Context: an optimization exercise on an open-source flow, tuned for small area, a short achievable clock period and few clock cycles per item. The choices shown serve that exercise and are no tape-out recipe. Function was checked by simulation only, so behaviour that the tests miss may differ from the original. Not every run is shown, and edits may drop behaviour that the tests do not exercise. No activity file was given, so power comes from the tool's default toggle rates.

Figure 1. Floorplan with the power grid (run 1).
Pins as bars on the die edge. Tap cells in grey.
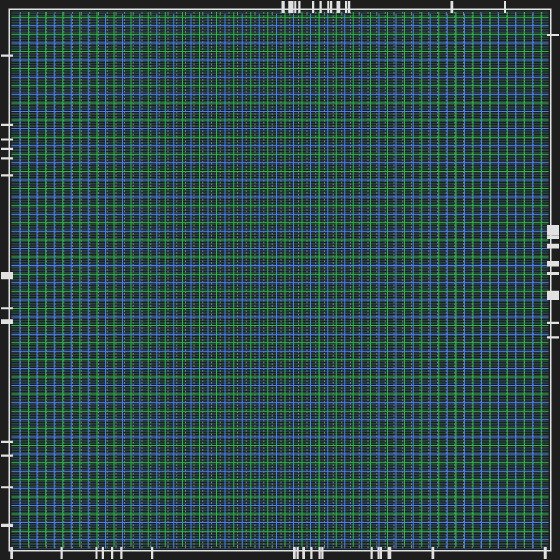
Figure 2. Placement by cell class (run 1).
Bar = 200 µm.
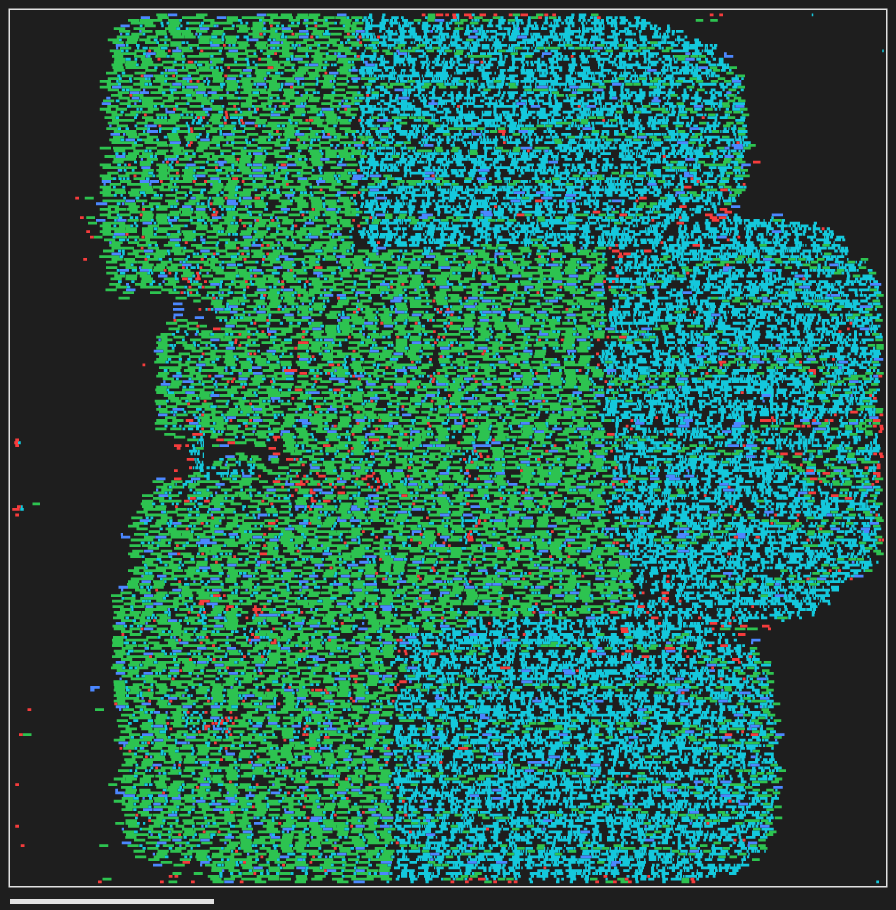
Figure 3. Routed clock nets over the placement (run 1).
Bar = 200 µm.
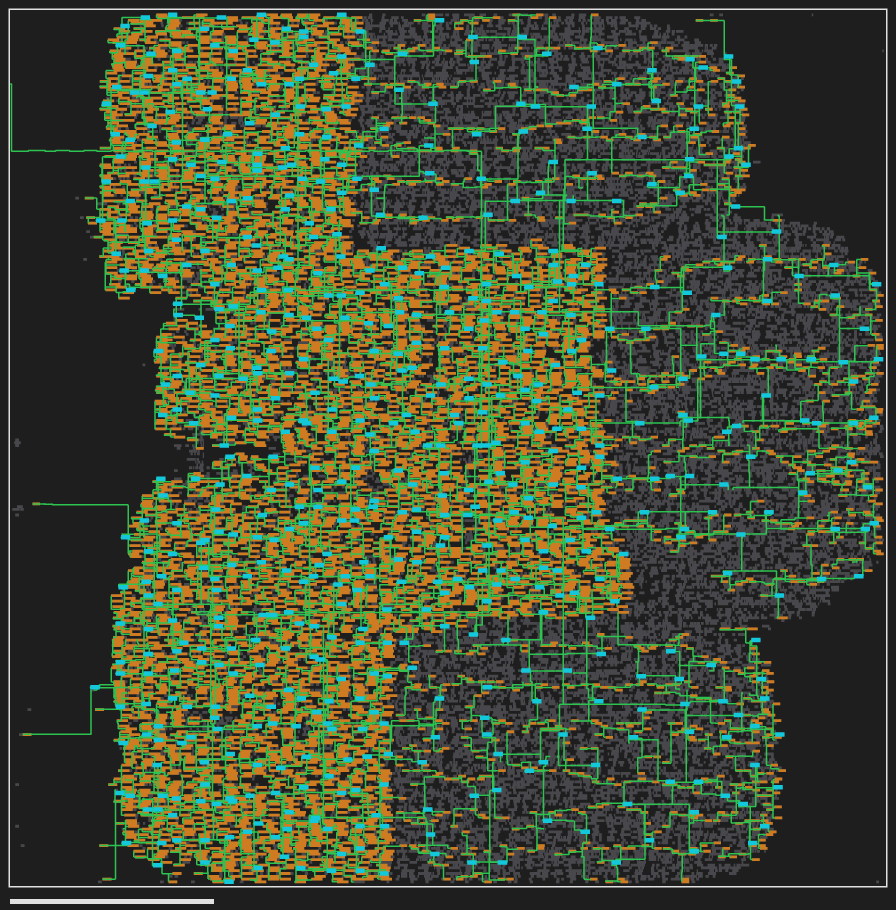
--- flow/design.v ---
`timescale 1ns / 1ps
module weight_cache(
  input         clk,
  input         we,
  input  [14:0] wsel,
  input  [15:0] d,
  input  [14:0] rsel,
  output [15:0] spo
);
wire [15:0] term [0:15];
assign term[15] = 16'h0;
genvar k;
generate
  for (k = 0; k < 15; k = k + 1) begin : word
    reg [15:0] q;
    always @(posedge clk)
      if (we & wsel[k]) q <= d;
    assign term[k] = q & {16{rsel[k]}};
  end
endgenerate
assign spo = ((term[0] | term[1]) | (term[2] | term[3])) | ((term[4] | term[5]) | (term[6] | term[7]))
           | ((term[8] | term[9]) | (term[10] | term[11])) | ((term[12] | term[13]) | term[14]);
endmodule
module my_multi_addere(
  input             clk,
  input             fb,
  input      [7:0]  one,
  input      [7:0]  two,
  input      [7:0]  neg,
  input      [15:0] w,
  output reg [27:0] s,
  output reg [27:1] c
);
wire [27:0] sg = s & {28{fb}};
wire [27:0] cg = {c & {27{fb}}, 1'b0};
wire pp0_0;
wire pp0_1;
wire pp0_2;
wire pp0_3;
wire pp0_4;
wire pp0_5;
wire pp0_6;
wire pp0_7;
wire pp0_8;
wire pp0_9;
wire pp0_10;
wire pp0_11;
wire pp0_12;
wire pp0_13;
wire pp0_14;
wire pp0_15;
wire pp0_16;
wire pp1_0;
wire pp1_1;
wire pp1_2;
wire pp1_3;
wire pp1_4;
wire pp1_5;
wire pp1_6;
wire pp1_7;
wire pp1_8;
wire pp1_9;
wire pp1_10;
wire pp1_11;
wire pp1_12;
wire pp1_13;
wire pp1_14;
wire pp1_15;
wire pp1_16;
wire pp2_0;
wire pp2_1;
wire pp2_2;
wire pp2_3;
wire pp2_4;
wire pp2_5;
wire pp2_6;
wire pp2_7;
wire pp2_8;
wire pp2_9;
wire pp2_10;
wire pp2_11;
wire pp2_12;
wire pp2_13;
wire pp2_14;
wire pp2_15;
wire pp2_16;
wire pp3_0;
wire pp3_1;
wire pp3_2;
wire pp3_3;
wire pp3_4;
wire pp3_5;
wire pp3_6;
wire pp3_7;
wire pp3_8;
wire pp3_9;
wire pp3_10;
wire pp3_11;
wire pp3_12;
wire pp3_13;
wire pp3_14;
wire pp3_15;
wire pp3_16;
wire pp4_0;
wire pp4_1;
wire pp4_2;
wire pp4_3;
wire pp4_4;
wire pp4_5;
wire pp4_6;
wire pp4_7;
wire pp4_8;
wire pp4_9;
wire pp4_10;
wire pp4_11;
wire pp4_12;
wire pp4_13;
wire pp4_14;
wire pp4_15;
wire pp4_16;
wire pp5_0;
wire pp5_1;
wire pp5_2;
wire pp5_3;
wire pp5_4;
wire pp5_5;
wire pp5_6;
wire pp5_7;
wire pp5_8;
wire pp5_9;
wire pp5_10;
wire pp5_11;
wire pp5_12;
wire pp5_13;
wire pp5_14;
wire pp5_15;
wire pp5_16;
wire pp6_0;
wire pp6_1;
wire pp6_2;
wire pp6_3;
wire pp6_4;
wire pp6_5;
wire pp6_6;
wire pp6_7;
wire pp6_8;
wire pp6_9;
wire pp6_10;
wire pp6_11;
wire pp6_12;
wire pp6_13;
wire pp6_14;
wire pp6_15;
wire pp7_0;
wire pp7_1;
wire pp7_2;
wire pp7_3;
wire pp7_4;
wire pp7_5;
wire pp7_6;
wire pp7_7;
wire pp7_8;
wire pp7_9;
wire pp7_10;
wire pp7_11;
wire pp7_12;
wire pp7_13;
wire s0, c0;
wire s1, c1;
wire s2, c2;
wire s3, c3;
wire s4, c4;
wire s5, c5;
wire s6, c6;
wire s7, c7;
wire s8, c8;
wire s9, c9;
wire s10, c10;
wire s11, c11;
wire s12, c12;
wire s13, c13;
wire s14, c14;
wire s15, c15;
wire s16, c16;
wire s17, c17;
wire s18, c18;
wire s19, c19;
wire s20, c20;
wire s21, c21;
wire s22, c22;
wire s23, c23;
wire s24, c24;
wire s25, c25;
wire s26, c26;
wire s27, c27;
wire s28, c28;
wire s29, c29;
wire s30, c30;
wire s31, c31;
wire s32, c32;
wire s33, c33;
wire s34, c34;
wire s35, c35;
wire s36, c36;
wire s37, c37;
wire s38, c38;
wire s39, c39;
wire s40, c40;
wire s41, c41;
wire s42, c42;
wire s43, c43;
wire s44, c44;
wire s45, c45;
wire s46, c46;
wire s47, c47;
wire s48, c48;
wire s49, c49;
wire s50, c50;
wire s51, c51;
wire s52, c52;
wire s53, c53;
wire s54, c54;
wire s55, c55;
wire s56, c56;
wire s57, c57;
wire s58, c58;
wire s59, c59;
wire s60, c60;
wire s61, c61;
wire s62, c62;
wire s63, c63;
wire s64, c64;
wire s65, c65;
wire s66, c66;
wire s67, c67;
wire s68, c68;
wire s69, c69;
wire s70, c70;
wire s71, c71;
wire s72, c72;
wire s73, c73;
wire s74, c74;
wire s75, c75;
wire s76, c76;
wire s77, c77;
wire s78, c78;
wire s79, c79;
wire s80, c80;
wire s81, c81;
wire s82, c82;
wire s83, c83;
wire s84, c84;
wire s85, c85;
wire s86, c86;
wire s87, c87;
wire s88, c88;
wire s89, c89;
wire s90, c90;
wire s91, c91;
wire s92, c92;
wire s93, c93;
wire s94, c94;
wire s95, c95;
wire s96, c96;
wire s97, c97;
wire s98, c98;
wire s99, c99;
wire s100, c100;
wire s101, c101;
wire s102, c102;
wire s103, c103;
wire s104, c104;
wire s105, c105;
wire s106, c106;
wire s107, c107;
wire s108, c108;
wire s109, c109;
wire s110, c110;
wire s111, c111;
wire s112, c112;
wire s113, c113;
wire s114, c114;
wire s115, c115;
wire s116, c116;
wire s117, c117;
wire s118, c118;
wire s119, c119;
wire s120, c120;
wire s121, c121;
wire s122, c122;
wire s123, c123;
wire s124, c124;
wire s125, c125;
wire s126, c126;
wire s127, c127;
wire s128, c128;
wire s129, c129;
wire s130, c130;
wire s131, c131;
wire s132, c132;
wire s133, c133;
wire s134, c134;
wire s135, c135;
wire s136, c136;
wire s137, c137;
wire s138, c138;
wire s139, c139;
wire s140, c140;
wire s141, c141;
wire s142, c142;
wire s143, c143;
wire s144, c144;
wire s145, c145;
wire s146, c146;
wire s147, c147;
wire s148, c148;
wire s149, c149;
wire s150, c150;
wire s151, c151;
wire s152, c152;
wire s153, c153;
wire s154, c154;
wire s155, c155;
wire s156, c156;
wire s157, c157;
wire s158, c158;
wire s159, c159;
wire s160, c160;
wire s161, c161;
wire s162, c162;
wire s163, c163;
assign pp0_0 = (one[0] & w[0]) ^ neg[0];
assign pp0_1 = ((one[0] & w[1]) | (two[0] & w[0])) ^ neg[0];
assign pp0_2 = ((one[0] & w[2]) | (two[0] & w[1])) ^ neg[0];
assign pp0_3 = ((one[0] & w[3]) | (two[0] & w[2])) ^ neg[0];
assign pp0_4 = ((one[0] & w[4]) | (two[0] & w[3])) ^ neg[0];
assign pp0_5 = ((one[0] & w[5]) | (two[0] & w[4])) ^ neg[0];
assign pp0_6 = ((one[0] & w[6]) | (two[0] & w[5])) ^ neg[0];
assign pp0_7 = ((one[0] & w[7]) | (two[0] & w[6])) ^ neg[0];
assign pp0_8 = ((one[0] & w[8]) | (two[0] & w[7])) ^ neg[0];
assign pp0_9 = ((one[0] & w[9]) | (two[0] & w[8])) ^ neg[0];
assign pp0_10 = ((one[0] & w[10]) | (two[0] & w[9])) ^ neg[0];
assign pp0_11 = ((one[0] & w[11]) | (two[0] & w[10])) ^ neg[0];
assign pp0_12 = ((one[0] & w[12]) | (two[0] & w[11])) ^ neg[0];
assign pp0_13 = ((one[0] & w[13]) | (two[0] & w[12])) ^ neg[0];
assign pp0_14 = ((one[0] & w[14]) | (two[0] & w[13])) ^ neg[0];
assign pp0_15 = ((one[0] & w[15]) | (two[0] & w[14])) ^ neg[0];
assign pp0_16 = ((one[0] & w[15]) | (two[0] & w[15])) ^ neg[0];
assign pp1_0 = (one[1] & w[0]) ^ neg[1];
assign pp1_1 = ((one[1] & w[1]) | (two[1] & w[0])) ^ neg[1];
assign pp1_2 = ((one[1] & w[2]) | (two[1] & w[1])) ^ neg[1];
assign pp1_3 = ((one[1] & w[3]) | (two[1] & w[2])) ^ neg[1];
assign pp1_4 = ((one[1] & w[4]) | (two[1] & w[3])) ^ neg[1];
assign pp1_5 = ((one[1] & w[5]) | (two[1] & w[4])) ^ neg[1];
assign pp1_6 = ((one[1] & w[6]) | (two[1] & w[5])) ^ neg[1];
assign pp1_7 = ((one[1] & w[7]) | (two[1] & w[6])) ^ neg[1];
assign pp1_8 = ((one[1] & w[8]) | (two[1] & w[7])) ^ neg[1];
assign pp1_9 = ((one[1] & w[9]) | (two[1] & w[8])) ^ neg[1];
assign pp1_10 = ((one[1] & w[10]) | (two[1] & w[9])) ^ neg[1];
assign pp1_11 = ((one[1] & w[11]) | (two[1] & w[10])) ^ neg[1];
assign pp1_12 = ((one[1] & w[12]) | (two[1] & w[11])) ^ neg[1];
assign pp1_13 = ((one[1] & w[13]) | (two[1] & w[12])) ^ neg[1];
assign pp1_14 = ((one[1] & w[14]) | (two[1] & w[13])) ^ neg[1];
assign pp1_15 = ((one[1] & w[15]) | (two[1] & w[14])) ^ neg[1];
assign pp1_16 = ((one[1] & w[15]) | (two[1] & w[15])) ^ neg[1];
assign pp2_0 = (one[2] & w[0]) ^ neg[2];
assign pp2_1 = ((one[2] & w[1]) | (two[2] & w[0])) ^ neg[2];
assign pp2_2 = ((one[2] & w[2]) | (two[2] & w[1])) ^ neg[2];
assign pp2_3 = ((one[2] & w[3]) | (two[2] & w[2])) ^ neg[2];
assign pp2_4 = ((one[2] & w[4]) | (two[2] & w[3])) ^ neg[2];
assign pp2_5 = ((one[2] & w[5]) | (two[2] & w[4])) ^ neg[2];
assign pp2_6 = ((one[2] & w[6]) | (two[2] & w[5])) ^ neg[2];
assign pp2_7 = ((one[2] & w[7]) | (two[2] & w[6])) ^ neg[2];
assign pp2_8 = ((one[2] & w[8]) | (two[2] & w[7])) ^ neg[2];
assign pp2_9 = ((one[2] & w[9]) | (two[2] & w[8])) ^ neg[2];
assign pp2_10 = ((one[2] & w[10]) | (two[2] & w[9])) ^ neg[2];
assign pp2_11 = ((one[2] & w[11]) | (two[2] & w[10])) ^ neg[2];
assign pp2_12 = ((one[2] & w[12]) | (two[2] & w[11])) ^ neg[2];
assign pp2_13 = ((one[2] & w[13]) | (two[2] & w[12])) ^ neg[2];
assign pp2_14 = ((one[2] & w[14]) | (two[2] & w[13])) ^ neg[2];
assign pp2_15 = ((one[2] & w[15]) | (two[2] & w[14])) ^ neg[2];
assign pp2_16 = ((one[2] & w[15]) | (two[2] & w[15])) ^ neg[2];
assign pp3_0 = (one[3] & w[0]) ^ neg[3];
assign pp3_1 = ((one[3] & w[1]) | (two[3] & w[0])) ^ neg[3];
assign pp3_2 = ((one[3] & w[2]) | (two[3] & w[1])) ^ neg[3];
assign pp3_3 = ((one[3] & w[3]) | (two[3] & w[2])) ^ neg[3];
assign pp3_4 = ((one[3] & w[4]) | (two[3] & w[3])) ^ neg[3];
assign pp3_5 = ((one[3] & w[5]) | (two[3] & w[4])) ^ neg[3];
assign pp3_6 = ((one[3] & w[6]) | (two[3] & w[5])) ^ neg[3];
assign pp3_7 = ((one[3] & w[7]) | (two[3] & w[6])) ^ neg[3];
assign pp3_8 = ((one[3] & w[8]) | (two[3] & w[7])) ^ neg[3];
assign pp3_9 = ((one[3] & w[9]) | (two[3] & w[8])) ^ neg[3];
assign pp3_10 = ((one[3] & w[10]) | (two[3] & w[9])) ^ neg[3];
assign pp3_11 = ((one[3] & w[11]) | (two[3] & w[10])) ^ neg[3];
assign pp3_12 = ((one[3] & w[12]) | (two[3] & w[11])) ^ neg[3];
assign pp3_13 = ((one[3] & w[13]) | (two[3] & w[12])) ^ neg[3];
assign pp3_14 = ((one[3] & w[14]) | (two[3] & w[13])) ^ neg[3];
assign pp3_15 = ((one[3] & w[15]) | (two[3] & w[14])) ^ neg[3];
assign pp3_16 = ((one[3] & w[15]) | (two[3] & w[15])) ^ neg[3];
assign pp4_0 = (one[4] & w[0]) ^ neg[4];
assign pp4_1 = ((one[4] & w[1]) | (two[4] & w[0])) ^ neg[4];
assign pp4_2 = ((one[4] & w[2]) | (two[4] & w[1])) ^ neg[4];
assign pp4_3 = ((one[4] & w[3]) | (two[4] & w[2])) ^ neg[4];
assign pp4_4 = ((one[4] & w[4]) | (two[4] & w[3])) ^ neg[4];
assign pp4_5 = ((one[4] & w[5]) | (two[4] & w[4])) ^ neg[4];
assign pp4_6 = ((one[4] & w[6]) | (two[4] & w[5])) ^ neg[4];
assign pp4_7 = ((one[4] & w[7]) | (two[4] & w[6])) ^ neg[4];
assign pp4_8 = ((one[4] & w[8]) | (two[4] & w[7])) ^ neg[4];
assign pp4_9 = ((one[4] & w[9]) | (two[4] & w[8])) ^ neg[4];
assign pp4_10 = ((one[4] & w[10]) | (two[4] & w[9])) ^ neg[4];
assign pp4_11 = ((one[4] & w[11]) | (two[4] & w[10])) ^ neg[4];
assign pp4_12 = ((one[4] & w[12]) | (two[4] & w[11])) ^ neg[4];
assign pp4_13 = ((one[4] & w[13]) | (two[4] & w[12])) ^ neg[4];
assign pp4_14 = ((one[4] & w[14]) | (two[4] & w[13])) ^ neg[4];
assign pp4_15 = ((one[4] & w[15]) | (two[4] & w[14])) ^ neg[4];
assign pp4_16 = ((one[4] & w[15]) | (two[4] & w[15])) ^ neg[4];
assign pp5_0 = (one[5] & w[0]) ^ neg[5];
assign pp5_1 = ((one[5] & w[1]) | (two[5] & w[0])) ^ neg[5];
assign pp5_2 = ((one[5] & w[2]) | (two[5] & w[1])) ^ neg[5];
assign pp5_3 = ((one[5] & w[3]) | (two[5] & w[2])) ^ neg[5];
assign pp5_4 = ((one[5] & w[4]) | (two[5] & w[3])) ^ neg[5];
assign pp5_5 = ((one[5] & w[5]) | (two[5] & w[4])) ^ neg[5];
assign pp5_6 = ((one[5] & w[6]) | (two[5] & w[5])) ^ neg[5];
assign pp5_7 = ((one[5] & w[7]) | (two[5] & w[6])) ^ neg[5];
assign pp5_8 = ((one[5] & w[8]) | (two[5] & w[7])) ^ neg[5];
assign pp5_9 = ((one[5] & w[9]) | (two[5] & w[8])) ^ neg[5];
assign pp5_10 = ((one[5] & w[10]) | (two[5] & w[9])) ^ neg[5];
assign pp5_11 = ((one[5] & w[11]) | (two[5] & w[10])) ^ neg[5];
assign pp5_12 = ((one[5] & w[12]) | (two[5] & w[11])) ^ neg[5];
assign pp5_13 = ((one[5] & w[13]) | (two[5] & w[12])) ^ neg[5];
assign pp5_14 = ((one[5] & w[14]) | (two[5] & w[13])) ^ neg[5];
assign pp5_15 = ((one[5] & w[15]) | (two[5] & w[14])) ^ neg[5];
assign pp5_16 = ((one[5] & w[15]) | (two[5] & w[15])) ^ neg[5];
assign pp6_0 = (one[6] & w[0]) ^ neg[6];
assign pp6_1 = ((one[6] & w[1]) | (two[6] & w[0])) ^ neg[6];
assign pp6_2 = ((one[6] & w[2]) | (two[6] & w[1])) ^ neg[6];
assign pp6_3 = ((one[6] & w[3]) | (two[6] & w[2])) ^ neg[6];
assign pp6_4 = ((one[6] & w[4]) | (two[6] & w[3])) ^ neg[6];
assign pp6_5 = ((one[6] & w[5]) | (two[6] & w[4])) ^ neg[6];
assign pp6_6 = ((one[6] & w[6]) | (two[6] & w[5])) ^ neg[6];
assign pp6_7 = ((one[6] & w[7]) | (two[6] & w[6])) ^ neg[6];
assign pp6_8 = ((one[6] & w[8]) | (two[6] & w[7])) ^ neg[6];
assign pp6_9 = ((one[6] & w[9]) | (two[6] & w[8])) ^ neg[6];
assign pp6_10 = ((one[6] & w[10]) | (two[6] & w[9])) ^ neg[6];
assign pp6_11 = ((one[6] & w[11]) | (two[6] & w[10])) ^ neg[6];
assign pp6_12 = ((one[6] & w[12]) | (two[6] & w[11])) ^ neg[6];
assign pp6_13 = ((one[6] & w[13]) | (two[6] & w[12])) ^ neg[6];
assign pp6_14 = ((one[6] & w[14]) | (two[6] & w[13])) ^ neg[6];
assign pp6_15 = ((one[6] & w[15]) | (two[6] & w[14])) ^ neg[6];
assign pp7_0 = (one[7] & w[0]) ^ neg[7];
assign pp7_1 = ((one[7] & w[1]) | (two[7] & w[0])) ^ neg[7];
assign pp7_2 = ((one[7] & w[2]) | (two[7] & w[1])) ^ neg[7];
assign pp7_3 = ((one[7] & w[3]) | (two[7] & w[2])) ^ neg[7];
assign pp7_4 = ((one[7] & w[4]) | (two[7] & w[3])) ^ neg[7];
assign pp7_5 = ((one[7] & w[5]) | (two[7] & w[4])) ^ neg[7];
assign pp7_6 = ((one[7] & w[6]) | (two[7] & w[5])) ^ neg[7];
assign pp7_7 = ((one[7] & w[7]) | (two[7] & w[6])) ^ neg[7];
assign pp7_8 = ((one[7] & w[8]) | (two[7] & w[7])) ^ neg[7];
assign pp7_9 = ((one[7] & w[9]) | (two[7] & w[8])) ^ neg[7];
assign pp7_10 = ((one[7] & w[10]) | (two[7] & w[9])) ^ neg[7];
assign pp7_11 = ((one[7] & w[11]) | (two[7] & w[10])) ^ neg[7];
assign pp7_12 = ((one[7] & w[12]) | (two[7] & w[11])) ^ neg[7];
assign pp7_13 = ((one[7] & w[13]) | (two[7] & w[12])) ^ neg[7];
assign s0 = pp0_12 ^ pp1_10;
assign c0 = pp0_12 & pp1_10;
assign s1 = pp0_13 ^ pp1_11;
assign c1 = pp0_13 & pp1_11;
assign s2 = pp0_14 ^ pp1_12 ^ pp2_10;
assign c2 = (pp0_14 & pp1_12) | (pp0_14 & pp2_10) | (pp1_12 & pp2_10);
assign s3 = pp3_8 ^ pp4_6;
assign c3 = pp3_8 & pp4_6;
assign s4 = pp0_15 ^ pp1_13 ^ pp2_11;
assign c4 = (pp0_15 & pp1_13) | (pp0_15 & pp2_11) | (pp1_13 & pp2_11);
assign s5 = pp3_9 ^ pp4_7;
assign c5 = pp3_9 & pp4_7;
assign s6 = ~pp0_16 ^ pp1_14 ^ pp2_12;
assign c6 = (~pp0_16 & pp1_14) | (~pp0_16 & pp2_12) | (pp1_14 & pp2_12);
assign s7 = pp3_10 ^ pp4_8 ^ pp5_6;
assign c7 = (pp3_10 & pp4_8) | (pp3_10 & pp5_6) | (pp4_8 & pp5_6);
assign s8 = pp1_15 ^ pp2_13 ^ pp3_11;
assign c8 = (pp1_15 & pp2_13) | (pp1_15 & pp3_11) | (pp2_13 & pp3_11);
assign s9 = pp4_9 ^ pp5_7;
assign c9 = pp4_9 & pp5_7;
assign s10 = ~pp1_16 ^ pp2_14 ^ pp3_12;
assign c10 = (~pp1_16 & pp2_14) | (~pp1_16 & pp3_12) | (pp2_14 & pp3_12);
assign s11 = pp2_15 ^ pp3_13;
assign c11 = pp2_15 & pp3_13;
assign s12 = pp0_6 ^ pp1_4;
assign c12 = pp0_6 & pp1_4;
assign s13 = pp0_7 ^ pp1_5;
assign c13 = pp0_7 & pp1_5;
assign s14 = pp0_8 ^ pp1_6 ^ pp2_4;
assign c14 = (pp0_8 & pp1_6) | (pp0_8 & pp2_4) | (pp1_6 & pp2_4);
assign s15 = pp3_2 ^ pp4_0;
assign c15 = pp3_2 & pp4_0;
assign s16 = pp0_9 ^ pp1_7 ^ pp2_5;
assign c16 = (pp0_9 & pp1_7) | (pp0_9 & pp2_5) | (pp1_7 & pp2_5);
assign s17 = pp3_3 ^ pp4_1;
assign c17 = pp3_3 & pp4_1;
assign s18 = pp0_10 ^ pp1_8 ^ pp2_6;
assign c18 = (pp0_10 & pp1_8) | (pp0_10 & pp2_6) | (pp1_8 & pp2_6);
assign s19 = pp3_4 ^ pp4_2 ^ pp5_0;
assign c19 = (pp3_4 & pp4_2) | (pp3_4 & pp5_0) | (pp4_2 & pp5_0);
assign s20 = neg[5] ^ sg[10];
assign c20 = neg[5] & sg[10];
assign s21 = pp0_11 ^ pp1_9 ^ pp2_7;
assign c21 = (pp0_11 & pp1_9) | (pp0_11 & pp2_7) | (pp1_9 & pp2_7);
assign s22 = pp3_5 ^ pp4_3 ^ pp5_1;
assign c22 = (pp3_5 & pp4_3) | (pp3_5 & pp5_1) | (pp4_3 & pp5_1);
assign s23 = sg[11] ^ cg[11];
assign c23 = sg[11] & cg[11];
assign s24 = s0 ^ pp2_8 ^ pp3_6;
assign c24 = (s0 & pp2_8) | (s0 & pp3_6) | (pp2_8 & pp3_6);
assign s25 = pp4_4 ^ pp5_2 ^ pp6_0;
assign c25 = (pp4_4 & pp5_2) | (pp4_4 & pp6_0) | (pp5_2 & pp6_0);
assign s26 = neg[6] ^ sg[12] ^ cg[12];
assign c26 = (neg[6] & sg[12]) | (neg[6] & cg[12]) | (sg[12] & cg[12]);
assign s27 = c0 ^ s1 ^ pp2_9;
assign c27 = (c0 & s1) | (c0 & pp2_9) | (s1 & pp2_9);
assign s28 = pp3_7 ^ pp4_5 ^ pp5_3;
assign c28 = (pp3_7 & pp4_5) | (pp3_7 & pp5_3) | (pp4_5 & pp5_3);
assign s29 = pp6_1 ^ sg[13] ^ cg[13];
assign c29 = (pp6_1 & sg[13]) | (pp6_1 & cg[13]) | (sg[13] & cg[13]);
assign s30 = c1 ^ s2 ^ s3;
assign c30 = (c1 & s2) | (c1 & s3) | (s2 & s3);
assign s31 = pp5_4 ^ pp6_2 ^ pp7_0;
assign c31 = (pp5_4 & pp6_2) | (pp5_4 & pp7_0) | (pp6_2 & pp7_0);
assign s32 = neg[7] ^ sg[14] ^ cg[14];
assign c32 = (neg[7] & sg[14]) | (neg[7] & cg[14]) | (sg[14] & cg[14]);
assign s33 = c2 ^ c3 ^ s4;
assign c33 = (c2 & c3) | (c2 & s4) | (c3 & s4);
assign s34 = s5 ^ pp5_5 ^ pp6_3;
assign c34 = (s5 & pp5_5) | (s5 & pp6_3) | (pp5_5 & pp6_3);
assign s35 = pp7_1 ^ sg[15] ^ cg[15];
assign c35 = (pp7_1 & sg[15]) | (pp7_1 & cg[15]) | (sg[15] & cg[15]);
assign s36 = c4 ^ c5 ^ s6;
assign c36 = (c4 & c5) | (c4 & s6) | (c5 & s6);
assign s37 = s7 ^ pp6_4 ^ pp7_2;
assign c37 = (s7 & pp6_4) | (s7 & pp7_2) | (pp6_4 & pp7_2);
assign s38 = sg[16] ^ cg[16] ^ 1'b1;
assign c38 = (sg[16] & cg[16]) | (sg[16] & 1'b1) | (cg[16] & 1'b1);
assign s39 = c6 ^ c7 ^ s8;
assign c39 = (c6 & c7) | (c6 & s8) | (c7 & s8);
assign s40 = s9 ^ pp6_5 ^ pp7_3;
assign c40 = (s9 & pp6_5) | (s9 & pp7_3) | (pp6_5 & pp7_3);
assign s41 = sg[17] ^ cg[17] ^ 1'b1;
assign c41 = (sg[17] & cg[17]) | (sg[17] & 1'b1) | (cg[17] & 1'b1);
assign s42 = c8 ^ c9 ^ s10;
assign c42 = (c8 & c9) | (c8 & s10) | (c9 & s10);
assign s43 = pp4_10 ^ pp5_8 ^ pp6_6;
assign c43 = (pp4_10 & pp5_8) | (pp4_10 & pp6_6) | (pp5_8 & pp6_6);
assign s44 = pp7_4 ^ sg[18] ^ cg[18];
assign c44 = (pp7_4 & sg[18]) | (pp7_4 & cg[18]) | (sg[18] & cg[18]);
assign s45 = c10 ^ s11 ^ pp4_11;
assign c45 = (c10 & s11) | (c10 & pp4_11) | (s11 & pp4_11);
assign s46 = pp5_9 ^ pp6_7 ^ pp7_5;
assign c46 = (pp5_9 & pp6_7) | (pp5_9 & pp7_5) | (pp6_7 & pp7_5);
assign s47 = sg[19] ^ cg[19] ^ 1'b1;
assign c47 = (sg[19] & cg[19]) | (sg[19] & 1'b1) | (cg[19] & 1'b1);
assign s48 = c11 ^ ~pp2_16 ^ pp3_14;
assign c48 = (c11 & ~pp2_16) | (c11 & pp3_14) | (~pp2_16 & pp3_14);
assign s49 = pp4_12 ^ pp5_10 ^ pp6_8;
assign c49 = (pp4_12 & pp5_10) | (pp4_12 & pp6_8) | (pp5_10 & pp6_8);
assign s50 = pp7_6 ^ sg[20] ^ cg[20];
assign c50 = (pp7_6 & sg[20]) | (pp7_6 & cg[20]) | (sg[20] & cg[20]);
assign s51 = pp3_15 ^ pp4_13 ^ pp5_11;
assign c51 = (pp3_15 & pp4_13) | (pp3_15 & pp5_11) | (pp4_13 & pp5_11);
assign s52 = pp6_9 ^ pp7_7 ^ sg[21];
assign c52 = (pp6_9 & pp7_7) | (pp6_9 & sg[21]) | (pp7_7 & sg[21]);
assign s53 = cg[21] ^ 1'b1;
assign c53 = cg[21] & 1'b1;
assign s54 = ~pp3_16 ^ pp4_14 ^ pp5_12;
assign c54 = (~pp3_16 & pp4_14) | (~pp3_16 & pp5_12) | (pp4_14 & pp5_12);
assign s55 = pp6_10 ^ pp7_8 ^ sg[22];
assign c55 = (pp6_10 & pp7_8) | (pp6_10 & sg[22]) | (pp7_8 & sg[22]);
assign s56 = pp4_15 ^ pp5_13 ^ pp6_11;
assign c56 = (pp4_15 & pp5_13) | (pp4_15 & pp6_11) | (pp5_13 & pp6_11);
assign s57 = pp7_9 ^ sg[23];
assign c57 = pp7_9 & sg[23];
assign s58 = ~pp4_16 ^ pp5_14 ^ pp6_12;
assign c58 = (~pp4_16 & pp5_14) | (~pp4_16 & pp6_12) | (pp5_14 & pp6_12);
assign s59 = pp5_15 ^ pp6_13;
assign c59 = pp5_15 & pp6_13;
assign s60 = pp0_2 ^ pp1_0;
assign c60 = pp0_2 & pp1_0;
assign s61 = pp0_3 ^ pp1_1;
assign c61 = pp0_3 & pp1_1;
assign s62 = pp0_4 ^ pp1_2 ^ pp2_0;
assign c62 = (pp0_4 & pp1_2) | (pp0_4 & pp2_0) | (pp1_2 & pp2_0);
assign s63 = neg[2] ^ sg[4];
assign c63 = neg[2] & sg[4];
assign s64 = pp0_5 ^ pp1_3 ^ pp2_1;
assign c64 = (pp0_5 & pp1_3) | (pp0_5 & pp2_1) | (pp1_3 & pp2_1);
assign s65 = sg[5] ^ cg[5];
assign c65 = sg[5] & cg[5];
assign s66 = s12 ^ pp2_2 ^ pp3_0;
assign c66 = (s12 & pp2_2) | (s12 & pp3_0) | (pp2_2 & pp3_0);
assign s67 = neg[3] ^ sg[6] ^ cg[6];
assign c67 = (neg[3] & sg[6]) | (neg[3] & cg[6]) | (sg[6] & cg[6]);
assign s68 = c12 ^ s13 ^ pp2_3;
assign c68 = (c12 & s13) | (c12 & pp2_3) | (s13 & pp2_3);
assign s69 = pp3_1 ^ sg[7] ^ cg[7];
assign c69 = (pp3_1 & sg[7]) | (pp3_1 & cg[7]) | (sg[7] & cg[7]);
assign s70 = c13 ^ s14 ^ s15;
assign c70 = (c13 & s14) | (c13 & s15) | (s14 & s15);
assign s71 = neg[4] ^ sg[8] ^ cg[8];
assign c71 = (neg[4] & sg[8]) | (neg[4] & cg[8]) | (sg[8] & cg[8]);
assign s72 = c14 ^ c15 ^ s16;
assign c72 = (c14 & c15) | (c14 & s16) | (c15 & s16);
assign s73 = s17 ^ sg[9] ^ cg[9];
assign c73 = (s17 & sg[9]) | (s17 & cg[9]) | (sg[9] & cg[9]);
assign s74 = c16 ^ c17 ^ s18;
assign c74 = (c16 & c17) | (c16 & s18) | (c17 & s18);
assign s75 = s19 ^ s20 ^ cg[10];
assign c75 = (s19 & s20) | (s19 & cg[10]) | (s20 & cg[10]);
assign s76 = c18 ^ c19 ^ c20;
assign c76 = (c18 & c19) | (c18 & c20) | (c19 & c20);
assign s77 = s21 ^ s22 ^ s23;
assign c77 = (s21 & s22) | (s21 & s23) | (s22 & s23);
assign s78 = c21 ^ c22 ^ c23;
assign c78 = (c21 & c22) | (c21 & c23) | (c22 & c23);
assign s79 = s24 ^ s25 ^ s26;
assign c79 = (s24 & s25) | (s24 & s26) | (s25 & s26);
assign s80 = c24 ^ c25 ^ c26;
assign c80 = (c24 & c25) | (c24 & c26) | (c25 & c26);
assign s81 = s27 ^ s28 ^ s29;
assign c81 = (s27 & s28) | (s27 & s29) | (s28 & s29);
assign s82 = c27 ^ c28 ^ c29;
assign c82 = (c27 & c28) | (c27 & c29) | (c28 & c29);
assign s83 = s30 ^ s31 ^ s32;
assign c83 = (s30 & s31) | (s30 & s32) | (s31 & s32);
assign s84 = c30 ^ c31 ^ c32;
assign c84 = (c30 & c31) | (c30 & c32) | (c31 & c32);
assign s85 = s33 ^ s34 ^ s35;
assign c85 = (s33 & s34) | (s33 & s35) | (s34 & s35);
assign s86 = c33 ^ c34 ^ c35;
assign c86 = (c33 & c34) | (c33 & c35) | (c34 & c35);
assign s87 = s36 ^ s37 ^ s38;
assign c87 = (s36 & s37) | (s36 & s38) | (s37 & s38);
assign s88 = c36 ^ c37 ^ c38;
assign c88 = (c36 & c37) | (c36 & c38) | (c37 & c38);
assign s89 = s39 ^ s40 ^ s41;
assign c89 = (s39 & s40) | (s39 & s41) | (s40 & s41);
assign s90 = c39 ^ c40 ^ c41;
assign c90 = (c39 & c40) | (c39 & c41) | (c40 & c41);
assign s91 = s42 ^ s43 ^ s44;
assign c91 = (s42 & s43) | (s42 & s44) | (s43 & s44);
assign s92 = c42 ^ c43 ^ c44;
assign c92 = (c42 & c43) | (c42 & c44) | (c43 & c44);
assign s93 = s45 ^ s46 ^ s47;
assign c93 = (s45 & s46) | (s45 & s47) | (s46 & s47);
assign s94 = c45 ^ c46 ^ c47;
assign c94 = (c45 & c46) | (c45 & c47) | (c46 & c47);
assign s95 = s48 ^ s49 ^ s50;
assign c95 = (s48 & s49) | (s48 & s50) | (s49 & s50);
assign s96 = c48 ^ c49 ^ c50;
assign c96 = (c48 & c49) | (c48 & c50) | (c49 & c50);
assign s97 = s51 ^ s52 ^ s53;
assign c97 = (s51 & s52) | (s51 & s53) | (s52 & s53);
assign s98 = c51 ^ c52 ^ c53;
assign c98 = (c51 & c52) | (c51 & c53) | (c52 & c53);
assign s99 = s54 ^ s55 ^ cg[22];
assign c99 = (s54 & s55) | (s54 & cg[22]) | (s55 & cg[22]);
assign s100 = c54 ^ c55 ^ s56;
assign c100 = (c54 & c55) | (c54 & s56) | (c55 & s56);
assign s101 = s57 ^ cg[23] ^ 1'b1;
assign c101 = (s57 & cg[23]) | (s57 & 1'b1) | (cg[23] & 1'b1);
assign s102 = c56 ^ c57 ^ s58;
assign c102 = (c56 & c57) | (c56 & s58) | (c57 & s58);
assign s103 = pp7_10 ^ sg[24] ^ cg[24];
assign c103 = (pp7_10 & sg[24]) | (pp7_10 & cg[24]) | (sg[24] & cg[24]);
assign s104 = c58 ^ s59 ^ pp7_11;
assign c104 = (c58 & s59) | (c58 & pp7_11) | (s59 & pp7_11);
assign s105 = sg[25] ^ cg[25] ^ 1'b1;
assign c105 = (sg[25] & cg[25]) | (sg[25] & 1'b1) | (cg[25] & 1'b1);
assign s106 = c59 ^ ~pp5_16 ^ pp6_14;
assign c106 = (c59 & ~pp5_16) | (c59 & pp6_14) | (~pp5_16 & pp6_14);
assign s107 = pp7_12 ^ sg[26] ^ cg[26];
assign c107 = (pp7_12 & sg[26]) | (pp7_12 & cg[26]) | (sg[26] & cg[26]);
assign s108 = pp6_15 ^ pp7_13 ^ sg[27];
assign c108 = (pp6_15 & pp7_13) | (pp6_15 & sg[27]) | (pp7_13 & sg[27]);
assign s109 = cg[27] ^ 1'b1;
assign c109 = cg[27] & 1'b1;
assign s110 = s60 ^ neg[1];
assign c110 = s60 & neg[1];
assign s111 = c60 ^ s61 ^ sg[3];
assign c111 = (c60 & s61) | (c60 & sg[3]) | (s61 & sg[3]);
assign s112 = c61 ^ s62 ^ s63;
assign c112 = (c61 & s62) | (c61 & s63) | (s62 & s63);
assign s113 = c62 ^ c63 ^ s64;
assign c113 = (c62 & c63) | (c62 & s64) | (c63 & s64);
assign s114 = c64 ^ c65 ^ s66;
assign c114 = (c64 & c65) | (c64 & s66) | (c65 & s66);
assign s115 = c66 ^ c67 ^ s68;
assign c115 = (c66 & c67) | (c66 & s68) | (c67 & s68);
assign s116 = c68 ^ c69 ^ s70;
assign c116 = (c68 & c69) | (c68 & s70) | (c69 & s70);
assign s117 = c70 ^ c71 ^ s72;
assign c117 = (c70 & c71) | (c70 & s72) | (c71 & s72);
assign s118 = c72 ^ c73 ^ s74;
assign c118 = (c72 & c73) | (c72 & s74) | (c73 & s74);
assign s119 = c74 ^ c75 ^ s76;
assign c119 = (c74 & c75) | (c74 & s76) | (c75 & s76);
assign s120 = c76 ^ c77 ^ s78;
assign c120 = (c76 & c77) | (c76 & s78) | (c77 & s78);
assign s121 = c78 ^ c79 ^ s80;
assign c121 = (c78 & c79) | (c78 & s80) | (c79 & s80);
assign s122 = c80 ^ c81 ^ s82;
assign c122 = (c80 & c81) | (c80 & s82) | (c81 & s82);
assign s123 = c82 ^ c83 ^ s84;
assign c123 = (c82 & c83) | (c82 & s84) | (c83 & s84);
assign s124 = c84 ^ c85 ^ s86;
assign c124 = (c84 & c85) | (c84 & s86) | (c85 & s86);
assign s125 = c86 ^ c87 ^ s88;
assign c125 = (c86 & c87) | (c86 & s88) | (c87 & s88);
assign s126 = c88 ^ c89 ^ s90;
assign c126 = (c88 & c89) | (c88 & s90) | (c89 & s90);
assign s127 = c90 ^ c91 ^ s92;
assign c127 = (c90 & c91) | (c90 & s92) | (c91 & s92);
assign s128 = c92 ^ c93 ^ s94;
assign c128 = (c92 & c93) | (c92 & s94) | (c93 & s94);
assign s129 = c94 ^ c95 ^ s96;
assign c129 = (c94 & c95) | (c94 & s96) | (c95 & s96);
assign s130 = c96 ^ c97 ^ s98;
assign c130 = (c96 & c97) | (c96 & s98) | (c97 & s98);
assign s131 = c98 ^ c99 ^ s100;
assign c131 = (c98 & c99) | (c98 & s100) | (c99 & s100);
assign s132 = c100 ^ c101 ^ s102;
assign c132 = (c100 & c101) | (c100 & s102) | (c101 & s102);
assign s133 = c102 ^ c103 ^ s104;
assign c133 = (c102 & c103) | (c102 & s104) | (c103 & s104);
assign s134 = c104 ^ c105 ^ s106;
assign c134 = (c104 & c105) | (c104 & s106) | (c105 & s106);
assign s135 = c106 ^ c107 ^ s108;
assign c135 = (c106 & c107) | (c106 & s108) | (c107 & s108);
assign s136 = pp0_0 ^ neg[0] ^ sg[0];
assign c136 = (pp0_0 & neg[0]) | (pp0_0 & sg[0]) | (neg[0] & sg[0]);
assign s137 = pp0_1 ^ sg[1] ^ cg[1];
assign c137 = (pp0_1 & sg[1]) | (pp0_1 & cg[1]) | (sg[1] & cg[1]);
assign s138 = s110 ^ sg[2] ^ cg[2];
assign c138 = (s110 & sg[2]) | (s110 & cg[2]) | (sg[2] & cg[2]);
assign s139 = c110 ^ s111 ^ cg[3];
assign c139 = (c110 & s111) | (c110 & cg[3]) | (s111 & cg[3]);
assign s140 = c111 ^ s112 ^ cg[4];
assign c140 = (c111 & s112) | (c111 & cg[4]) | (s112 & cg[4]);
assign s141 = c112 ^ s113 ^ s65;
assign c141 = (c112 & s113) | (c112 & s65) | (s113 & s65);
assign s142 = c113 ^ s114 ^ s67;
assign c142 = (c113 & s114) | (c113 & s67) | (s114 & s67);
assign s143 = c114 ^ s115 ^ s69;
assign c143 = (c114 & s115) | (c114 & s69) | (s115 & s69);
assign s144 = c115 ^ s116 ^ s71;
assign c144 = (c115 & s116) | (c115 & s71) | (s116 & s71);
assign s145 = c116 ^ s117 ^ s73;
assign c145 = (c116 & s117) | (c116 & s73) | (s117 & s73);
assign s146 = c117 ^ s118 ^ s75;
assign c146 = (c117 & s118) | (c117 & s75) | (s118 & s75);
assign s147 = c118 ^ s119 ^ s77;
assign c147 = (c118 & s119) | (c118 & s77) | (s119 & s77);
assign s148 = c119 ^ s120 ^ s79;
assign c148 = (c119 & s120) | (c119 & s79) | (s120 & s79);
assign s149 = c120 ^ s121 ^ s81;
assign c149 = (c120 & s121) | (c120 & s81) | (s121 & s81);
assign s150 = c121 ^ s122 ^ s83;
assign c150 = (c121 & s122) | (c121 & s83) | (s122 & s83);
assign s151 = c122 ^ s123 ^ s85;
assign c151 = (c122 & s123) | (c122 & s85) | (s123 & s85);
assign s152 = c123 ^ s124 ^ s87;
assign c152 = (c123 & s124) | (c123 & s87) | (s124 & s87);
assign s153 = c124 ^ s125 ^ s89;
assign c153 = (c124 & s125) | (c124 & s89) | (s125 & s89);
assign s154 = c125 ^ s126 ^ s91;
assign c154 = (c125 & s126) | (c125 & s91) | (s126 & s91);
assign s155 = c126 ^ s127 ^ s93;
assign c155 = (c126 & s127) | (c126 & s93) | (s127 & s93);
assign s156 = c127 ^ s128 ^ s95;
assign c156 = (c127 & s128) | (c127 & s95) | (s128 & s95);
assign s157 = c128 ^ s129 ^ s97;
assign c157 = (c128 & s129) | (c128 & s97) | (s129 & s97);
assign s158 = c129 ^ s130 ^ s99;
assign c158 = (c129 & s130) | (c129 & s99) | (s130 & s99);
assign s159 = c130 ^ s131 ^ s101;
assign c159 = (c130 & s131) | (c130 & s101) | (s131 & s101);
assign s160 = c131 ^ s132 ^ s103;
assign c160 = (c131 & s132) | (c131 & s103) | (s132 & s103);
assign s161 = c132 ^ s133 ^ s105;
assign c161 = (c132 & s133) | (c132 & s105) | (s133 & s105);
assign s162 = c133 ^ s134 ^ s107;
assign c162 = (c133 & s134) | (c133 & s107) | (s134 & s107);
assign s163 = c134 ^ s135 ^ s109;
assign c163 = (c134 & s135) | (c134 & s109) | (s135 & s109);
wire [27:0] ns = {c162, c161, c160, c159, c158, c157, c156, c155, c154, c153, c152, c151, c150, c149, c148, c147, c146, c145, c144, c143, c142, c141, c140, c139, c138, c137, c136, s136};
wire [27:0] nc = {s163, s162, s161, s160, s159, s158, s157, s156, s155, s154, s153, s152, s151, s150, s149, s148, s147, s146, s145, s144, s143, s142, s141, s140, s139, s138, s137, 1'b0};
always @(posedge clk) begin
  s <= ns;
  c <= nc[27:1];
end
endmodule
`timescale 1ns / 1ps
module nlayer1(
    input           aclk,
    input           aresetn,
    input   [15:0]  w_tdata,
    input   [7:0]   w_tid, 
    input          s_tvalid,
    output         s_tready,
    input  [15:0]  s_tdata,
    input          s_tlast,
    output        m_tvalid,
    input         m_tready,
    output  [15:0]  m_tdata0,
    output  [15:0]  m_tdata1,
    output  [15:0]  m_tdata2,
    input   [3:0] input_dim
    );
assign s_tready = 1'b1;
reg        wv_r;           
reg [19:0] wn_oh;          
reg [15:0] wd_r;           
reg [14:0] wa_oh;          
always @(posedge aclk)
begin
  wd_r  <= w_tdata;
  wn_oh <= (w_tid[7:5] == 3'b100) ? (20'h1 << w_tid[4:0]) : 20'h0;
end
always @(posedge aclk or negedge aresetn)
begin
  if (aresetn == 1'b0) begin
    wv_r  <= 1'b0;
    wa_oh <= 15'h1;
  end else begin
    wv_r  <= (w_tid[7:5] == 3'b100);
    wa_oh <= wv_r ? {wa_oh[13:0], 1'b0} : 15'h1;
  end
end
reg  [3:0]  dm1_r;         
reg  [3:0]  in_cnt;        
reg  [14:0] rsel;          
reg  [7:0]  one_r, two_r, neg_r;    
reg         fb;            
reg         last1;         
reg  [6:0]  osel;          
reg         mvalid;
wire last  = (in_cnt == dm1_r);
wire first = (in_cnt == 4'h0);
wire [16:0] xe = {s_tdata, 1'b0};
wire [7:0] enc_one, enc_two, enc_neg;
genvar i;
generate
  for (i = 0; i < 8; i = i + 1) begin : benc
    assign enc_one[i] = xe[2*i+1] ^ xe[2*i];
    assign enc_two[i] = (xe[2*i+2] & ~xe[2*i+1] & ~xe[2*i]) | (~xe[2*i+2] & xe[2*i+1] & xe[2*i]);
    assign enc_neg[i] = xe[2*i+2];
  end
endgenerate
always @(posedge aclk)
begin
  dm1_r <= input_dim - 4'h1;
  rsel  <= 15'h1 << in_cnt;
  one_r <= enc_one & {8{s_tvalid}};
  two_r <= enc_two & {8{s_tvalid}};
  neg_r <= enc_neg & {8{s_tvalid}};
  fb    <= ~(s_tvalid & first);
end
always @(posedge aclk or negedge aresetn)
begin
  if (aresetn == 1'b0) begin
    in_cnt <= 4'h0;
    last1  <= 1'b0;
    osel   <= 7'h0;
    mvalid <= 1'b0;
  end else begin
    in_cnt <= (s_tvalid & ~last) ? in_cnt + 4'h1 : 4'h0;
    last1  <= s_tvalid & last;
    osel   <= {osel[5:0], last1};
    mvalid <= |osel;
  end
end
wire [27:0] acc_s [0:20];
wire [27:1] acc_c [0:20];
assign acc_s[20] = 28'h0;
assign acc_c[20] = 27'h0;
generate
  for (i = 0; i < 20; i = i + 1) begin : layer1
    wire [15:0] w;
    weight_cache weight_cache00 (
      .clk(aclk),
      .we(wn_oh[i]),
      .wsel(wa_oh),
      .d(wd_r),
      .rsel(rsel),
      .spo(w)
    );
    my_multi_addere blocks00 (
      .clk(aclk),
      .fb(fb),
      .one(one_r),
      .two(two_r),
      .neg(neg_r),
      .w(w),
      .s(acc_s[i]),
      .c(acc_c[i])
    );
  end
endgenerate
reg [15:0] out0, out1, out2;
wire [27:0] sel_s [0:2];
wire [27:1] sel_c [0:2];
wire [27:0] sum [0:2];
generate
  for (i = 0; i < 3; i = i + 1) begin : lane
    assign sel_s[i] = (acc_s[7*i+0] & {28{osel[0]}}) | (acc_s[7*i+1] & {28{osel[1]}})
                    | (acc_s[7*i+2] & {28{osel[2]}}) | (acc_s[7*i+3] & {28{osel[3]}})
                    | (acc_s[7*i+4] & {28{osel[4]}}) | (acc_s[7*i+5] & {28{osel[5]}})
                    | (acc_s[7*i+6] & {28{osel[6]}});
    assign sel_c[i] = (acc_c[7*i+0] & {27{osel[0]}}) | (acc_c[7*i+1] & {27{osel[1]}})
                    | (acc_c[7*i+2] & {27{osel[2]}}) | (acc_c[7*i+3] & {27{osel[3]}})
                    | (acc_c[7*i+4] & {27{osel[4]}}) | (acc_c[7*i+5] & {27{osel[5]}})
                    | (acc_c[7*i+6] & {27{osel[6]}});
    assign sum[i] = sel_s[i] + {sel_c[i], 1'b0};
  end
endgenerate
always @(posedge aclk)
begin
  out0 <= sum[0][27] ? 16'h0 : sum[0][27:12];
  out1 <= sum[1][27] ? 16'h0 : sum[1][27:12];
  out2 <= osel[6] ? 16'h0100 : (sum[2][27] ? 16'h0 : sum[2][27:12]);
end
assign m_tvalid = mvalid;
assign m_tdata0 = out0;
assign m_tdata1 = out1;
assign m_tdata2 = out2;
endmodule
--- flow/run.sh ---
#!/bin/bash
# synth_recipe.tcl (not shown) runs the flow's synth.tcl, then flattens the netlist and writes it again
# the make line also repeats each setting of config.mk as NAME=value (left out here)
make -C /OpenROAD-flow-scripts/flow DESIGN_CONFIG=/design/flow/config.mk WORK_HOME=/design/flow/orfs CLKGATE_MAP_FILE= SYNTH_SCRIPT=/design/flow/synth_recipe.tcl finish
--- flow/config.mk ---
export PLATFORM = sky130hd
export DESIGN_NAME = nlayer1
export DESIGN_NICKNAME = nlayer1
export VERILOG_FILES = /design/flow/design.v
export SDC_FILE = /design/flow/constraint.sdc
export NUM_CORES = 4
export LEC_CHECK = 0
export CAP_MARGIN = 20
export CORE_MARGIN = 2
export CORE_UTILIZATION = 45
export SLEW_MARGIN = 20
--- flow/constraint.sdc ---
create_clock -name core_clock -period 12.0 [get_ports {aclk}]
set_input_delay 2.4000 -clock core_clock [delete_from_list [all_inputs] [get_ports {aclk}]]
set_output_delay 2.4000 -clock core_clock [all_outputs]
set_load 0.01 [all_outputs]
==> impl_results.rst, run 1 <==
.. list-table::
   :header-rows: 1

   * - Metric
     - Value
   * - Status
     - finished with violations
   * - Layout checks that failed
     - antenna rules
   * - Worst Hold Margin
     - 0.3556 ns
   * - Number of multi-input combinational cells in the layout
     - 14,084
   * - Post-synthesis mux area share
     - 0.01222%
   * - Number of synthesis warnings
     - 3
   * - Mean area per synthesized cell
     - 13.28 µm²
   * - Inserted tap cell count
     - 9,607
   * - Cells after Synth
     - 24,672
   * - Crit path setup slack, layout
     - 5.451 ns
   * - Min-Delay Path Class
     - register to register
   * - GRT Residual Overflow
     - 0
   * - Overall Global Routing Usage
     - 28.98%
   * - FF-to-FF End
     - layer1[3].blocks00.c[19]
   * - Final Routed Wirelength
     - 1,086,000 µm
   * - Share of the final layout cell area in multi-input gates
     - 39.01%
   * - Type of origin of the critical path
     - register
   * - Clock sink count
     - 6,054
   * - Antenna violation net count after detailed routing
     - 1
   * - Sequential Power Share
     - 33.6%
   * - Number of synthesized register bits
     - 6,054
   * - Total power per unit cell area
     - 227.3 nW/µm²
   * - Post-cts gate resize count
     - 0
   * - Total negative slack
     - 0 ns
   * - Master cell of the clock root buffer
     - sky130_fd_sc_hd__clkbuf_16
   * - Worst slack, placed
     - 5.630 ns
   * - Wire length of the first global-routing pass
     - 1,574,000 µm
   * - GR Util met2
     - 43.86%
   * - Total via count after detailed routing
     - 216,047
   * - Number of global-route vias before repair
     - 220,104
   * - Area of the die
     - 735,100 µm²
   * - Critical Path, Cell by Cell
     - buf_4, buf_4, a22o_1, a221oi_1, nand4_1, buf_4, a22oi_1, xnor2_1, fa_1, fa_1, inv_1, fa_1, fa_1, inv_1, fa_1
   * - Critical Path Max Stage Delay
     - 0.84 ns
   * - Nature of the critical path endpoint
     - register
   * - Area used by multi-input combinational logic
     - 141,000 µm²
   * - Measured slew at the worst slew-check pin
     - 1.433 ns
   * - Logic gate share of total power
     - 42.0%
   * - Avg Vias per Cell
     - 6.279
   * - Count of buffers added by post-CTS timing repair for setup
     - 0
   * - Hold path depth
     - 0
   * - Met3 routed wirelength
     - 129,600 µm
   * - WP data arrival
     - 7.53 ns
   * - Relative area change from synthesis to final layout
     - 10.34%
   * - Top post-synthesis cells by count
     - sky130_fd_sc_hd__edfxtp_1 (4,800), sky130_fd_sc_hd__a22oi_1 (4,018), sky130_fd_sc_hd__fa_1 (2,680), sky130_fd_sc_hd__inv_1 (2,522), sky130_fd_sc_hd__xnor2_1 (1,675)
   * - GR met3 Demand/Resource
     - 6.531%
   * - XOR/XNOR Fraction of Synth Area
     - 7.462%
   * - Final Power
     - 0.08218 W
   * - Number of flops mapped to enable cells by yosys
     - 4,800
   * - Group with the largest share of power
     - combinational logic
   * - Uppermost signal routing layer after detailed routing
     - met5
   * - Post-synthesis compound-gate area fraction
     - 12.59%
   * - Destination of the worst hold path
     - osel[0]
   * - Count of cell types in the netlist
     - 65
   * - Busiest grt layer
     - met2
   * - Final-report setup violation count
     - 0
   * - Critical path class
     - register to register
   * - Antenna violations before repair
     - 57
   * - Fill cells
     - 62,059
   * - Dominant cells by area after synthesis
     - sky130_fd_sc_hd__edfxtp_1 (44%), sky130_fd_sc_hd__fa_1 (16%), sky130_fd_sc_hd__a22oi_1 (9.2%)
   * - Inserted Diodes
     - 74
   * - Area share of the leading cell type in the synthesized netlist
     - 43.98%
   * - Routed wirelength normalized by instance count
     - 31.57 µm
   * - Maximum achievable frequency
     - 152.7 MHz
   * - Number of CTS-inserted buffers
     - 649
   * - Buffers outside the clock class
     - 887
   * - LEAKAGE
     - 128.0 nW
   * - Most prevalent standard cell on the critical path
     - sky130_fd_sc_hd__fa_1
   * - Power spent charging and discharging nets
     - 0.03165 W
   * - FF/Latch Area
     - 169,600 µm²
   * - Number of hold-slack violations in the final timing report
     - 0
   * - DPL Wire Length
     - 648,100 µm
   * - Effective utilization at floorplan
     - 45.14%
   * - Total length of routed met2 wires
     - 480,900 µm
   * - TritonCTS clock tree
     - done
   * - Time the final worst path needs with I/O delays and setup
     - 6.549 ns
   * - Final standard cell count with taps included and fillers excluded
     - 34,409
   * - Peak fanout along the critical path
     - 44
   * - Worst slew margin relative to its limit
     - 4.482%
   * - Non-clock inverters
     - 2,522
   * - Share of total power consumed by net switching
     - 38.52%
   * - Deepest clock path buffer count
     - 4
   * - Buffers plus inverters on the worst setup path
     - 5
   * - Number of clock-tree buffers in the layout
     - 839
   * - Largest cell class by area
     - flip-flops and latches
   * - Largest area contributor in the synthesized netlist
     - sky130_fd_sc_hd__edfxtp_1
   * - Count of cells along the worst register-to-register path
     - 15
   * - Met1 Usage GRT
     - 41.58%
   * - Placed Cells
     - 33,143
   * - Max Cap Viol
     - 0
   * - Post-cts hold buffer count
     - 0
   * - Clock buf/inv share
     - 5.821%
   * - H-tree levels
     - 6
   * - Fraction of final layout cells with drive strength greater than 1
     - 7.684%
   * - Prevailing post-synth register cell
     - sky130_fd_sc_hd__edfxtp_1
   * - Power in sequential cells
     - 0.0276 W
   * - Final weighted congestion in routability-driven placement
     - 0.8683
   * - Slowest cell on the critical path
     - sky130_fd_sc_hd__buf_4
   * - Main combinational cell family by area after synthesis
     - adder cells
   * - Startpoint of the most critical register-to-register path
     - rsel[13]
   * - Leading cell type by number of instances after synthesis
     - sky130_fd_sc_hd__edfxtp_1
   * - IO Port Bufs
     - 92
   * - Cell area reported after detailed placement
     - 340,100 µm²
   * - Beginning of the worst hold path
     - last1
   * - Dominant delay contributor by cell family on the critical path
     - adder cells
   * - Detailed-route DRC error count
     - 0
   * - Capture point of the worst path
     - layer1[3].blocks00.c[19]
   * - Power share of the clock group
     - 24.4%
   * - Post-synthesis share of cell area spent on full adders, half adders and majority gates
     - 18.51%
   * - Stages on worst setup path
     - 15
   * - Starting DRC count in detailed routing
     - 29,105
   * - I/O pin total
     - 99
   * - Critical path startpoint
     - rsel[13]
   * - Share of the cycle needed by the critical path after routing
     - 54.57%
   * - Maximum number of pins on one net before global-route repair
     - 221
   * - Worst path required time
     - 12.98 ns
   * - Worst-case register-to-register setup slack
     - 5.45 ns
   * - Number of detailed-routing iterations run before antenna repair
     - 9
   * - Unrepaired setup endpoints after global routing
     - no
   * - Total Nets Final
     - 27,488
   * - Sequential area share after synthesis
     - 51.69%
   * - Layout non-clock buf frac
     - 2.266%
   * - Netlist area before placement
     - 327,700 µm²
Testbench counts for the RTL of run 1, summed over its fixed seeds: cycles 10,400, items 800.
About Figure 1:
Key: VSS = blue; VDD = green
9,607 tap cells. 62 straps on met4. 62 straps on met5. 314 met1 rails follow the rows. 99 signal pins sit on the boundary.
Chip Height: 857.4 µm
die boundary width: 857.4 µm
area of the core region: 726,100 µm²

About Figure 2:
Key: clock drivers and dummy loads = blue [cells 1,181, share of their area 6.0%]; all other logic = cyan [cells 16,606, share of their area 43%]; flip-flops = green [cells 6,054, share of their area 49%]; other buffers and delay cells = red [cells 887, share of their area 2.3%]
post-route standard cell area excluding fillers: 361,600 µm²
row count: 313
register share of the cell area: 46.91%
share of the core filled with cells: 49.80%

About Figure 3:
Key: clock wires = green [length 75.1 mm]; flip-flops = orange [count 6,054]; cells driving clock nets = cyan [count 649]
There are 650 routed clock nets.
clock insertion delay at the later pin of the skew report: 1.17 ns
clock tree skew after final layout: 0.08526 ns
power attributed to the clock group: 0.0200 W

[run 1: logic make-up after synthesis]
| group | after synthesis |
|---|---|
| AO/OA/AOI/OAI | 5275 |
| other | 2 |
| buffers and inverters | 4536 |
| AND/OR/NAND/NOR | 2768 |
| XOR/XNOR | 2792 |
| adder cells (fa/ha/maj) | 3241 |
| flip-flops | 6054 |
| multiplexers | 4 |
[run 1: cells in the final DEF, fill, tap and decap left out, types with 428 or more instances in the layout]
cell	instances
sky130_fd_sc_hd__xor2_1	1117
sky130_fd_sc_hd__dfxtp_1	1169
sky130_fd_sc_hd__a22oi_1	4018
sky130_fd_sc_hd__ha_1	561
sky130_fd_sc_hd__buf_4	683
sky130_fd_sc_hd__a222oi_1	428
sky130_fd_sc_hd__clkbuf_16	655
sky130_fd_sc_hd__edfxtp_1	4800
sky130_fd_sc_hd__and2_1	727
sky130_fd_sc_hd__inv_1	2521
sky130_fd_sc_hd__xnor2_1	1674
sky130_fd_sc_hd__nand2_1	962
sky130_fd_sc_hd__fa_1	2680
[run 1: sequential cells by signal, summed over array words and instances, names as in the netlist, 16 cells and up]
signal                        flops
layer1.blocks00.c               540
layer1.blocks00.s               560
layer1.weight_cache00.word.q   4800
wd_r                             16
wn_oh                            20
Figure 4. Path with the least slack (run 1).
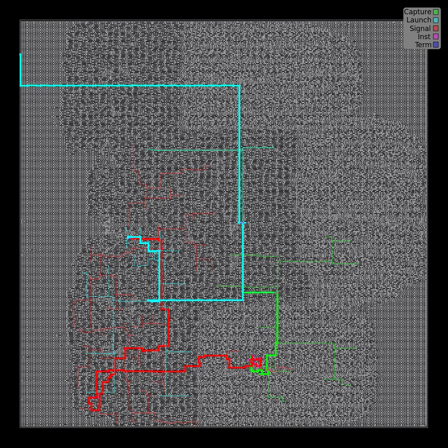

==> run 1 -> run 2 <==
--- a/flow/design.v
+++ b/flow/design.v
@@ -2,8 +2,8 @@
 module weight_cache(
-  input         clk,
-  input         we,
-  input  [14:0] wsel,
-  input  [15:0] d,
-  input  [14:0] rsel,
-  output [15:0] spo
+  input             clk,
+  input             we,
+  input      [14:0] wsel,
+  input      [15:0] d,
+  input      [14:0] rsel,
+  output reg [15:0] spo
 );
@@ -20,4 +20,5 @@
 endgenerate
-assign spo = ((term[0] | term[1]) | (term[2] | term[3])) | ((term[4] | term[5]) | (term[6] | term[7]))
-           | ((term[8] | term[9]) | (term[10] | term[11])) | ((term[12] | term[13]) | term[14]);
+always @(posedge clk)
+  spo <= ((term[0] | term[1]) | (term[2] | term[3])) | ((term[4] | term[5]) | (term[6] | term[7]))
+       | ((term[8] | term[9]) | (term[10] | term[11])) | ((term[12] | term[13]) | term[14]);
 endmodule
@@ -837,5 +838,10 @@
 reg  [3:0]  in_cnt;        
-reg  [14:0] rsel;          
-reg  [7:0]  one_r, two_r, neg_r;    
-reg         fb;            
+reg  [14:0] rs    [0:4];   
+reg  [7:0]  one_r [0:5];   
+reg  [7:0]  two_r [0:5];
+reg  [7:0]  neg_r [0:5];
+reg  [7:0]  onen_r [0:5];  
+reg  [7:0]  twon_r [0:5];  
+reg  [7:0]  negn_r [0:5];  
+reg         fb    [0:5];   
 reg         last1;         
@@ -845,2 +851,3 @@
 wire first = (in_cnt == 4'h0);
+wire [14:0] rsel_now = 15'h1 << in_cnt;
 wire [16:0] xe = {s_tdata, 1'b0};
@@ -857,9 +864,30 @@
 begin
-  dm1_r <= input_dim - 4'h1;
-  rsel  <= 15'h1 << in_cnt;
-  one_r <= enc_one & {8{s_tvalid}};
-  two_r <= enc_two & {8{s_tvalid}};
-  neg_r <= enc_neg & {8{s_tvalid}};
-  fb    <= ~(s_tvalid & first);
+  dm1_r    <= input_dim - 4'h1;
+  rs[0]    <= rsel_now;
+  one_r[0] <= enc_one & {8{s_tvalid}};
+  two_r[0] <= enc_two & {8{s_tvalid}};
+  neg_r[0] <= enc_neg & {8{s_tvalid}};
+  onen_r[0] <= ~(enc_one & {8{s_tvalid}});
+  twon_r[0] <= ~(enc_two & {8{s_tvalid}});
+  negn_r[0] <= ~(enc_neg & {8{s_tvalid}});
+  fb[0]    <= ~(s_tvalid & first);
 end
+generate
+  for (i = 1; i < 6; i = i + 1) begin : hop
+    always @(posedge aclk)
+    begin
+      one_r[i] <= one_r[i-1];
+      two_r[i] <= two_r[i-1];
+      neg_r[i] <= neg_r[i-1];
+      onen_r[i] <= onen_r[i-1];
+      twon_r[i] <= twon_r[i-1];
+      negn_r[i] <= negn_r[i-1];
+      fb[i]    <= fb[i-1];
+    end
+  end
+  for (i = 1; i < 5; i = i + 1) begin : rhop
+    always @(posedge aclk)
+      rs[i] <= rs[i-1];
+  end
+endgenerate
 always @(posedge aclk or negedge aresetn)
@@ -884,2 +912,5 @@
   for (i = 0; i < 20; i = i + 1) begin : layer1
+    localparam integer H = i % 7;                  
+    localparam integer P = (H == 0) ? 0 : H - 1;   
+    localparam integer N = (H == 1) || (H >= 2 && i / 7 == 1);  
     wire [15:0] w;
@@ -890,3 +921,3 @@
       .d(wd_r),
-      .rsel(rsel),
+      .rsel((H < 2) ? rsel_now : rs[H - 2]),
       .spo(w)
@@ -895,6 +926,6 @@
       .clk(aclk),
-      .fb(fb),
-      .one(one_r),
-      .two(two_r),
-      .neg(neg_r),
+      .fb(fb[P]),
+      .one(N ? ~onen_r[P] : one_r[P]),
+      .two(N ? ~twon_r[P] : two_r[P]),
+      .neg(N ? ~negn_r[P] : neg_r[P]),
       .w(w),
@@ -905,17 +936,24 @@
 endgenerate
-reg [15:0] out0, out1, out2;
-wire [27:0] sel_s [0:2];
-wire [27:1] sel_c [0:2];
-wire [27:0] sum [0:2];
+reg  [15:0] out0, out1, out2;
+reg  [27:0] lsel_s [0:2];      
+reg  [27:1] lsel_c [0:2];
+wire [27:0] sum0 [0:2];        
+wire [27:0] suml [0:2];        
+wire [15:0] y0 [0:2];
+wire [15:0] yl [0:2];
 generate
   for (i = 0; i < 3; i = i + 1) begin : lane
-    assign sel_s[i] = (acc_s[7*i+0] & {28{osel[0]}}) | (acc_s[7*i+1] & {28{osel[1]}})
-                    | (acc_s[7*i+2] & {28{osel[2]}}) | (acc_s[7*i+3] & {28{osel[3]}})
-                    | (acc_s[7*i+4] & {28{osel[4]}}) | (acc_s[7*i+5] & {28{osel[5]}})
-                    | (acc_s[7*i+6] & {28{osel[6]}});
-    assign sel_c[i] = (acc_c[7*i+0] & {27{osel[0]}}) | (acc_c[7*i+1] & {27{osel[1]}})
-                    | (acc_c[7*i+2] & {27{osel[2]}}) | (acc_c[7*i+3] & {27{osel[3]}})
-                    | (acc_c[7*i+4] & {27{osel[4]}}) | (acc_c[7*i+5] & {27{osel[5]}})
-                    | (acc_c[7*i+6] & {27{osel[6]}});
-    assign sum[i] = sel_s[i] + {sel_c[i], 1'b0};
+    always @(posedge aclk)
+    begin
+      lsel_s[i] <= (acc_s[7*i+1] & {28{osel[0]}}) | (acc_s[7*i+2] & {28{osel[1]}})
+                 | (acc_s[7*i+3] & {28{osel[2]}}) | (acc_s[7*i+4] & {28{osel[3]}})
+                 | (acc_s[7*i+5] & {28{osel[4]}}) | (acc_s[7*i+6] & {28{osel[5]}});
+      lsel_c[i] <= (acc_c[7*i+1] & {27{osel[0]}}) | (acc_c[7*i+2] & {27{osel[1]}})
+                 | (acc_c[7*i+3] & {27{osel[2]}}) | (acc_c[7*i+4] & {27{osel[3]}})
+                 | (acc_c[7*i+5] & {27{osel[4]}}) | (acc_c[7*i+6] & {27{osel[5]}});
+    end
+    assign sum0[i] = acc_s[7*i] + {acc_c[7*i], 1'b0};
+    assign suml[i] = lsel_s[i] + {lsel_c[i], 1'b0};
+    assign y0[i] = sum0[i][27] ? 16'h0 : sum0[i][27:12];
+    assign yl[i] = suml[i][27] ? 16'h0 : suml[i][27:12];
   end
@@ -924,5 +962,5 @@
 begin
-  out0 <= sum[0][27] ? 16'h0 : sum[0][27:12];
-  out1 <= sum[1][27] ? 16'h0 : sum[1][27:12];
-  out2 <= osel[6] ? 16'h0100 : (sum[2][27] ? 16'h0 : sum[2][27:12]);
+  out0 <= osel[0] ? y0[0] : yl[0];
+  out1 <= osel[0] ? y0[1] : yl[1];
+  out2 <= osel[6] ? 16'h0100 : (osel[0] ? y0[2] : yl[2]);
 end
==> flow/flow/run.sh (new file) <==
#!/bin/bash
# The standard layout, except that:
# - buffer_ports (global placement) puts a sky130_fd_sc_hd__buf_4 on every
#   input and output port instead of the cell it picks by itself (a
#   clkdlybuf4s50_1, a slow delay buffer);
# - the antenna repair after detailed routing may take up to 12 rounds
#   instead of 5.
set -euo pipefail
export BUFFER_PORTS_ARGS="-buffer_cell sky130_fd_sc_hd__buf_4"
export MAX_REPAIR_ANTENNAS_ITER_DRT=12
bash standard.sh > standard.log 2>&1
==> flow/standard.sh (new file) <==
#!/bin/bash
# synth_recipe.tcl (not shown) runs the flow's synth.tcl, then flattens the netlist and writes it again
# the make line also repeats each setting of config.mk as NAME=value (left out here)
make -C /OpenROAD-flow-scripts/flow DESIGN_CONFIG=/design/flow/config.mk WORK_HOME=/design/flow/orfs CLKGATE_MAP_FILE= SYNTH_SCRIPT=/design/flow/synth_recipe.tcl "${@:-finish}"
removed: flow/run.sh
Figure 5. Path with the least slack (run 2).
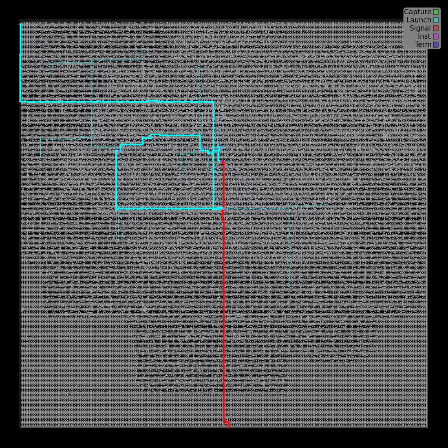
crit path setup slack, layout: 7.154 ns
final standard cell count with taps included and fillers excluded: 37,099
share of the core filled with cells: 49.86%

Figure 6. Routed clock nets over the placement (run 2).
Bar = 200 µm.
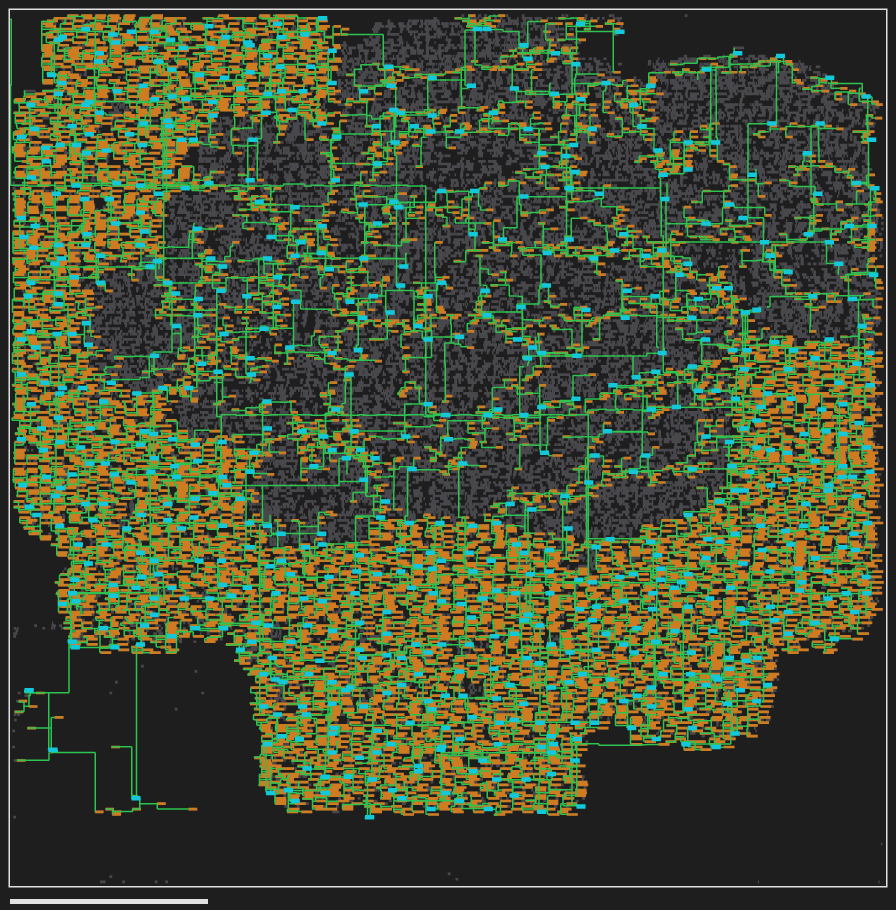
Key: cells driving clock nets = cyan [count 703]; flip-flops = orange [count 6,865]; clock wires = green [length 82.9 mm]
Position of the flops: widely spread. There are 704 routed clock nets.
power share of the clock group: 24.8%
clock tree skew after final layout: 0.1136 ns

==> run 2 against run 1 <==
Effect of this change: critical path type is now register to primary output; now clean on timing, DRC and antenna; sequential power rose by about 20%; critical endpoint is now m_tdata1[4]; cell area increased by 6.0%; sequential share of layout area up 1.6 points; largest cell class unchanged; synthesized cell count is 7.6% higher; die area rose by 6.0%; core utilization increased by 0.052 points.
==> impl_results.rst, run 2 <==
.. list-table::
   :header-rows: 1

   * - Metric
     - Value
   * - Status
     - finished clean
   * - Area used by multi-input combinational logic
     - 142,600 µm² (+1.1%)
   * - Routed wirelength normalized by instance count
     - 32.11 µm (+1.7%)
   * - Critical path class
     - register to primary output
   * - Die boundary width
     - 882.8 µm (+3.0%)
   * - Register ranked first by flip-flop count
     - layer1.weight_cache00.word.q
   * - Overall Global Routing Usage
     - 30.06% (+1.1 points)
   * - Final Routed Wirelength
     - 1,191,000 µm (+9.6%)
   * - Area share of the leading cell type in the synthesized netlist
     - 41.47% (-2.5 points)
   * - Share of the final layout cell area in multi-input gates
     - 37.20% (-1.8 points)
   * - Buffers outside the clock class
     - 714 (-20%)
   * - Peak fanout along the critical path
     - 7 (-84%)
   * - DPL Wire Length
     - 780,600 µm (+20%)
   * - Area of the core region
     - 769,100 µm² (+5.9%)
   * - Largest cell class by area
     - flip-flops and latches
   * - Power spent charging and discharging nets
     - 0.03557 W (+12%)
   * - Worst path required time
     - 9.60 ns (-3.38 ns)
   * - Area of the die
     - 779,300 µm² (+6.0%)
   * - Chip Height
     - 882.8 µm (+3.0%)
   * - Int Power
     - 0.05556 W
   * - Worst-case register-to-register setup slack
     - 7.26 ns (+1.81 ns)
   * - Wire length of the first global-routing pass
     - 1,690,000 µm (+7.4%)
   * - Unrepaired setup endpoints after global routing
     - no
   * - Critical path startpoint
     - out1[4]
   * - Min-Delay Path Class
     - register to register
   * - Nature of the critical path endpoint
     - primary output
   * - Most common cell after layout, fill and taps aside
     - sky130_fd_sc_hd__edfxtp_1
   * - Number of CTS-inserted buffers
     - 703 (+8.3%)
   * - Commonest cells after routing, fill and taps aside
     - sky130_fd_sc_hd__edfxtp_1 (4,800), sky130_fd_sc_hd__inv_1 (3,035), sky130_fd_sc_hd__a22oi_1 (2,985)
   * - Count of cells along the worst register-to-register path
     - 11 (-4)
   * - Highest ir drop seen on vdd
     - 0.1893 mV
   * - Number of synthesized register bits
     - 6,865 (+13%)
   * - Beginning of the worst hold path
     - neg_r[3][0]
   * - Inserted tap cell count
     - 10,206 (+6.2%)
   * - Sequential Power Share
     - 36.2% (+2.6 points)
   * - Stages on worst setup path
     - 1 (-14)
   * - Netlist area before placement
     - 347,500 µm² (+6.0%)
   * - H-tree levels
     - 6 (unchanged)
   * - Clock-pin slew on the worst setup and hold paths
     - 0.07 ns
   * - Master cell of the clock root buffer
     - sky130_fd_sc_hd__clkbuf_16
   * - Type of origin of the critical path
     - register
   * - Register share of the cell area
     - 48.51% (+1.6 points)
   * - Proportion of synthesized flip-flops having asynchronous set or reset
     - 0.4224%
   * - Final-report setup violation count
     - 0 (unchanged)
   * - Largest register FFs
     - 4,800 (unchanged)
   * - Time the final worst path needs with I/O delays and setup
     - 4.846 ns (-1.703 ns)
   * - Relative area change from synthesis to final layout
     - 10.33% (about the same)
   * - Critical Path, Cell by Cell
     - buf_4
   * - Number of hold-slack violations in the final timing report
     - 0 (unchanged)
   * - Placed Cells
     - 35,313 (+6.5%)
   * - Antenna violation net count after detailed routing
     - 0 (-1)
   * - Total power per unit cell area
     - 237.7 nW/µm² (+4.6%)
   * - Post-cts hold buffer count
     - 0 (unchanged)
   * - Startpoint of the most critical register-to-register path
     - twon_r[0][1]
   * - Slowest cell on the critical path
     - sky130_fd_sc_hd__dfxtp_1
   * - Sequential area share after synthesis
     - 53.41% (+1.7 points)
   * - Starting DRC count in detailed routing
     - 29,476 (+1.3%)
   * - Logic gate share of total power
     - 39.1% (-2.9 points)
   * - Fraction of final layout cells with drive strength greater than 1
     - 7.879% (+0.20 points)
   * - Prevailing post-synth register cell
     - sky130_fd_sc_hd__edfxtp_1
   * - Count of cell types in the netlist
     - 80 (+23%)
   * - Clock insertion delay at the later pin of the skew report
     - 1.22 ns (+0.05 ns)
   * - Worst Hold Margin
     - 0.3469 ns (-0.008648 ns)
   * - Antenna violations before repair
     - 134 (+140%)
   * - Dominant cells by area after synthesis
     - sky130_fd_sc_hd__edfxtp_1 (41%), sky130_fd_sc_hd__fa_1 (15%), sky130_fd_sc_hd__dfxtp_1 (12%)
   * - WP data arrival
     - 2.45 ns (-5.08 ns)
   * - Leading cell type by number of instances after synthesis
     - sky130_fd_sc_hd__edfxtp_1
   * - TritonCTS clock tree
     - done
   * - Max Cap Viol
     - 0 (unchanged)
   * - Buffers plus inverters on the worst setup path
     - 1 (-4)
   * - Mean area per synthesized cell
     - 13.09 µm² (-1.5%)
   * - Cells after Synth
     - 26,552 (+7.6%)
   * - Inserted Diodes
     - 456 (+520%)
   * - Number of global-route vias before repair
     - 226,369 (+2.8%)
   * - Measured slew at the worst slew-check pin
     - 1.316 ns (-0.1168 ns)
   * - IO Port Bufs
     - 92 (unchanged)
   * - GRT Residual Overflow
     - 0 (unchanged)
   * - Clock sink count
     - 6,865 (+13%)
   * - Count of flip-flops and latches
     - 6,865
   * - Number of multi-input combinational cells in the layout
     - 14,505 (+3.0%)
   * - Total negative slack
     - 0 ns (unchanged)
   * - FF-to-FF End
     - layer1[8].blocks00.c[19]
   * - Cell area reported after detailed placement
     - 358,200 µm² (+5.3%)
   * - Dominant delay contributor by cell family on the critical path
     - flip-flops
   * - Count of buffers added by post-CTS timing repair for setup
     - 0 (unchanged)
   * - Deepest clock path buffer count
     - 4 (unchanged)
   * - Leading registers by flop count
     - layer1.weight_cache00.word.q x4800, layer1.blocks00.s x560, layer1.blocks00.c x540
   * - Maximum number of pins on one net before global-route repair
     - 177 (-20%)
   * - Layout non-clock buf frac
     - 1.493% (-0.77 points)
   * - Final weighted congestion in routability-driven placement
     - 0.9738 (+12%)
   * - I/O pin total
     - 99 (unchanged)
   * - Post-cts gate resize count
     - 0 (unchanged)
   * - Maximum achievable frequency
     - 206.4 MHz (+35%)
   * - Destination of the worst hold path
     - neg_r[4][0]
   * - Share of the cycle needed by the critical path after routing
     - 40.38% (-14 points)
   * - Number of synthesis warnings
     - 23 (+20)
   * - Largest area contributor in the synthesized netlist
     - sky130_fd_sc_hd__edfxtp_1
   * - Effective utilization at floorplan
     - 45.19% (+0.050 points)
   * - Number of slew-limit violations in the final report
     - 0
   * - Number of detailed-routing iterations run before antenna repair
     - 14 (+5)
   * - Hold path depth
     - 0 (unchanged)
   * - Number of clock-tree buffers in the layout
     - 958 (+14%)
   * - Non-clock inverters
     - 3,042 (+21%)
   * - FF/Latch Area
     - 186,000 µm² (+9.6%)
   * - Final Power
     - 0.09113 W (+11%)
   * - LEAKAGE
     - 140.1 nW (+9.5%)
   * - Total Nets Final
     - 29,197 (+6.2%)
   * - Worst slew margin relative to its limit
     - 12.27% (+7.8 points)
   * - Detailed-route DRC error count
     - 0 (unchanged)
   * - Critical Path Max Stage Delay
     - 1.01 ns (+0.17 ns)
   * - Share of total power consumed by net switching
     - 39.03% (+0.52 points)
   * - Clock buf/inv share
     - 6.192% (+0.37 points)
   * - Capture point of the worst path
     - m_tdata1[4]
   * - Fill cells
     - 65,833 (+6.1%)
   * - Avg Vias per Cell
     - 6.066 (-3.4%)
   * - Top post-synthesis cells by count
     - sky130_fd_sc_hd__edfxtp_1 (4,800), sky130_fd_sc_hd__inv_1 (3,035), sky130_fd_sc_hd__a22oi_1 (2,985), sky130_fd_sc_hd__fa_1 (2,680), sky130_fd_sc_hd__xnor2_1 (2,143)
   * - Number of flops mapped to enable cells by yosys
     - 4,800 (unchanged)
   * - Worst slack, placed
     - 7.410 ns (+1.780 ns)
   * - Total via count after detailed routing
     - 225,058 (+4.2%)
Testbench counts for the RTL of run 2, summed over its fixed seeds: cycles 10,400, items 800.
Figure 7. Placement by cell class (run 2).
Bar = 200 µm.
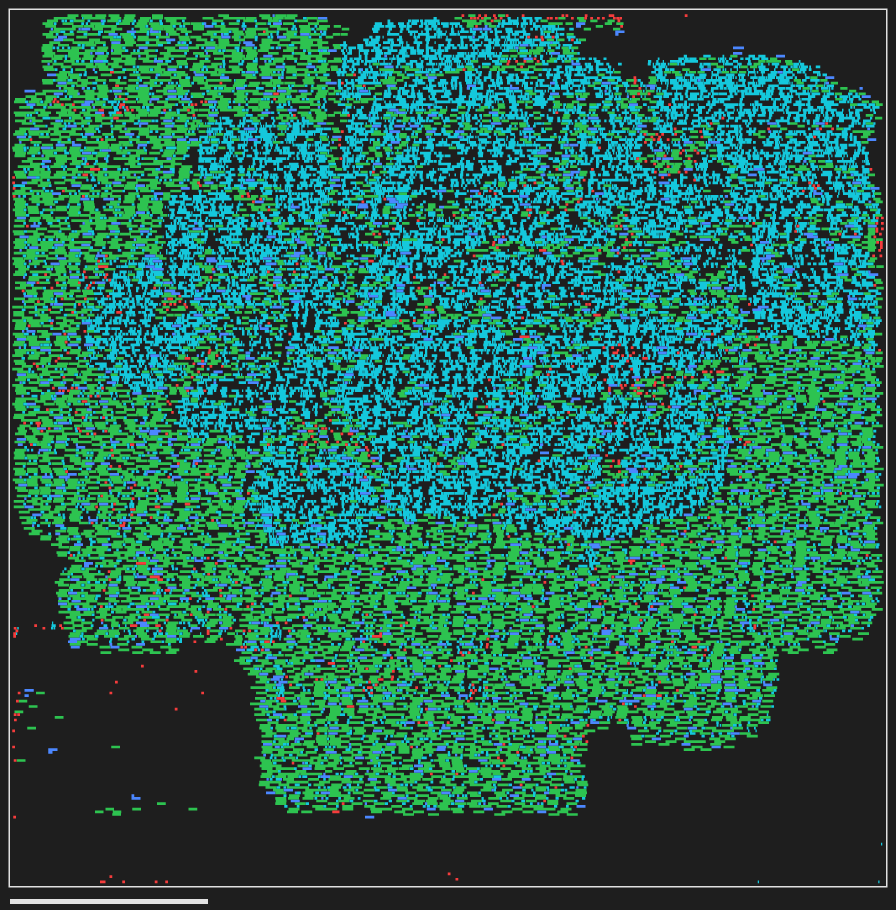
Key: flip-flops = green [cells 6,865, share of their area 50%]; clock drivers and dummy loads = blue [cells 1,311, share of their area 6.4%]; all other logic = cyan [cells 17,547, share of their area 42%]; other buffers and delay cells = red [cells 714, share of their area 1.5%]
row count: 322
post-route standard cell area excluding fillers: 383,400 µm²

run 2: cell count changes in the layout (fill, tap and decap cells not counted), sizes merged, moves of 139 or more:
cell,delta
a22oi,-1033
o22ai,+951
dfxtp,+811
inv,+526
xnor2,+468
xor2,-414
diode,+382
o21ai,+184
a222oi,-150
nand2,+139
run 2: cell families (layout without fill, tap and decap cells):
logic type	count (synthesis)	count (layout)	share of synthesized area [%]
buffers and inverters	5184	5067	5.606
other	2	460	0.002161
DFF	6865	6865	53.41
muxes	3	3	0.009001
xor gates and xnor gates	2846	2846	7.172
adders and majority gates	3317	3317	17.73
AOI/OAI and AO/OA	5564	5564	12.00
and+or+nand+nor	2771	2771	4.063
run 2: routing by layer:
metal	up-vias	part of all wire (%)	GRT usage (%)
li1	93045	-	-
met1	116215	38	39.18
met2	13258	45	45.60
met3	2482	10	6.896
met4	58	7.2	18.95
met5	-	0.034	0
run 2: power groups by stage:
stage                     logic (W)  clock network, W  registers, W
after floorplan              0.0256                 0        0.0303
after global placement       0.0344                 0        0.0333
after detailed placement     0.0353                 0        0.0333
after CTS                    0.0358            0.0227        0.0328
after global routing         0.0417            0.0237        0.0330
final                        0.0356            0.0226        0.0330

==> re-timing with driven ports <==
No port has a modelled driver above. Below, the same layouts with a new extraction and two added sets of constraints.
Step 1, drivers: a clkbuf_16 drives aclk and a buf_2 each remaining input, both assumed.
Step 2 also shifts input and output timing later by t, the mid clock arrival at the registers, as if the neighbouring blocks saw the same clock.
Three values: ideal, step 1, step 2; two values: the first two.
run	shift t [ns]	slack for setup (ns)	hold slack, ns	worst data-port slew with drivers (ns)	cell pins on the clock port's net
run 1	1.276	5.451 / 5.451 / 5.451	0.356 / 0.356 / 0.356	0.21	1
run 2	1.295	7.154 / 7.005 / 7.260	0.347 / 0.347 / 0.347	0.34	1
